What follows belongs to an exercise in optimizing a design on an open flow for small area, a short achievable clock period and few clock cycles per item; a production flow would make more cautious choices. In this exercise RTL edits were held to simulation tests only and were not proved equivalent to the original. Some runs may be left out. An edit can pass the tests and still lose a function that they never use.

run_1/layer_met1.png
Scale: 1 px per µm. Cells faint in the background.
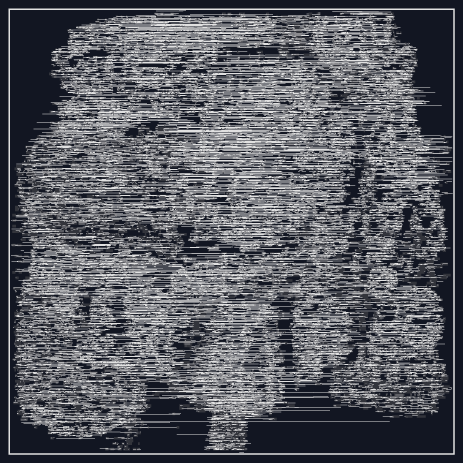
run_1/layer_met2.png
Scale: 1 px per µm.
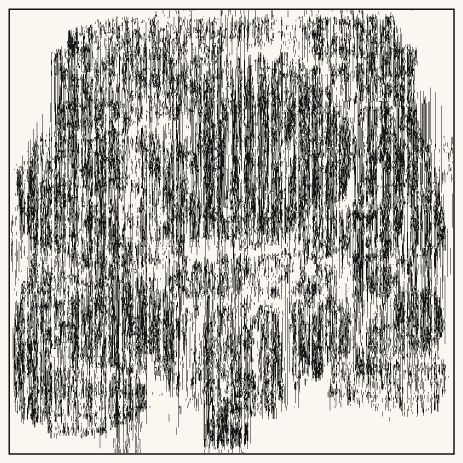
run_1/layer_met4.png
Scale: 1.5 px per µm.
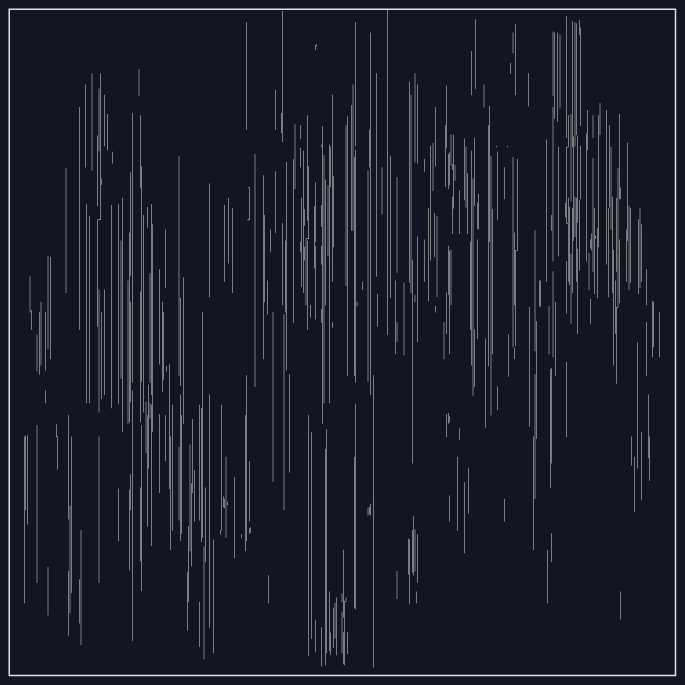
run_1/wires.png
Scale: 1 px per µm. Only two layers are drawn.
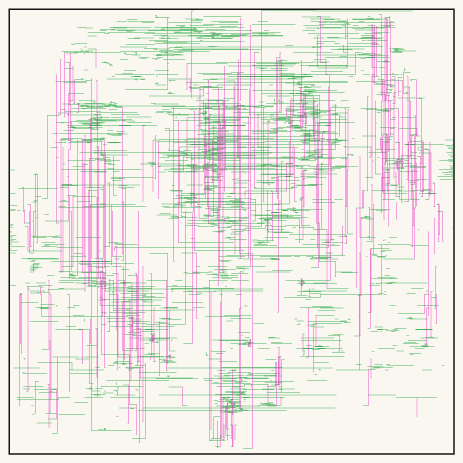
--- run.sh ---
#!/bin/bash
# synth_recipe.tcl (not shown) runs the flow's synth.tcl, then flattens the netlist and writes it again
# the make line also repeats each setting of config.mk as NAME=value (left out here)
make -C /OpenROAD-flow-scripts/flow DESIGN_CONFIG=/design/flow/config.mk WORK_HOME=/design/flow/orfs CLKGATE_MAP_FILE= SYNTH_SCRIPT=/design/flow/synth_recipe.tcl finish
--- config.mk ---
export PLATFORM = sky130hd
export DESIGN_NAME = fpu_arith
export DESIGN_NICKNAME = fpu_arith
export VERILOG_FILES = /design/flow/design.v
export SDC_FILE = /design/flow/constraint.sdc
export NUM_CORES = 4
export LEC_CHECK = 0
export ABC_AREA = 1
export CAP_MARGIN = 20
export CORE_MARGIN = 2
export CORE_UTILIZATION = 35
export SETUP_SLACK_MARGIN = 1.0
export SLEW_MARGIN = 20
--- constraint.sdc ---
create_clock -name core_clock -period 9.0 [get_ports {clk}]
set_input_delay 1.8000 -clock core_clock [delete_from_list [all_inputs] [get_ports {clk}]]
set_output_delay 1.8000 -clock core_clock [all_outputs]
set_load 0.01 [all_outputs]
--- design.v ---
module fpu_as_s1
  (
   input [31:0]      opa_i,
   input [31:0]      opb_i,
   output [27:0]     fa_o,
   output [27:0]     fb_o,
   output [7:0]      exp_o
   );
   wire [7:0] 	     s_expa = opa_i[30:23];
   wire [7:0] 	     s_expb = opb_i[30:23];
   wire [22:0] 	     s_fracta = opa_i[22:0];
   wire [22:0] 	     s_fractb = opb_i[22:0];
   wire 	     s_expa_gt_expb = s_expa > s_expb;
   wire 	     s_opa_dn = !(|s_expa);
   wire 	     s_opb_dn = !(|s_expb);
   assign exp_o = s_expa_gt_expb ? s_expa : s_expb;
   wire [27:0] 	     s_fracta_28 = {1'b0, !s_opa_dn, s_fracta, 3'b000};
   wire [27:0] 	     s_fractb_28 = {1'b0, !s_opb_dn, s_fractb, 3'b000};
   reg [7:0] 	     s_exp_diff;
   always @*
     case ({s_expa_gt_expb, s_opa_dn ^ s_opb_dn})
       2'b00: s_exp_diff = s_expb - s_expa;
       2'b01: s_exp_diff = s_expb - (s_expa + 8'd1);
       2'b10: s_exp_diff = s_expa - s_expb;
       default: s_exp_diff = s_expa - (s_expb + 8'd1);
     endcase
   wire [27:0] 	     s_fract_sm_28 = s_expa_gt_expb ? s_fractb_28 : s_fracta_28;
   wire [27:0] 	     s_fract_shr_28 = s_fract_sm_28 >> s_exp_diff;
   wire [27:0] 	     s_lost_mask = ~(28'hfffffff << s_exp_diff);
   wire 	     s_sticky = |(s_fract_sm_28 & s_lost_mask);
   wire [27:0] 	     fa = s_expa_gt_expb ? s_fracta_28 :
			  {s_fract_shr_28[27:1], (s_sticky | s_fract_shr_28[0])};
   wire [27:0] 	     fb = s_expa_gt_expb ? {s_fract_shr_28[27:1], (s_sticky | s_fract_shr_28[0])} :
			  s_fractb_28;
   assign fa_o = fa;
   assign fb_o = fb;
endmodule
module fpu_as_add
  (
   input [27:0]      fa,
   input [27:0]      fb,
   input 	     signa,
   input 	     signb,
   input 	     fpu_op_i,
   output [27:0]     fract_o,
   output 	     sign_o
   );
   wire [28:0] 	     d_ab = {1'b0, fa} - {1'b0, fb};
   wire [28:0] 	     d_ba = {1'b0, fb} - {1'b0, fa};
   wire 	     fa_gt_fb = d_ba[28];
   wire 	     fa_eq_fb = fa == fb;
   wire 	     s_addop = ((signa ^ signb) & !fpu_op_i) | ((signa ^~ signb) & fpu_op_i);
   assign fract_o = s_addop ? (fa_gt_fb ? d_ab[27:0] : d_ba[27:0]) : fa + fb;
   wire 	     fract_zero = s_addop ? fa_eq_fb : !(|fa) & !(|fb);
   assign sign_o = (fract_zero & !(signa & signb)) ? 1'b0 :
		   (!signa & (!fa_gt_fb & (fpu_op_i ^ signb))) |
		   (signa & (fa_gt_fb | (fpu_op_i ^ signb)));
endmodule
module fpu_as_s2a
  (
   input [27:0]      fract_28_i,
   input [7:0] 	     exp_i,
   output [27:0]     fracto28_1_o,
   output [8:0]      expo9_1_o,
   output 	     x_sticky_o,  
   output 	     x_lost_o,  
   output 	     zero_fract_o
   );
   wire 	     s_carry = fract_28_i[27];
   reg [5:0] 	     lzeroes;
   integer 	     i;
   always @* begin
      lzeroes = 6'd27;
      for (i = 0; i < 27; i = i + 1)
	if (fract_28_i[i]) lzeroes = 6'd26 - i;
   end
   wire [5:0] 	     s_zeros = s_carry ? 6'd0 : lzeroes;
   wire [9:0] 	     s_exp10 = {2'd0, exp_i} + {9'd0, s_carry} - {4'd0, s_zeros};
   reg [5:0] 	     s_shl1;
   reg 		     s_shr1;
   reg [8:0] 	     s_expo9_1;
   always @* begin
      if (s_exp10[9] | !(|s_exp10)) begin
	 s_shr1 = 1'b0;
	 s_expo9_1 = 9'd1;
	 s_shl1 = (|exp_i) ? exp_i[5:0] - 6'd1 : 6'd0;
      end else if (s_exp10[8]) begin
	 s_shr1 = 1'b0;
	 s_shl1 = 6'd0;
	 s_expo9_1 = 9'b011111111;
      end else begin
	 s_shr1 = s_carry;
	 s_shl1 = s_zeros;
	 s_expo9_1 = s_exp10[8:0];
      end
   end
   assign fracto28_1_o = s_shr1 ? {1'b0, fract_28_i[27:1]} : fract_28_i << s_shl1;
   assign expo9_1_o = s_expo9_1;
   assign x_sticky_o = fract_28_i[0] & fract_28_i[27];
   assign x_lost_o = s_shr1 & fract_28_i[0];
   assign zero_fract_o = s_zeros == 6'd27 & !fract_28_i[27];
endmodule
module fpu_as_s2b
  (
   input [27:0]      s_fracto28_1,
   input [8:0] 	     s_expo9_1,
   input 	     x_sticky,
   input 	     x_lost,
   input 	     s_zero_fract,
   input 	     sign_i,
   input [3:0] 	     rm_i,  
   input 	     nan_in,  
   input 	     nan_op,  
   input 	     nan_sign,
   input 	     inf_in,  
   output [31:0]     output_o,
   output 	     ine_o,
   output 	     sp_nan_o,  
   output 	     sp_inf_o  
   );
   localparam [30:0] INF = 31'b1111111100000000000000000000000;
   localparam [30:0] QNAN = 31'b1111111110000000000000000000000;
   wire [8:0] 	     s_expo9_2 = (s_fracto28_1[27:26] == 2'b00) ? s_expo9_1 - 9'd1 : s_expo9_1;
   wire 	     s_sticky = s_fracto28_1[0] | x_sticky;
   wire 	     s_roundup = (rm_i[0] & (s_fracto28_1[2] & ((s_fracto28_1[1] | s_sticky) | s_fracto28_1[3]))) |
				 (rm_i[2] & ((s_fracto28_1[2] | s_fracto28_1[1] | s_sticky) & !sign_i)) |
				 (rm_i[3] & ((s_fracto28_1[2] | s_fracto28_1[1] | s_sticky) & sign_i));
   wire [27:0] 	     s_fracto28_rnd = s_roundup ? s_fracto28_1 + 28'd8 : s_fracto28_1;
   wire 	     s_shr2 = s_fracto28_rnd[27];
   wire [8:0] 	     s_expo9_3 = (s_shr2 & s_expo9_2 != 9'b011111111) ? s_expo9_2 + 9'd1 : s_expo9_2;
   wire [27:0] 	     s_fracto28_2 = s_shr2 ? {1'b0, s_fracto28_rnd[27:1]} : s_fracto28_rnd;
   wire 	     s_lost = x_lost | (s_shr2 & s_fracto28_rnd[0]) | (|s_fracto28_2[2:0]);
   wire 	     s_overflow = s_expo9_3 == 9'b011111111 & !inf_in;
   assign ine_o = (s_lost | s_overflow) & !inf_in;
   assign sp_nan_o = nan_in | nan_op;
   assign sp_inf_o = !(nan_in | nan_op) & (inf_in | s_overflow);
   assign output_o = (nan_in | nan_op) ? {nan_sign, QNAN} :
		     inf_in | s_overflow ? {sign_i, INF} :
		     s_zero_fract ? {sign_i, 31'd0} :
		     {sign_i, s_expo9_3[7:0], s_fracto28_2[25:3]};
endmodule
module fpu_mul_s1
  (
   input [31:0]      opa_i,
   input [31:0]      opb_i,
   input 	     first,  
   input [35:0]      plo_i,  
   output [35:0]     prod_o,  
   output [9:0]      exp_10_o
   );
   wire [7:0] 	     s_expa = opa_i[30:23];
   wire [7:0] 	     s_expb = opb_i[30:23];
   wire 	     s_opa_dn = !(|s_expa);
   wire 	     s_opb_dn = !(|s_expb);
   wire [23:0] 	     fracta_24 = {!s_opa_dn, opa_i[22:0]};
   wire [23:0] 	     fractb_24 = {!s_opb_dn, opb_i[22:0]};
   wire [9:0] 	     s_expa_in = {2'd0, s_expa} + {9'd0, s_opa_dn};
   wire [9:0] 	     s_expb_in = {2'd0, s_expb} + {9'd0, s_opb_dn};
   assign exp_10_o = s_expa_in + s_expb_in - 10'b0001111111;
   wire [11:0] 	     bsel = first ? fractb_24[11:0] : fractb_24[23:12];
   wire [23:0] 	     addend = first ? 24'd0 : plo_i[35:12];
   assign prod_o = fracta_24 * bsel + {12'd0, addend};
endmodule
module fpu_mul_s2
  (
   input [47:0]      fract_48_i,
   input [9:0] 	     exp_10_i,
   output [47:0]     frac2a_o,
   output [8:0]      expo1_o,
   output 	     lost_o
   );
   wire 	     s_carry = fract_48_i[47];
   reg [5:0] 	     s_zeros_l;
   reg [5:0] 	     s_r_zeros;
   integer 	     i;
   always @* begin
      s_zeros_l = 6'd46;
      for (i = 1; i < 47; i = i + 1)
	if (fract_48_i[i]) s_zeros_l = 6'd46 - i;
      s_r_zeros = 6'd48;
      for (i = 47; i >= 0; i = i - 1)
	if (fract_48_i[i]) s_r_zeros = i;
   end
   wire [5:0] 	     s_zeros = s_carry ? 6'd0 : s_zeros_l;
   wire [9:0] 	     s_exp_10a = exp_10_i + {9'd0, s_carry};
   wire [9:0] 	     s_exp_10b = s_exp_10a - {4'd0, s_zeros};
   wire 	     c_a = s_exp_10a[9] | !(|s_exp_10a);
   wire 	     c_b = s_exp_10b[9] | !(|s_exp_10b);
   wire [9:0] 	     v_shr1 = c_a ? 10'd1 - s_exp_10a + {9'd0, s_carry} :
			      c_b ? 10'd0 :
			      s_exp_10b[8] ? 10'd0 : {9'd0, s_carry};
   wire [9:0] 	     v_shl1 = c_a ? 10'd0 :
			      c_b ? {4'd0, s_zeros} - s_exp_10a :
			      s_exp_10b[8] ? 10'd0 : {4'd0, s_zeros};
   assign expo1_o = c_a ? 9'd1 : c_b ? 9'd1 : s_exp_10b[8] ? 9'b011111111 : s_exp_10b[8:0];
   wire [5:0] 	     s_shr2 = v_shr1[6] ? 6'b111111 : v_shr1[5:0];
   wire [5:0] 	     s_shl2 = v_shl1[5:0];
   assign frac2a_o = (|s_shr2) ? fract_48_i >> s_shr2 : fract_48_i << s_shl2;
   assign lost_o = s_shr2 > s_r_zeros;
endmodule
module fpu_mul_s3
  (
   input [47:21]     frac2a_i,  
   input 	     sticky_i,  
   input 	     inelow_i,  
   input [8:0] 	     expo1_i,
   input 	     sign_i,
   input [3:0] 	     rm_i,  
   input 	     nan_in,
   input 	     nan_op,
   input 	     inf_in,
   input 	     op_0,
   output [31:0]     output_o,
   output 	     ine_o,
   output 	     sp_nan_o,  
   output 	     sp_inf_o  
   );
   localparam [30:0] INF = 31'b1111111100000000000000000000000;
   localparam [30:0] QNAN = 31'b1111111110000000000000000000000;
   wire [8:0] 	     s_expo2b = frac2a_i[46] ? expo1_i : expo1_i - 9'd1;
   wire 	     s_guard = frac2a_i[22];
   wire 	     s_round = frac2a_i[21];
   wire 	     s_sticky = sticky_i;
   wire 	     s_roundup = (rm_i[0] & (s_guard & ((s_round | s_sticky) | frac2a_i[23]))) |
				 (rm_i[2] & ((s_guard | s_round | s_sticky) & !sign_i)) |
				 (rm_i[3] & ((s_guard | s_round | s_sticky) & sign_i));
   wire [24:0] 	     s_frac_inc = frac2a_i[47:23] + 25'd1;
   wire [24:0] 	     s_frac_rnd = s_roundup ? s_frac_inc : frac2a_i[47:23];
   wire 	     s_shr3 = s_frac_rnd[24];
   wire [8:0] 	     s_expo3 = (s_shr3 & (s_expo2b != 9'b011111111)) ? s_expo2b + 9'd1 : s_expo2b;
   wire [24:0] 	     s_frac3 = (s_shr3 & (s_expo2b != 9'b011111111)) ? {1'b0, s_frac_rnd[24:1]} : s_frac_rnd;
   wire 	     s_overflow = (s_expo3 == 9'b011111111) & !inf_in;
   assign ine_o = !op_0 & (inelow_i | s_overflow);
   assign sp_nan_o = nan_in | nan_op;
   assign sp_inf_o = !(nan_in | nan_op) & (inf_in | s_overflow);
   assign output_o = (nan_in | nan_op) ? {sign_i, QNAN} :
		     inf_in | s_overflow ? {sign_i, INF} :
		     op_0 ? {sign_i, 31'd0} :
		     {sign_i, s_expo3[7:0], s_frac3[22:0]};
endmodule
module fpu_div_s1
  (
   input [31:0]      opa_i,
   input [31:0]      opb_i,
   output [23:0]     dvdnd_o,
   output [23:0]     dvsor_o,
   output [9:0]      exp_10_o
   );
   wire [7:0] 	     s_expa = opa_i[30:23];
   wire [7:0] 	     s_expb = opb_i[30:23];
   wire 	     s_opa_dn = !(|s_expa);
   wire 	     s_opb_dn = !(|s_expb);
   wire [23:0] 	     s_fracta_24 = {!s_opa_dn, opa_i[22:0]};
   wire [23:0] 	     s_fractb_24 = {!s_opb_dn, opb_i[22:0]};
   reg [4:0] 	     s_dvd_zeros;
   reg [4:0] 	     s_div_zeros;
   integer 	     i;
   always @* begin
      s_dvd_zeros = 5'd24;
      s_div_zeros = 5'd24;
      for (i = 0; i < 24; i = i + 1) begin
	 if (s_fracta_24[i]) s_dvd_zeros = 5'd23 - i;
	 if (s_fractb_24[i]) s_div_zeros = 5'd23 - i;
      end
   end
   assign dvdnd_o = s_fracta_24 << s_dvd_zeros;
   assign dvsor_o = s_fractb_24 << s_div_zeros;
   wire [9:0] 	     s_expa_in = {2'd0, s_expa} + {9'd0, s_opa_dn};
   wire [9:0] 	     s_expb_in = {2'd0, s_expb} + {9'd0, s_opb_dn};
   assign exp_10_o = s_expa_in - s_expb_in + 10'b0001111111 -
		     {5'd0, s_dvd_zeros} + {5'd0, s_div_zeros};
endmodule
module fpu_div_step
  (
   input [27:0]      s_i,
   input [27:0]      c_i,
   input [24:0]      d_i,
   output [27:0]     s_o,
   output [27:0]     c_o,
   output 	     qpos_o,
   output 	     qneg_o
   );
   wire [27:0] 	     s2 = {s_i[26:0], 1'b0};
   wire [27:0] 	     c2 = {c_i[26:0], 1'b0};
   wire [3:0] 	     ya = s2[27:24];
   wire [3:0] 	     yb = c2[27:24];
   wire [3:0] 	     yg = ya & yb;
   wire [3:0] 	     yp = ya ^ yb;
   wire 	     yc3 = yg[2] | (yp[2] & yg[1]) | (yp[2] & yp[1] & yg[0]);
   wire 	     ysign = yp[3] ^ yc3;
   wire 	     yall1 = &yp;
   wire 	     q_pos = !ysign;
   wire 	     q_neg = ysign & !yall1;
   wire [27:0] 	     dx = {3'b000, d_i};
   wire [27:0] 	     t = ({28{q_pos}} & ~dx) | ({28{q_neg}} & dx);
   assign s_o = s2 ^ c2 ^ t;
   assign c_o = {(s2[26:0] & c2[26:0]) | (s2[26:0] & t[26:0]) | (c2[26:0] & t[26:0]), q_pos};
   assign qpos_o = q_pos;
   assign qneg_o = q_neg;
endmodule
module fpu_div_fin
  (
   input [27:0]      s_i,
   input [27:0]      c_i,
   input [27:0]      qp_i,
   input [27:0]      qn_i,
   input [24:0]      d_i,
   output [26:0]     qutnt_o,
   output 	     rmndr_nz_o
   );
   wire [27:0] 	     w = s_i + c_i;
   wire [27:0] 	     wd = s_i + c_i + {3'b000, d_i};
   wire 	     neg = w[27];
   wire [27:0] 	     q_0 = qp_i - qn_i;
   wire [27:0] 	     q_m = qp_i + ~qn_i;
   wire [27:0] 	     qf = neg ? q_m : q_0;
   assign qutnt_o = qf[27:1];
   assign rmndr_nz_o = neg ? |wd : |w;
endmodule
module fpu_div_s2a
  (
   input [26:0]      qutnt_i,
   input [9:0] 	     exp_10_i,
   output [26:0]     fraco1_o,
   output [8:0]      expo2_o,
   output 	     lost0_o,  
   output 	     lost1_o  
   );
   wire 	     s_qutdn = !qutnt_i[26];
   wire [9:0] 	     eb0 = exp_10_i;
   wire [9:0] 	     eb1 = exp_10_i - 10'd1;
   wire 	     cb0 = eb0[9] | !(|eb0);
   wire 	     cb1 = eb1[9] | !(|eb1);
   wire [9:0] 	     vr0 = cb0 ? 10'd1 - eb0 : 10'd0;
   wire [9:0] 	     vr1 = cb1 ? (10'd1 - eb1) - 10'd1 : 10'd0;
   wire [9:0] 	     vl1 = cb1 ? 10'd0 : eb1[8] ? 10'd0 : 10'd1;
   wire [8:0] 	     e1_0 = cb0 ? 9'd1 : eb0[8:0];
   wire [8:0] 	     e1_1 = cb1 ? 9'd1 : eb1[8:0];
   wire [5:0] 	     sr0 = vr0[6] ? 6'b111111 : vr0[5:0];
   wire [5:0] 	     sr1 = vr1[6] ? 6'b111111 : vr1[5:0];
   wire [8:0] 	     e1m_0 = e1_0 - 9'd1;
   wire [8:0] 	     e1m_1 = e1_1 - 9'd1;
   wire [5:0] 	     s_shr1 = s_qutdn ? sr1 : sr0;
   wire [5:0] 	     s_shl1 = s_qutdn ? vl1[5:0] : 6'd0;
   wire 	     s_right = s_qutdn ? (|sr1) : (|sr0);
   wire [8:0] 	     s_expo1 = s_qutdn ? e1_1 : e1_0;
   wire [8:0] 	     s_expo1m = s_qutdn ? e1m_1 : e1m_0;
   wire [26:0] 	     s_fraco1 = s_right ? qutnt_i >> s_shr1 : qutnt_i << s_shl1;
   assign fraco1_o = s_fraco1;
   assign expo2_o = s_fraco1[26] ? s_expo1 : s_expo1m;
   reg [5:0] 	     s_r_zeros;
   integer 	     i;
   always @* begin
      s_r_zeros = 6'd27;
      for (i = 26; i >= 0; i = i - 1)
	if (qutnt_i[i]) s_r_zeros = i;
   end
   assign lost0_o = s_shr1 > s_r_zeros;
   assign lost1_o = (s_shr1 + 6'd1) > s_r_zeros;
endmodule
module fpu_div_s2b
  (
   input [26:0]      s_fraco1,
   input [8:0] 	     s_expo2,
   input 	     lost0,
   input 	     lost1,
   input 	     rmndr_nz_i,
   input 	     sign_i,
   input [3:0] 	     rm_i,  
   input 	     nan_in,
   input 	     infa,
   input 	     infb,
   input 	     opa_0,
   input 	     opb_0,
   output [31:0]     output_o,
   output 	     ine_o,
   output 	     sp_nan_o,  
   output 	     sp_inf_o  
   );
   localparam [30:0] INF = 31'b1111111100000000000000000000000;
   localparam [30:0] QNAN = 31'b1111111110000000000000000000000;
   wire 	     s_guard = s_fraco1[2];
   wire 	     s_round = s_fraco1[1];
   wire 	     s_sticky = s_fraco1[0] | rmndr_nz_i;
   wire 	     s_roundup = (rm_i[0] & (s_guard & ((s_round | s_sticky) | s_fraco1[3]))) |
				 (rm_i[2] & ((s_guard | s_round | s_sticky) & !sign_i)) |
				 (rm_i[3] & ((s_guard | s_round | s_sticky) & sign_i));
   wire [24:0] 	     s_frac_inc = {1'b0, s_fraco1[26:3]} + 25'd1;
   wire [24:0] 	     s_frac_rnd = s_roundup ? s_frac_inc : {1'b0, s_fraco1[26:3]};
   wire 	     s_shr2 = s_frac_rnd[24];
   wire [8:0] 	     s_expo3 = s_shr2 ? s_expo2 + 9'd1 : s_expo2;
   wire [24:0] 	     s_fraco2 = s_shr2 ? {1'b0, s_frac_rnd[24:1]} : s_frac_rnd;
   wire 	     s_lost = s_shr2 ? lost1 : lost0;
   wire 	     s_op_0 = opa_0 | opb_0;
   wire 	     s_opab_0 = opa_0 & opb_0;
   wire 	     s_nan_op = (infa & infb) | s_opab_0;
   wire 	     s_inf_result = (&s_expo3[7:0]) | s_expo3[8] | opb_0;
   wire 	     s_overflow = s_inf_result & !infa & !opb_0;
   assign ine_o = !s_op_0 & (s_lost | (|s_fraco1[2:0]) | s_overflow | rmndr_nz_i);
   assign sp_nan_o = nan_in | s_nan_op;
   assign sp_inf_o = !(nan_in | s_nan_op) & (infa | s_overflow | s_inf_result);
   assign output_o = (nan_in | s_nan_op) ? {sign_i, QNAN} :
		     infa | s_overflow | s_inf_result ? {sign_i, INF} :
		     s_op_0 | infb ? {sign_i, 31'd0} :
		     {sign_i, s_expo3[7:0], s_fraco2[22:0]};
endmodule
module fpu_conv_s1
  (
   input [31:0]      opa,
   input 	     op_f2i,  
   input [1:0] 	     rmode,
   output [22:0]     fract_out,
   output 	     r_o,
   output 	     s_o,
   output [7:0]      exp_out,
   output 	     exp_in_lt_half_o,
   output 	     f2i_zero_o,
   output 	     f2i_max_o,
   output 	     fract_in_00_o,
   output 	     fract_in_lo_nz_o,
   output 	     sign_a_o,
   output 	     sign_b_o
   );
   wire 	     opas = opa[31];
   wire [7:0] 	     expa = opa[30:23];
   wire 	     opa_inf = (&expa) & !(|opa[22:0]);
   wire 	     opa_nan = (&expa) & (|opa[22:0]);
   wire [7:0] 	     exp_in = op_f2i ? expa : 8'd0;
   wire [47:0] 	     fract_in = op_f2i ?
			       (opas ? 48'd1 - {24'h00, (|expa), opa[22:0]} - 48'd1 :
				{24'h0, (|expa), opa[22:0]}) :
			       (opas ? 48'd1 - {opa[30:0], 17'h01} : {opa[30:0], 17'h0});
   reg [5:0] 	     fi_ldz;
   integer 	     i;
   always @* begin
      fi_ldz = 6'd48;
      for (i = 1; i < 48; i = i + 1)
	if (fract_in[i]) fi_ldz = 6'd48 - i;
   end
   wire 	     fract_in_00 = !(|fract_in);
   wire 	     rmode_00 = rmode == 2'b00;
   wire 	     rmode_11 = rmode == 2'b11;
   wire 	     exp_in_00 = !(|exp_in);
   wire [7:0] 	     f2i_emin = rmode_00 ? 8'h7e : 8'h7f;
   wire 	     f2i_exp_gt_max = exp_in > 8'h9d;
   wire 	     f2i_exp_lt_min = exp_in < f2i_emin;
   wire 	     f2i_zero = (((f2i_exp_lt_min & (opas & (!rmode_11 | fract_in_00))) |
				  (f2i_exp_lt_min & !opas) |
				  (f2i_exp_gt_max & opas))
				 & !(&exp_in)) |
			        (opa_inf & opas) |
			        (fract_in_00 & exp_in_00);
   wire 	     f2i_max = ((((!opas & f2i_exp_gt_max) |
				  (f2i_exp_lt_min & !fract_in_00 & rmode_11 & opas))
				 & !(&exp_in)) |
				(opa_nan | (opa_inf & !opas))) &
			       !(opas & fract_in_00 & exp_in_00);
   wire [7:0] 	     f2i_shft = exp_in - 8'h7d;
   wire [7:0] 	     conv_shft = op_f2i ? f2i_shft : {2'h0, fi_ldz};
   wire [55:0] 	     fract_in_shft56 = {{8{fract_in[47]}}, fract_in} << conv_shft[5:0];
   wire [47:0] 	     fract_in_shftl = (|conv_shft[7:6] | (f2i_zero & op_f2i)) ?
				      48'd0 : fract_in_shft56[47:0];
   assign fract_out = fract_in_shftl[47:25];
   assign r_o = fract_in_shftl[24];
   assign s_o = |fract_in_shftl[23:0];
   wire [7:0] 	     exp_i2f = fract_in_00 ? (opas ? 8'h9e : 8'd0) : (8'h9e - {2'd0, fi_ldz});
   wire [7:0] 	     exp_f2i_1 = (|f2i_shft[7:6]) ? 8'd0 : fract_in_shft56[55:48];
   wire [7:0] 	     exp_f2i = f2i_zero ? 8'd0 : f2i_max ? 8'hff : exp_f2i_1;
   assign exp_out = op_f2i ? exp_f2i : exp_i2f;
   assign exp_in_lt_half_o = exp_in < 8'h80;
   assign f2i_zero_o = f2i_zero;
   assign f2i_max_o = f2i_max;
   assign fract_in_00_o = fract_in_00;
   assign fract_in_lo_nz_o = |fract_in[23:0];
   assign sign_a_o = opas & f2i_exp_gt_max & f2i_zero;
   assign sign_b_o = opa_nan | (f2i_zero & !f2i_max & !(opa_inf & opas));
endmodule
module fpu_conv_s2
  (
   input [22:0]      fract_out,
   input 	     r,
   input 	     s,
   input [7:0] 	     exp_out,
   input 	     exp_in_lt_half,
   input 	     f2i_zero,
   input 	     f2i_max,
   input 	     fract_in_00,
   input 	     fract_in_lo_nz,
   input 	     sign_a,
   input 	     sign_b,
   input 	     opas,
   input 	     op_f2i,
   input [3:0] 	     rm,  
   output [31:0]     out,
   output 	     ine
   );
   wire 	     rmode_01 = rm[1];
   wire 	     rmode_10 = rm[2];
   wire 	     rmode_11 = rm[3];
   wire 	     sign = rmode_11 ? !opas : opas;
   wire 	     exp_out_ff = &exp_out;
   wire 	     exp_out_fe = &exp_out[7:1] & !exp_out[0];
   wire 	     fract_out_7fffff = &fract_out;
   wire [23:0] 	     fract_out_pl1 = fract_out + 24'd1;
   wire [7:0] 	     exp_out_pl1 = exp_out + 8'd1;
   wire 	     g = fract_out[0];
   wire 	     trunc_nz = r | s;
   wire 	     round = (g & r) | (r & s);
   wire 	     exp_rnd_adj0;
   wire [22:0] 	     fract_out_rnd0;
   assign {exp_rnd_adj0, fract_out_rnd0} = round ? fract_out_pl1 : {1'b0, fract_out};
   wire [7:0] 	     exp_out_rnd0 = exp_rnd_adj0 ? exp_out_pl1 : exp_out;
   wire [22:0] 	     fract_out_rnd1 = 1'b0 ? 23'h7fffff :
				      (op_f2i & trunc_nz & opas) ? fract_out_pl1[22:0] : fract_out;
   wire [7:0] 	     exp_out_rnd1 = (exp_out_ff & !op_f2i) ? 8'd0 :
				    (op_f2i & opas & trunc_nz & fract_out_pl1[23]) ? exp_out_pl1 : exp_out;
   wire 	     round2a = !exp_out_fe | !fract_out_7fffff | (exp_out_fe & fract_out_7fffff);
   wire 	     round2_fasu = ((r | s) & !sign) & (!exp_out[7] | (exp_out[7] & round2a));
   wire 	     round2_f2i = rmode_10 & ((fract_in_lo_nz & !opas & exp_in_lt_half) | trunc_nz);
   wire 	     round2 = op_f2i ? round2_f2i : round2_fasu;
   wire 	     exp_rnd_adj2a;
   wire [22:0] 	     fract_out_rnd2a;
   assign {exp_rnd_adj2a, fract_out_rnd2a} = round2 ? fract_out_pl1 : {1'b0, fract_out};
   wire [7:0] 	     exp_out_rnd2a = exp_rnd_adj2a ? exp_out_pl1 : exp_out;
   wire [22:0] 	     fract_out_rnd2 = 1'b0 ? 23'h7fffff : fract_out_rnd2a;
   wire [7:0] 	     exp_out_rnd2 = (sign & exp_out_ff & !op_f2i) ? 8'hfe : exp_out_rnd2a;
   wire [7:0] 	     exp_out_rnd = ({8{rm[0]}} & exp_out_rnd0) | ({8{rm[1]}} & exp_out_rnd1) |
				   ({8{rm[2] | rm[3]}} & exp_out_rnd2);
   wire [22:0] 	     fract_out_rnd = ({23{rm[0]}} & fract_out_rnd0) | ({23{rm[1]}} & fract_out_rnd1) |
				     ({23{rm[2] | rm[3]}} & fract_out_rnd2);
   wire 	     exp_out_final_ff = &exp_out_final;
   wire 	     ovf0 = exp_out_final_ff & !rmode_01 & !op_f2i;
   wire [22:0] 	     fract_out_final = ovf0 ? 23'h0 : (f2i_max & op_f2i) ? 23'h7fffff : fract_out_rnd;
   wire [7:0] 	     exp_out_final = (f2i_max & op_f2i) ? 8'hff : exp_out_rnd;
   wire [30:0] 	     out_d = {exp_out_final, fract_out_final};
   wire 	     f2i_out_sign = sign_a ? 1'b1 :
				    (sign_b | (!(|out_d) & !f2i_zero)) ? 1'b0 : opas;
   assign out = {op_f2i ? f2i_out_sign : opas, out_d};
   wire 	     f2i_ine = (f2i_zero & !fract_in_00 & !opas) |
			       trunc_nz |
			       (f2i_zero & exp_in_lt_half & opas & !fract_in_00) |
			       (f2i_max & rmode_11 & exp_in_lt_half);
   assign ine = op_f2i ? f2i_ine : trunc_nz;
endmodule
module fpu_arith
  (
   clk,
   rst,
   opa_i,
   opb_i,
   fpu_op_i,
   rmode_i,
   output_o,
   start_i,
   ready_o,
   ine_o,
   overflow_o,
   underflow_o,
   div_zero_o,
   inf_o,
   zero_o,
   qnan_o,
   snan_o
   );
   input  clk;
   input  rst;
   input [31:0] opa_i;
   input [31:0] opb_i;
   input [2:0] 	fpu_op_i;
   input [1:0] 	rmode_i;
   input 	start_i;
   output reg 	ready_o;
   output reg [31:0] output_o;
   output reg 	     ine_o;
   output reg 	     overflow_o;
   output reg 	     underflow_o;
   output reg 	     div_zero_o;
   output reg 	     inf_o;
   output reg 	     zero_o;
   output reg 	     qnan_o;
   output reg 	     snan_o;
   localparam [30:0] QNAN = 31'b11111111_10000000000000000000000;
   localparam [30:0] SNAN = 31'b11111111_00000000000000000000001;
   reg 		     busy;
   reg [3:0] 	     cnt;
   wire 	     op_as = fpu_op_i[2:1] == 2'b00;
   wire 	     op_mul = fpu_op_i == 3'd2;
   wire 	     op_div = fpu_op_i == 3'd3;
   wire 	     op_cv = fpu_op_i[2];
   reg 		     mul_fast;
   wire 	     last = busy & (op_as ? cnt == 4'd0 :
				    op_mul ? (cnt == 4'd1 | mul_fast) : cnt == 4'd7);
   always @(posedge clk or posedge rst)
     if (rst) begin
	busy <= 1'b0;
	ready_o <= 1'b0;
	cnt <= 4'd0;
     end else begin
	if (start_i) begin
	   busy <= !op_cv;
	   ready_o <= op_cv;
	   cnt <= 4'd0;
	end else if (last) begin
	   busy <= 1'b0;
	   ready_o <= 1'b1;
	end else begin
	   ready_o <= 1'b0;
	   cnt <= cnt + 4'd1;
	end
     end
   reg sel_as, sel_mul, sel_div, sel_cv;
   reg op0, rm0, rm1, rm2, rm3, sa, sb, sab, infa, infb, nana, nanb, za, zb;
   always @(posedge clk) begin
	sel_as <= op_as;
	sel_mul <= op_mul;
	sel_div <= op_div;
	sel_cv <= op_cv;
	op0 <= fpu_op_i[0];
	rm0 <= rmode_i == 2'd0;
	rm1 <= rmode_i == 2'd1;
	rm2 <= rmode_i == 2'd2;
	rm3 <= rmode_i == 2'd3;
	sa <= opa_i[31];
	sb <= opb_i[31];
	sab <= opa_i[31] ^ opb_i[31];
	infa <= &opa_i[30:23];
	infb <= &opb_i[30:23];
	nana <= (&opa_i[30:23]) & (|opa_i[22:0]);
	nanb <= (&opb_i[30:23]) & (|opb_i[22:0]);
	za <= !(|opa_i[30:0]);
	zb <= !(|opb_i[30:0]);
     end
   wire [3:0] rm_oh = {rm3, rm2, rm1, rm0};
   wire [27:0] as_fa_d, as_fb_d;
   wire [7:0]  as_exp_d;
   reg [27:0]  as_fa, as_fb;
   reg [7:0]   as_exp;
   fpu_as_s1 u_as_s1 (.opa_i(opa_i), .opb_i(opb_i), .fa_o(as_fa_d), .fb_o(as_fb_d), .exp_o(as_exp_d));
   always @(posedge clk) begin
	as_fa <= as_fa_d;
	as_fb <= as_fb_d;
	as_exp <= as_exp_d;
     end
   wire [27:0] as_fract_d;
   wire        as_sign_d;
   fpu_as_add u_as_add (.fa(as_fa), .fb(as_fb), .signa(sa), .signb(sb), .fpu_op_i(op0),
			.fract_o(as_fract_d), .sign_o(as_sign_d));
   wire [27:0] as_f1_d;
   wire [8:0]  as_e1_d;
   wire        as_xs_d, as_xl_d, as_zf_d;
   fpu_as_s2a u_as_s2a (.fract_28_i(as_fract_d), .exp_i(as_exp), .fracto28_1_o(as_f1_d),
			.expo9_1_o(as_e1_d), .x_sticky_o(as_xs_d), .x_lost_o(as_xl_d),
			.zero_fract_o(as_zf_d));
   reg [27:0]  as_f1;
   reg [8:0]   as_e1;
   reg 	       as_xs, as_xl, as_zf, as_sign, as_nsign;
   always @(posedge clk) begin
	as_f1 <= as_f1_d;
	as_e1 <= as_e1_d;
	as_xs <= as_xs_d;
	as_xl <= as_xl_d;
	as_zf <= as_zf_d;
	as_sign <= as_sign_d;
	as_nsign <= (nana & nanb) ? as_sign_d : nana ? sa : sb;
     end
   wire [31:0] as_out;
   wire        as_ine, as_spn, as_spi;
   fpu_as_s2b u_as_s2b
     (.s_fracto28_1(as_f1), .s_expo9_1(as_e1), .x_sticky(as_xs), .x_lost(as_xl),
      .s_zero_fract(as_zf), .sign_i(as_sign), .rm_i(rm_oh),
      .nan_in(nana | nanb),
      .nan_op(infa & infb & (sa ^ (op0 ^ sb))),
      .nan_sign(as_nsign),
      .inf_in(infa | infb),
      .output_o(as_out), .ine_o(as_ine), .sp_nan_o(as_spn), .sp_inf_o(as_spi));
   wire [35:0] mul_prod_d;
   wire [9:0]  mul_e_d;
   reg [47:0]  mul_m;
   reg [9:0]   mul_e;
   reg 	       mul_or;
   wire [47:0] mul_frac2a_d;
   wire [8:0]  mul_expo1_d;
   wire        mul_lost_d;
   fpu_mul_s1 u_mul_s1 (.opa_i(opa_i), .opb_i(opb_i), .first(!busy), .plo_i(mul_m[35:0]),
			.prod_o(mul_prod_d), .exp_10_o(mul_e_d));
   fpu_mul_s2 u_mul_s2 (.fract_48_i(mul_m), .exp_10_i(mul_e), .frac2a_o(mul_frac2a_d),
			.expo1_o(mul_expo1_d), .lost_o(mul_lost_d));
   wire [8:0]  mul_esum = {1'b0, opa_i[30:23]} + {1'b0, opb_i[30:23]};
   wire        mul_fast_d = (|opa_i[30:23]) & !(&opa_i[30:23]) &
	       (|opb_i[30:23]) & !(&opb_i[30:23]) &
	       (mul_esum >= 9'd128) & (mul_esum <= 9'd381);
   always @(posedge clk) begin
      mul_fast <= mul_fast_d;
      if (!busy)
	mul_m <= {12'd0, mul_prod_d};
      else if (cnt == 4'd0)
	mul_m <= {mul_prod_d, mul_m[11:0]};
      else
	mul_m <= mul_frac2a_d;
      if (busy & cnt != 4'd0)
	mul_e <= {1'b0, mul_expo1_d};
      else
	mul_e <= mul_e_d;
      if (cnt == 4'd0)
	mul_or <= |{mul_prod_d[8:0], mul_m[11:0]};
      else
	mul_or <= (|mul_frac2a_d[20:0]) | mul_lost_d;
   end
   wire        mul_sh = mul_fast & mul_m[47];
   wire [47:21] mul_fx = mul_sh ? {1'b0, mul_m[47:22]} : mul_m[47:21];
   wire [8:0]  mul_ex = mul_e[8:0] + {8'd0, mul_sh};
   wire [31:0] mul_out;
   wire        mul_ine, mul_spn, mul_spi;
   fpu_mul_s3 u_mul_s3
     (.frac2a_i(mul_fx), .sticky_i(mul_or | (mul_sh & mul_m[21])),
      .inelow_i(mul_or | mul_m[21] | mul_m[22] | (mul_sh & mul_m[23])),
      .expo1_i(mul_ex), .sign_i(sab),
      .rm_i(rm_oh), .nan_in(nana | nanb), .nan_op((infa | infb) & (za | zb)),
      .inf_in(infa | infb), .op_0(za | zb),
      .output_o(mul_out), .ine_o(mul_ine), .sp_nan_o(mul_spn), .sp_inf_o(mul_spi));
   wire [23:0] div_a_d, div_b_d;
   wire [9:0]  div_e_d;
   reg [27:0]  div_s, div_c, div_dp, div_dn;
   reg [23:0]  div_b;
   reg [9:0]   div_e;
   fpu_div_s1 u_div_s1 (.opa_i(opa_i), .opb_i(opb_i), .dvdnd_o(div_a_d), .dvsor_o(div_b_d),
			.exp_10_o(div_e_d));
   wire [24:0] div_d = {div_b, 1'b0};
   wire [27:0] st_s [0:4];
   wire [27:0] st_c [0:4];
   wire [3:0]  st_qp, st_qn;
   assign st_s[0] = div_s;
   assign st_c[0] = div_c;
   genvar      gi;
   generate
      for (gi = 0; gi < 4; gi = gi + 1) begin : g_st
	 fpu_div_step u_st
	      (.s_i(st_s[gi]), .c_i(st_c[gi]), .d_i(div_d),
	       .s_o(st_s[gi+1]), .c_o(st_c[gi+1]), .qpos_o(st_qp[3-gi]), .qneg_o(st_qn[3-gi]));
      end
   endgenerate
   always @(posedge clk) begin
      div_b <= div_b_d;
      div_e <= div_e_d;
      if (!busy) begin
	 div_s <= {4'd0, div_a_d};
	 div_c <= 28'd0;
	 div_dp <= 28'd0;
	 div_dn <= 28'd0;
      end else begin
	 div_s <= st_s[4];
	 div_c <= st_c[4];
	 div_dp <= {div_dp[23:0], st_qp};
	 div_dn <= {div_dn[23:0], st_qn};
      end
   end
   wire [26:0] div_qf;
   wire        div_rnz_d;
   fpu_div_fin u_div_fin (.s_i(div_s), .c_i(div_c), .qp_i(div_dp), .qn_i(div_dn), .d_i(div_d),
			  .qutnt_o(div_qf), .rmndr_nz_o(div_rnz_d));
   wire [26:0] div_f1_d;
   wire [8:0]  div_e2_d;
   wire        div_l0_d, div_l1_d;
   reg [26:0]  div_f1;
   reg [8:0]   div_e2;
   reg 	       div_l0, div_l1, div_rnz;
   fpu_div_s2a u_div_s2a (.qutnt_i(div_qf), .exp_10_i(div_e), .fraco1_o(div_f1_d),
			  .expo2_o(div_e2_d), .lost0_o(div_l0_d), .lost1_o(div_l1_d));
   always @(posedge clk) begin
	div_f1 <= div_f1_d;
	div_e2 <= div_e2_d;
	div_l0 <= div_l0_d;
	div_l1 <= div_l1_d;
	div_rnz <= div_rnz_d;
     end
   wire [31:0] div_out;
   wire        div_ine, div_spn, div_spi;
   fpu_div_s2b u_div_s2b
     (.s_fraco1(div_f1), .s_expo2(div_e2), .lost0(div_l0), .lost1(div_l1),
      .rmndr_nz_i(div_rnz), .sign_i(sab),
      .rm_i(rm_oh), .nan_in(nana | nanb), .infa(infa), .infb(infb), .opa_0(za), .opb_0(zb),
      .output_o(div_out), .ine_o(div_ine), .sp_nan_o(div_spn), .sp_inf_o(div_spi));
   wire [22:0] cv_fract_d;
   wire        cv_r_d, cv_s_d;
   wire [7:0]  cv_exp_out_d;
   wire        cv_eh_d, cv_zero_d, cv_max_d, cv_f00_d, cv_lonz_d, cv_sa_d, cv_sb_d;
   reg [22:0]  cv_fract;
   reg 	       cv_r, cv_s;
   reg [7:0]   cv_exp_out;
   reg 	       cv_eh, cv_zero, cv_max, cv_f00, cv_lonz, cv_sa, cv_sb;
   fpu_conv_s1 u_cv_s1
     (.opa(opa_i), .op_f2i(fpu_op_i[0]), .rmode(rmode_i),
      .fract_out(cv_fract_d), .r_o(cv_r_d), .s_o(cv_s_d), .exp_out(cv_exp_out_d),
      .exp_in_lt_half_o(cv_eh_d),
      .f2i_zero_o(cv_zero_d), .f2i_max_o(cv_max_d), .fract_in_00_o(cv_f00_d),
      .fract_in_lo_nz_o(cv_lonz_d), .sign_a_o(cv_sa_d), .sign_b_o(cv_sb_d));
   always @(posedge clk) begin
	cv_fract <= cv_fract_d;
	cv_r <= cv_r_d;
	cv_s <= cv_s_d;
	cv_exp_out <= cv_exp_out_d;
	cv_eh <= cv_eh_d;
	cv_zero <= cv_zero_d;
	cv_max <= cv_max_d;
	cv_f00 <= cv_f00_d;
	cv_lonz <= cv_lonz_d;
	cv_sa <= cv_sa_d;
	cv_sb <= cv_sb_d;
     end
   wire [31:0] cv_out;
   wire        cv_ine;
   fpu_conv_s2 u_cv_s2
     (.fract_out(cv_fract), .r(cv_r), .s(cv_s), .exp_out(cv_exp_out),
      .exp_in_lt_half(cv_eh), .f2i_zero(cv_zero), .f2i_max(cv_max),
      .fract_in_00(cv_f00), .fract_in_lo_nz(cv_lonz), .sign_a(cv_sa), .sign_b(cv_sb),
      .opas(sa), .op_f2i(op0), .rm(rm_oh), .out(cv_out), .ine(cv_ine));
   localparam [30:0] MAXF = 31'b1111111_01111111_11111111_11111111;
   wire dz = zb & !za;
   wire as_z = !(|as_out[30:0]);
   wire as_e0 = !(|as_out[30:23]);
   wire as_ff = as_spn | as_spi;
   wire as_keep = rm0 | infa | infb | as_spn;
   wire as_sat = !as_keep & as_ff & (rm1 | (rm2 & as_out[31]) | (rm3 & !as_out[31]));
   wire as_negz = !as_keep & rm3 & as_z & (sa | (op0 ^ sb));
   wire [31:0] as_fo = {as_out[31] | as_negz, as_sat ? MAXF : as_out[30:0]};
   wire mul_z = !(|mul_out[30:0]);
   wire mul_e0 = !(|mul_out[30:23]);
   wire mul_ff = mul_spn | mul_spi;
   wire mul_keep = rm0 | infa | infb | mul_spn;
   wire mul_sat = !mul_keep & mul_ff & (rm1 | (rm2 & mul_out[31]) | (rm3 & !mul_out[31]));
   wire [31:0] mul_fo = {mul_out[31], mul_sat ? MAXF : mul_out[30:0]};
   wire div_z = !(|div_out[30:0]);
   wire div_e0 = !(|div_out[30:23]);
   wire div_ff = div_spn | div_spi;
   wire div_keep = rm0 | dz | infa | infb | div_spn;
   wire div_sat = !div_keep & div_ff & (rm1 | (rm2 & div_out[31]) | (rm3 & !div_out[31]));
   wire [31:0] div_fo = {div_out[31], div_sat ? MAXF : div_out[30:0]};
   wire cv_z = !(|cv_out[30:0]);
   wire cv_e0 = !(|cv_out[30:23]);
   wire cv_ff = &cv_out[30:23];
   wire cv_qn = cv_out[30:0] == QNAN;
   wire cv_sn = cv_out[30:0] == SNAN;
   wire cv_keep = rm0 | infa | infb | cv_qn;
   wire cv_sat = !cv_keep & cv_ff & (rm1 | (rm2 & cv_out[31]) | (rm3 & !cv_out[31]));
   wire [31:0] cv_fo = {cv_out[31], cv_sat ? MAXF : cv_out[30:0]};
   always @* begin
      output_o = ({32{sel_as}} & as_fo) | ({32{sel_mul}} & mul_fo) |
		 ({32{sel_div}} & div_fo) | ({32{sel_cv}} & cv_fo);
      ine_o = (sel_as & as_ine) | (sel_mul & mul_ine) | (sel_div & div_ine) | (sel_cv & cv_ine);
      overflow_o = (sel_as & as_ff & as_ine) | (sel_mul & mul_ff & mul_ine) |
		   (sel_div & div_ff & div_ine) | (sel_cv & cv_ff & cv_ine);
      underflow_o = (sel_as & as_e0 & as_ine) | (sel_mul & mul_e0 & mul_ine) |
		    (sel_div & div_e0 & div_ine) | (sel_cv & cv_e0 & cv_ine);
      div_zero_o = sel_div & dz & !infa;
      inf_o = (sel_as & as_spi) | (sel_mul & mul_spi) | (sel_div & div_spi) |
	      (sel_cv & cv_ff & !(cv_qn | cv_sn));
      zero_o = (sel_as & as_z) | (sel_mul & mul_z) | (sel_div & div_z) | (sel_cv & cv_z);
      qnan_o = (sel_as & as_spn) | (sel_mul & mul_spn) | (sel_div & div_spn) | (sel_cv & cv_qn);
      snan_o = sel_cv & cv_sn;
   end
endmodule
==> results.tsv, run 1 <==
stage	metric	value	unit
synthesis	synth.top_cell.area_share	0.163	
critical_path	critical_path.max_fanout	4	
routing	top_layer_used	met5	
synthesis	synth_area	67500	µm²
die	dieArea	196000	µm²
critical_path	crit_required	9.56	ns
synthesis	synth.distinct_cells	102	
critical_path	cp_top_family	compound AO/OA/AOI/OAI gates	
routing	drtPass1Iterations	8	
die	die_x	443	µm
finish	multi_input_area	54200	µm²
run	drv_cap	0	
die	ios	113	
routing	wl_met2	144	mm
timing	min_period	8.36	ns
critical_path	r2r-end	mul_m[46]	
synthesis	ys.flop_type	dfxtp_1	
synthesis	synth.area.top_cells	nand2_1 16%, dfxtp_1 12%, fa_1 11%	
routing	drtIter0Drc	8688	
critical_path	arrival	8.92	ns
clock_tree	cts_sinks	408	
synthesis	ys_top_cells_by_count	2932 x nand2_1, 1435 x inv_1, 1025 x nand3_1	
synthesis	synth_top_family_by_area	simple AND/OR/NAND/NOR gates	
synthesis	yosys.area.top_type	nand2_1	
place	pre_cts_slack	-1.09	ns
critical_path	r2r_start	busy	
clock_tree	clk_pin_slew_worst_paths	0.06	ns
finish	largest_reg_flops	48	
routing	via_per_inst	5.58	
finish	final_nets	12770	
synthesis	async_flop_share	0.0147	
worst_hold_path	min_to	div_dp[11]	
routing	wl_met3	28.7	mm
synthesis	ys_warn_count	7	
synthesis	ys_seq_area_frac	0.123	
timing	fmax	120	MHz
place	port_buffers	112	
timing	fin_skew	0.0357	ns
die	die_h	443	µm
critical_path	end_kind	register	
finish	regArea	8380	µm²
critical_path	criticalPathCategory	primary input to register	
critical_path	critPathMaxStageDelay	0.54	ns
die	fp-row-count	161	
critical_path	cp-start-kind	primary input	
die	initial_core_util	0.351	
grt	gr-total-overflow	0	
synthesis	synthMuxAreaShare	0.00465	
timing	rsz0062_at_grt	yes	
worst_hold_path	min_from	div_dp[7]	
critical_path	slowest_stage	fa_1	
routing	ant_nets	0	
place	post-dp-hpwl	272	mm
clock_tree	cts_buffers	51	
clock_tree	cts_tree	yes	
synthesis	synth_most_common_cell	nand2_1	
synthesis	synth_fa_ha_area_frac	0.177	
synthesis	synth-seq-cells	408	
synthesis	synth-simple-area-share	0.339	
synthesis	synth_xor_area_frac	0.0525	
timing	setup_viol	0	
clock_tree	ctsHoldBuffers	0	
clock_tree	cts_max_level	2	
timing	finalCritPeriodShare	0.929	
place	gp_congestion	1.07	
finish	fin_util	0.437	
synthesis	synth_compound_area_frac	0.184	
finish	largest_register	mul_m	
outcome	outcome	complete, no violations	
grt	antenna_found_initial	21	
critical_path	crit_buf_inv	7	
timing	fin_ws	0.641	ns
synthesis	synth-edff-count	12	
finish	layout-drive-gt1-share	0.172	
grt	grt_max_degree	68	
critical_path	ff2ff_setup_slack	0.86	ns
routing	wl_met1	142	mm
synthesis	synth_nets	11993	
critical_path	r2r.worst_path.cells	43	
grt	grt_pass1_vias	76445	
clock_tree	cts-root-buf	clkbuf_16	
grt	grt_busiest_layer	met2	
die	core-area	192000	µm²
finish	fill_cells	20313	
timing	hold_viol	0	
timing	setup_tns	0	ns
grt	grt_pass1_wl	490	mm
timing	slew_headroom	0.255	
synthesis	syn_area_per_cell	6.04	µm²
synthesis	synth_cells	11181	
worst_hold_path	holdCritPathClass	register to register	
finish	syn2layout_area_growth	24.5	%
routing	drc	0	
worst_hold_path	hold_depth	2	
Testbench counts for the RTL of run 1, summed over its fixed seeds: cycles 40,382, ops 16,000.
-- layer_met1.png (at the start) --
The longest straight run is 233 µm. The layer holds 42% of the routed length. The layer carries 142 mm of wire. The wires run mostly horizontal. 12118 nets have wire on it.
Total Routed Length: 337 mm
GR Layer Usage met1: 0.434
routed vias: 81.1k

-- layer_met2.png (at the start) --
10542 nets have wire on it. The longest straight run is 108 µm. The wires run mostly vertical. The layer holds 43% of the routed length. The layer carries 144 mm of wire.
met2 Use GR: 0.503

-- layer_met4.png (at the start) --
The layer holds 6.5% of the routed length. The wires run mostly vertical. The longest straight run is 241 µm. The layer carries 21.8 mm of wire.

-- wires.png (at the start) --
Key: metal 3 = green [wire length 28.7 mm]; metal 4 = magenta [wire length 21.8 mm]
All-Layer GR Usage: 0.327
wire length per cell: 23.2 µm

run 1: cells in the final DEF, fill, tap and decap left out, types with 49 or more instances in the layout:
master	instances
inv_1	1379
nor3_1	111
nand2_1	2819
buf_4	1043
nand3_1	940
o21ai_0	787
inv_2	86
nor2_1	845
o211ai_1	120
a21oi_1	551
xor2_1	304
ha_1	350
fa_1	352
nand2_2	110
a31oi_1	62
o22ai_1	49
o21ai_1	145
dfxtp_1	366
buf_6	70
clkbuf_16	61
nand3_2	80
nand4_1	160
xnor2_1	72
nor4_1	64
o21ai_2	70
run 1: tightest hold or removal path, stage by stage, from the launching register on:
cell	delay (ns)
dfxtp_1	0.31
nand2_1	0.06
inv_1	0.03
run 1: how the worst max path moves through the flow:
stage | from | to | slack (ns) | depth (start not counted)
after floorplan | opb_i[0] | mul_m[46] | 0.44 | 44
after global placement | opb_i[0] | mul_m[46] | -1.02 | 45
after detailed placement | opb_i[23] | mul_m[46] | -1.09 | 43
after CTS | cv_fract[0] | output_o[7] | 0.78 | 39
after global routing | opb_i[0] | mul_m[46] | 0.19 | 45
final | opb_i[0] | mul_m[46] | 0.64 | 45
run 1: metrics by stage:
step | std cells | cell area [µm²]
6_report | 14532 | 84000
5_1_grt | 14526 | 84000
4_1_cts | 14378 | 80700
3_5_place_dp | 13992 | 75500
3_3_place_gp | 13992 | 75500
2_1_floorplan | 11181 | 67700
run 1: cell families after synthesis:
kind of cell / count (synthesis)
AOI/OAI and AO/OA: 2173
xor gates and xnor gates: 400
adders and majority gates: 740
and+or+nand+nor: 5358
DFF: 408
buffers and inverters: 2071
muxes: 31
run 1: final cells by class:
type / instances / share of cell area
antenna: 8 / 0.000238
clock buffer: 61 / 0.0162
clock inverter: 32 / 0.00472
inverter: 1517 / 0.0692
multi-input combinational: 8707 / 0.645
sequential: 408 / 0.0997
tap: 2526 / 0.0376
timing repair buffer: 1270 / 0.127
timing repair inverter: 3 / 0.000238
run 1: what timing repair did:
action	in CTS	in global routing
pin swaps	153	284
resized for setup	498	566
buffers inserted	287	132
endpoints found under the setup margin	142	281
gates cloned	6	13
--- run 2 (diff from run 1) ---
--- a/config.mk
+++ b/config.mk
@@ -9,5 +9,5 @@
 export CAP_MARGIN = 20
 export CORE_MARGIN = 2
 export CORE_UTILIZATION = 35
-export SETUP_SLACK_MARGIN = 1.0
+export GPL_TIMING_DRIVEN = 0
 export SLEW_MARGIN = 20
run_2/layer_met4.png
Scale: 1.5 px per µm.
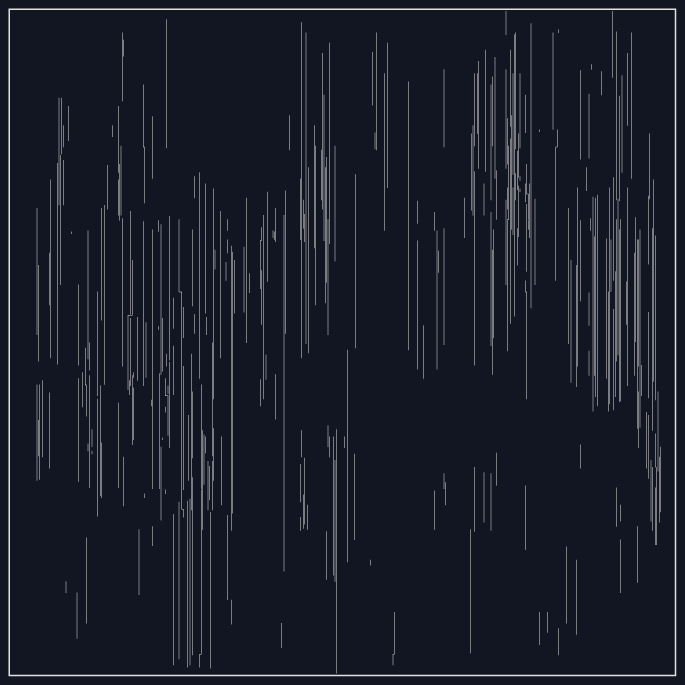
The layer holds 5.0% of the routed length. 263 nets have wire on it. The wires run mostly vertical. The layer carries 18300 µm of wire. The longest straight run is 237 µm.
Total Routed Length: 364 mm
routed vias: 80.3k

run_2/layer_met2.png
Scale: 1 px per µm.
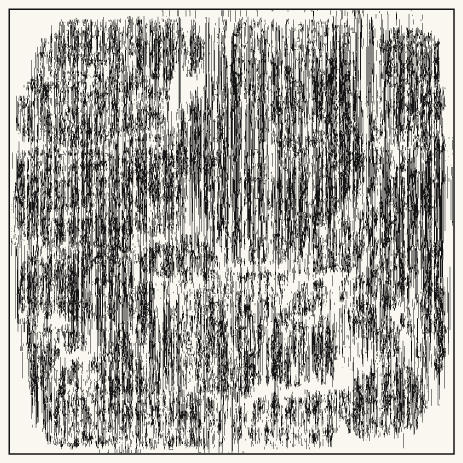
10187 nets have wire on it. The longest straight run is 150 µm.
met2 Use GR: 0.543

==> run 2 against run 1 <==
  * The layout now fails its checks (setup timing)
  * Utilization shrank 3.9 points
  * Global-route usage grew 2.9 points
  * Count of clock-buffer cells in the layout shrank 4
  * Area after synthesis is the same
  * Critical endpoint unchanged
  * Cell area shrank 9.0%
  * Sequential cell count is the same
  * Cell count shrank 3.4%
==> results.tsv, run 2 <==
stage	metric	value	unit
finish	largest_register	mul_m	
outcome	so_faults	setup timing	
die	die_h	443	µm
synthesis	syn_area_per_cell	6.04	µm²
timing	fin_ws	-0.0897	ns
finish	final_cell_mix	2886 x nand2_1, 1392 x inv_1, 1010 x nand3_1	
synthesis	synth_area	67500	µm²
worst_hold_path	holdCritPathClass	register to register	
critical_path	ff2ff_setup_slack	-0.04	ns
timing	fin_skew	0.0382	ns
clock_tree	cts-root-buf	clkbuf_16	
synthesis	synth-edff-count	12	
finish	largest_reg_flops	48	
die	dieArea	196000	µm²
clock_tree	cts_buffers	52	
clock_tree	cts_max_level	2	
finish	final_nets	12258	
synthesis	synth.area.top_cells	nand2_1 16%, dfxtp_1 12%, fa_1 11%	
critical_path	crit_required	9.58	ns
run	drv_cap	0	
critical_path	critical_path.max_fanout	10	
timing	finalCritPeriodShare	1.01	
place	port_buffers	93	
place	post-place-cells	13807	
timing	slew_headroom	0.212	
routing	wl_per_cell	26.0	µm
synthesis	ys_warn_count	7	
die	die_x	443	µm
grt	gr-total-overflow	0	
finish	syn2layout_area_growth	13.3	%
timing	setup_viol	1	
timing	min_period	9.09	ns
finish	final_cells	14034	
outcome	outcome	failed layout checks	
synthesis	async_flop_share	0.0147	
synthesis	ys_top_cells_by_count	2932 x nand2_1, 1435 x inv_1, 1025 x nand3_1	
critical_path	cp-start-kind	primary input	
die	core-area	192000	µm²
timing	rsz0062_at_grt	yes	
synthesis	synth_most_common_cell	nand2_1	
synthesis	synth.top_cell.area_share	0.163	
critical_path	end_kind	register	
routing	ant_nets	0	
grt	antenna_found_initial	30	
grt	grt_pass1_wl	518	mm
synthesis	ys.flop_type	dfxtp_1	
synthesis	ys_seq_area_frac	0.123	
==> run 2: cells by family (layout without fill, tap and decap cells) <==
| group | after synthesis | count (layout) | synth area share |
|---|---|---|---|
| and+or+nand+nor | 5358 | 5358 | 0.339 |
| AOI/OAI and AO/OA | 2173 | 2173 | 0.184 |
| buffers and inverters | 2071 | 2378 | 0.120 |
| adders and majority gates | 740 | 740 | 0.177 |
| DFF | 408 | 408 | 0.123 |
| xor gates and xnor gates | 400 | 400 | 0.0525 |
| muxes | 31 | 31 | 0.00465 |
| other | 0 | 20 | 0 |
==> run 2: path summary, 6_finish.rpt <==
kind	from	to
min	div_dp[10]	div_dp[14]
max reg2reg	busy	mul_m[46]
min reg2reg	div_dp[10]	div_dp[14]
max in group asynchronous	rst	busy
min in group asynchronous	rst	ready_o
max	opb_i[15]	mul_m[46]
==> run 2: final cells by class <==
cell class,instances,area [µm²],area share
Multi-Input combinational cell,8702,52600,0.688
Sequential cell,408,8360,0.109
Timing Repair Buffer,230,1980,0.0259
Antenna cell,20,50.0,0.000654
Buffer,535,2580,0.0337
Clock inverter,39,562,0.00735
Inverter,1517,5770,0.0755
Clock buffer,57,1370,0.0179
Tap cell,2526,3160,0.0413
==> run 2: through the flow <==
| stage | cell area [µm²] | hold WS [ns] |
|---|---|---|
| 2_1_floorplan | 67500 | 0.420 |
| 3_3_place_gp | 71600 | 0.433 |
| 3_5_place_dp | 71700 | 0.431 |
| 4_1_cts | 74800 | 0.431 |
| 5_1_grt | 76400 | 0.460 |
| 6_report | 76500 | 0.431 |
==> run 2: timing repair <==
item,CTS,global route
gates resized for setup,333,377
pin swaps,35,95
endpoints found under the setup margin,160,212
hold buffers,0,0
buffers inserted,54,80
==> run 2: routing by layer <==
layer  GRT usage  up-vias  routed length [µm]
met5           0        -                 100
met4       0.151       14               18300
met3      0.0674      678               32500
met2       0.543     3880              155000
met1       0.486    38543              158000
li1            -    37153                   -
==> run 2: critical path, delay by kind of cell <==
family                     cells  cell delay, ns
xor gates and xnor gates       1            0.22
AOI/OAI and AO/OA             20            2.85
adders and majority gates      6            2.55
and+or+nand+nor               11            1.11
buffers and inverters          8            1.09
--- run 3 (diff from run 2) ---
--- a/config.mk
+++ b/config.mk
@@ -9,5 +9,4 @@
 export CAP_MARGIN = 20
 export CORE_MARGIN = 2
 export CORE_UTILIZATION = 35
-export GPL_TIMING_DRIVEN = 0
 export SLEW_MARGIN = 20
run_3/layer_met4.png
Scale: 1.5 px per µm.
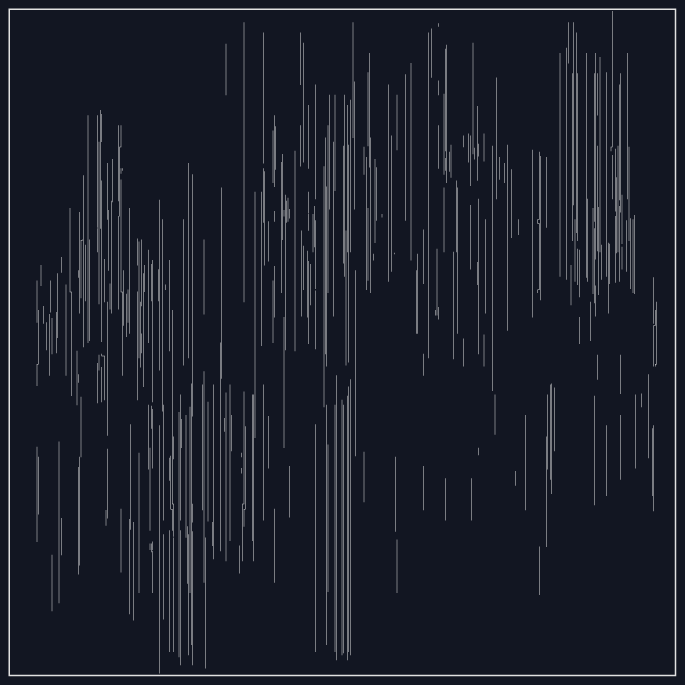
The longest straight run is 217 µm. The layer carries 20.8 mm of wire. The layer holds 6.4% of the routed length. The wires run mostly vertical. 279 nets have wire on it.
routed vias: 78.2k
Total Routed Length: 324 mm

run_3/layer_met2.png
Scale: 1 px per µm.
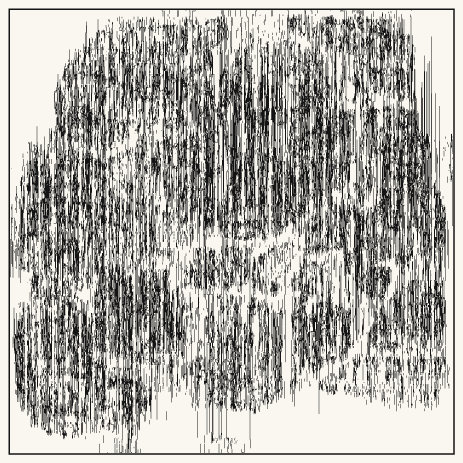
The wires run mostly vertical. 9998 nets have wire on it. The longest straight run is 152 µm. The layer holds 43% of the routed length. The layer carries 138 mm of wire.
met2 Use GR: 0.488

==> run 3 against run 2 <==
  * Now clean on timing, DRC and antenna
  * Hold slack improved by 0.0038 ns
  * Area after synthesis unchanged
  * Global-route usage down 3.7 points
  * Die area unchanged
  * Critical path depth decreased by 15
  * Maximum frequency is 4.7% higher
  * Register-to-register slack better by 0.61 ns
  * Critical path type is now register to primary output
  * Critical endpoint is now zero_o
  * Highest routed layer unchanged
==> results.tsv, run 3 <==
stage	metric	value	unit
outcome	outcome	complete, no violations	
routing	wl_per_cell	23.1	µm
clock_tree	cts_buffers	52	
die	fp-row-count	161	
die	dieArea	196000	µm²
grt	met1_usage	0.417	
timing	setup_tns	0	ns
synthesis	synth.top_cell.area_share	0.163	
timing	slew_headroom	0.236	
clock_tree	cts_max_level	2	
routing	drtIter0Drc	8837	
grt	gr-total-overflow	0	
finish	final_cells	14036	
finish	largest_reg_flops	48	
synthesis	synth_area	67500	µm²
timing	rsz0062_at_grt	yes	
die	ios	113	
synthesis	synth_top_family_by_area	simple AND/OR/NAND/NOR gates	
grt	grt_busiest_layer	met2	
place	post-place-cells	13906	
synthesis	synth-seq-cells	408	
synthesis	synth_nets	11993	
synthesis	ys.flop_type	dfxtp_1	
critical_path	slowest_stage	clkdlybuf4s50_1	
finish	largest_register	mul_m	
synthesis	synth_cells	11181	
synthesis	synth-simple-area-share	0.339	
finish	final_nets	12274	
timing	hold_ws	0.435	ns
synthesis	yosys.area.top_type	nand2_1	
die	die_h	443	µm
routing	via_per_inst	5.57	
place	post-dp-hpwl	270	mm
synthesis	synth.area.top_cells	nand2_1 16%, dfxtp_1 12%, fa_1 11%	
timing	hold_viol	0	
grt	grt_pass1_wl	476	mm
timing	setup_viol	0	
clock_tree	cts_sinks	408	
finish	final_cell_mix	2916 x nand2_1, 1419 x inv_1, 1022 x nand3_1	
timing	finalCritPeriodShare	0.965	
synthesis	synth_fa_ha_area_frac	0.177	
critical_path	critPathMaxStageDelay	0.62	ns
critical_path	criticalPathCategory	register to primary output	
grt	met3_usage	0.0662	
worst_hold_path	holdCritPathClass	register to register	
synthesis	ys_top_cells_by_count	2932 x nand2_1, 1435 x inv_1, 1025 x nand3_1	
critical_path	cp-start-kind	register	
synthesis	async_flop_share	0.0147	
routing	drtPass1Iterations	7	
finish	final_common_cell	nand2_1	
synthesis	synthMuxAreaShare	0.00465	
clock_tree	cts-root-buf	clkbuf_16	
routing	ant_nets	0	
synthesis	synth_most_common_cell	nand2_1	
critical_path	critical_path.max_fanout	27	
clock_tree	clk_pin_slew_worst_paths	0.06	ns
grt	antenna_found_initial	16	
finish	syn2layout_area_growth	14.7	%
synthesis	ys_seq_area_frac	0.123	
grt	grt_max_degree	64	
grt	grt_pass1_vias	74387	
finish	layout-drive-gt1-share	0.0940	
grt	grt.total_usage	0.318	
run	drv_cap	0	
routing	drc	0	
critical_path	end_kind	primary output	
synthesis	synth_xor_area_frac	0.0525	
synthesis	syn_area_per_cell	6.04	µm²
timing	min_period	8.68	ns
timing	fmax	115	MHz
critical_path	crit_required	7.20	ns
critical_path	arrival	6.88	ns
place	gp_congestion	1.07	
synthesis	ys_warn_count	7	
timing	fin_skew	0.0601	ns
synthesis	synth-edff-count	12	
synthesis	synth_compound_area_frac	0.184	
die	core-area	192000	µm²
==> run 3: cell counts after synthesis <==
Identical to the previous run, type by type.
==> run 3: cell type report <==
cell class / count / area, µm²
fill: 21048 / 115000
multi-input combinational: 8704 / 51800
sequential: 408 / 8330
timing repair buffer: 779 / 6550
inverter: 1517 / 5720
tap: 2526 / 3160
clock buffer: 64 / 1420
clock inverter: 33 / 444
antenna: 5 / 12.5
==> run 3: repair_timing <==
action | in CTS | in global routing
setup endpoints to repair | 32 | 130
pin swaps | 2 | 53
setup buffers | 4 | 21
gates cloned | 1 | 2
hold buffers | 0 | 0
resized for setup | 18 | 211
==> run 3: layer usage <==
metal / part of all wire / vias to the layer above
met5: 0.00016 / -
met4: 0.064 / 8
met3: 0.091 / 710
met2: 0.43 / 3689
met1: 0.42 / 36659
li1: - / 37108
==> run 3: path summary, 6_finish.rpt <==
path | depth (start not counted) | from | end | slack, ns
worst min-delay path | 2 | div_dp[7] | div_dp[11] | 0.44
min in group asynchronous | 2 | rst | cnt[3] | 1.72
worst min register to register | 2 | div_dp[7] | div_dp[11] | 0.44
worst max register to register | 42 | busy | mul_m[46] | 0.57
max in group asynchronous | 2 | rst | busy | 7.04
worst max-delay path | 31 | mul_m[47] | zero_o | 0.32
==> run 3: stage by stage <==
| stage | cell area (µm²) | util | worst slack (ns) |
|---|---|---|---|
| finish | 77400 | 0.403 | 0.319 |
| global route | 77400 | 0.403 | -0.198 |
| CTS | 76600 | 0.398 | 0.000310 |
| detailed placement | 74600 | 0.388 | -1.02 |
| global placement | 74600 | 0.388 | -0.963 |
| floorplan | 67500 | - | 0.0254 |
==> run 3: logic make-up after synthesis <==
logic type,after synthesis
xor gates and xnor gates,400
AOI/OAI and AO/OA,2173
adders and majority gates,740
buffers and inverters,2071
muxes,31
DFF,408
and+or+nand+nor,5358
==> run 3: worst max-delay path: cells and delay by family, from the launching register on <==
family	cells	cell delay, ns
buf+inv	7	1.42
compound gates	4	0.45
flops	1	0.47
xor+xnor	2	0.66
fa+ha+maj	4	0.77
simple gates	14	2.45
--- run 4 (diff from run 3) ---
--- a/config.mk
+++ b/config.mk
@@ -8,5 +8,5 @@
 export ABC_AREA = 1
 export CAP_MARGIN = 20
 export CORE_MARGIN = 2
-export CORE_UTILIZATION = 35
+export CORE_UTILIZATION = 50
 export SLEW_MARGIN = 20
run_4/wires.png
Scale: 1 px per µm. Only two layers are drawn.
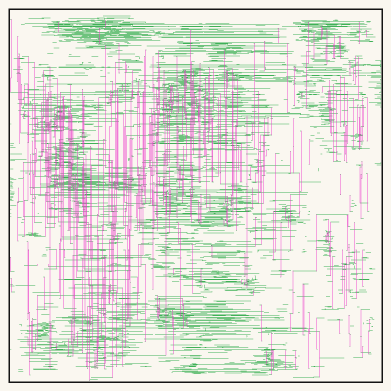
Key: metal 3 = green [wire length 36.8 mm]; metal 4 = magenta [wire length 19900 µm]
routed vias: 79.9k
Total Routed Length: 307 mm

run_4/layer_met1.png
Scale: 1 px per µm. Cells faint in the background.
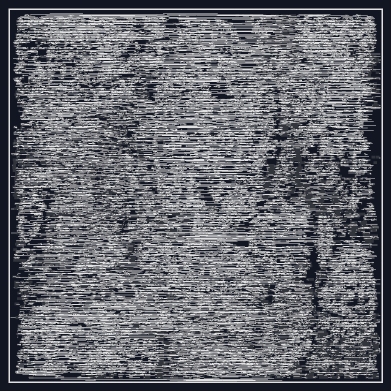
The layer holds 39% of the routed length. 11554 nets have wire on it. The layer carries 121 mm of wire. The wires run mostly horizontal.
GR Layer Usage met1: 0.552

==> run 4 against run 3 <==
  * Still clean
  * Count of clock-buffer cells in the layout unchanged
  * Cell count shrank 6.0%
  * Non-clock buffer count is 77 lower
  * Critical path type unchanged
  * Critical endpoint is now output_o[2]
==> results.tsv, run 4 <==
stage	metric	value	unit
synthesis	yosys.area.top_type	nand2_1	
worst_hold_path	min_to	div_dp[21]	
critical_path	arrival	6.93	ns
worst_hold_path	min_from	div_dp[17]	
synthesis	synth-seq-cells	408	
critical_path	r2r_start	as_fb[0]	
finish	final_cell_mix	2907 x nand2_1, 1417 x inv_1, 1022 x nand3_1	
die	dieArea	138000	µm²
synthesis	ys_warn_count	7	
timing	fmax	115	MHz
synthesis	synth.top_cell.area_share	0.163	
synthesis	synth_area	67500	µm²
critical_path	end_kind	primary output	
synthesis	syn_area_per_cell	6.04	µm²
clock_tree	cts_max_level	2	
grt	met2_usage	0.658	
grt	grt.total_usage	0.430	
place	gp_congestion	1.10	
outcome	outcome	complete, no violations	
grt	grt_pass1_vias	74338	
timing	fin_skew	0.0386	ns
grt	grt_pass1_wl	453	mm
routing	via_per_inst	6.05	
finish	fill_cells	13557	
die	die_h	371	µm
clock_tree	cts_tree	yes	
synthesis	synth.area.top_cells	nand2_1 16%, dfxtp_1 12%, fa_1 11%	
synthesis	synth_most_common_cell	nand2_1	
critical_path	cp-start-kind	register	
grt	gr-total-overflow	0	
critical_path	startpoint	cv_fract[0]	
timing	setup_viol	0	
critical_path	r2r-end	as_f1[16]	
run	drv_cap	0	
worst_hold_path	hold_depth	2	
synthesis	synth_nets	11993	
timing	min_period	8.73	ns
finish	largest_reg_flops	48	
critical_path	criticalPathCategory	register to primary output	
==> run 4: routing by layer <==
| metal | routed length [µm] | share of wire |
|---|---|---|
| met1 | 121000 | 0.39 |
| met2 | 130000 | 0.42 |
| met3 | 36800 | 0.12 |
| met4 | 19900 | 0.065 |
| met5 | 32 | 0.00010 |
==> run 4: cell families after synthesis <==
| logic type | after synthesis | synth area share |
|---|---|---|
| muxes | 31 | 0.00465 |
| buffers and inverters | 2071 | 0.120 |
| adders and majority gates | 740 | 0.177 |
| DFF | 408 | 0.123 |
| xor gates and xnor gates | 400 | 0.0525 |
| and+or+nand+nor | 5358 | 0.339 |
| AOI/OAI and AO/OA | 2173 | 0.184 |
==> run 4: critical path: cells and delay by family (launching register included) <==
family / cells / cell delay, ns
buffers and inverters: 5 / 0.91
and+or+nand+nor: 28 / 4.26
DFF: 1 / 0.39
AOI/OAI and AO/OA: 5 / 0.72
==> run 4: final cells by class <==
class	count	area [µm²]	area share
multi-input combinational	8709	52000	0.685
sequential	408	8340	0.110
timing repair buffer	702	5840	0.0770
inverter	1517	5730	0.0755
tap	1768	2210	0.0292
clock buffer	64	1400	0.0185
clock inverter	24	319	0.00421
antenna	7	17.5	0.000231
timing repair inverter	1	7.51	0.0000990
==> run 4: worst max-delay path by stage <==
stage | end
after CTS | mul_m[46]
after floorplan | mul_m[46]
after global placement | mul_m[46]
final | output_o[2]
after detailed placement | mul_m[46]
after global routing | as_f1[16]
==> run 4: stage by stage <==
step	worst slack (ns)	hold slack, ns	setup TNS [ns]	instances
after detailed placement	-1.01	0.429	-8.72	13060
after global routing	-0.201	0.448	-3.20	13194
after CTS	-0.0463	0.425	-0.0463	13152
final	0.271	0.421	0	13200
after global placement	-0.878	0.426	-8.03	13060
after floorplan	0.0254	0.420	0	11181
==> run 4: timing repair <==
item,CTS,global route
setup endpoints to repair,10,138
resized for setup,12,244
buffers inserted,3,34
hold buffers,0,0
pin swaps,3,90
gates cloned,1,7

## port drivers added, routing unchanged
Ports are ideal in the flow. The routed layouts listed here were re-timed in OpenROAD. Step 1 assumes that a clkbuf_16 drives the clock port and a buf_2 every other input. Step 2, shift: input delay + t, output delay - t, t = (earliest + latest rising clock arrival at the registers) / 2. This alone moves slack from input paths to output paths. Slacks: no drivers / after step 1 / after step 2; pairs: no drivers / after step 1.
| run | shift t [ns] | setup WS [ns] | cell pins on the clock port's net |
|---|---|---|---|
| run 1 | 0.742 | 0.641 / 0.653 / -0.048 | 1 |
| run 2 | 0.792 | -0.090 / -0.066 / -0.859 | 1 |
| run 3 | 0.770 | 0.319 / 0.230 / -0.312 | 1 |
| run 4 | 0.735 | 0.271 / 0.173 / -0.322 | 1 |
With both steps, setup timing fails in run 1, run 3 and run 4, where it was met with ideal ports. For run 2, which loses most, drivers alone change the setup slack by +0.024 ns; drivers and shift together by -0.769 ns.
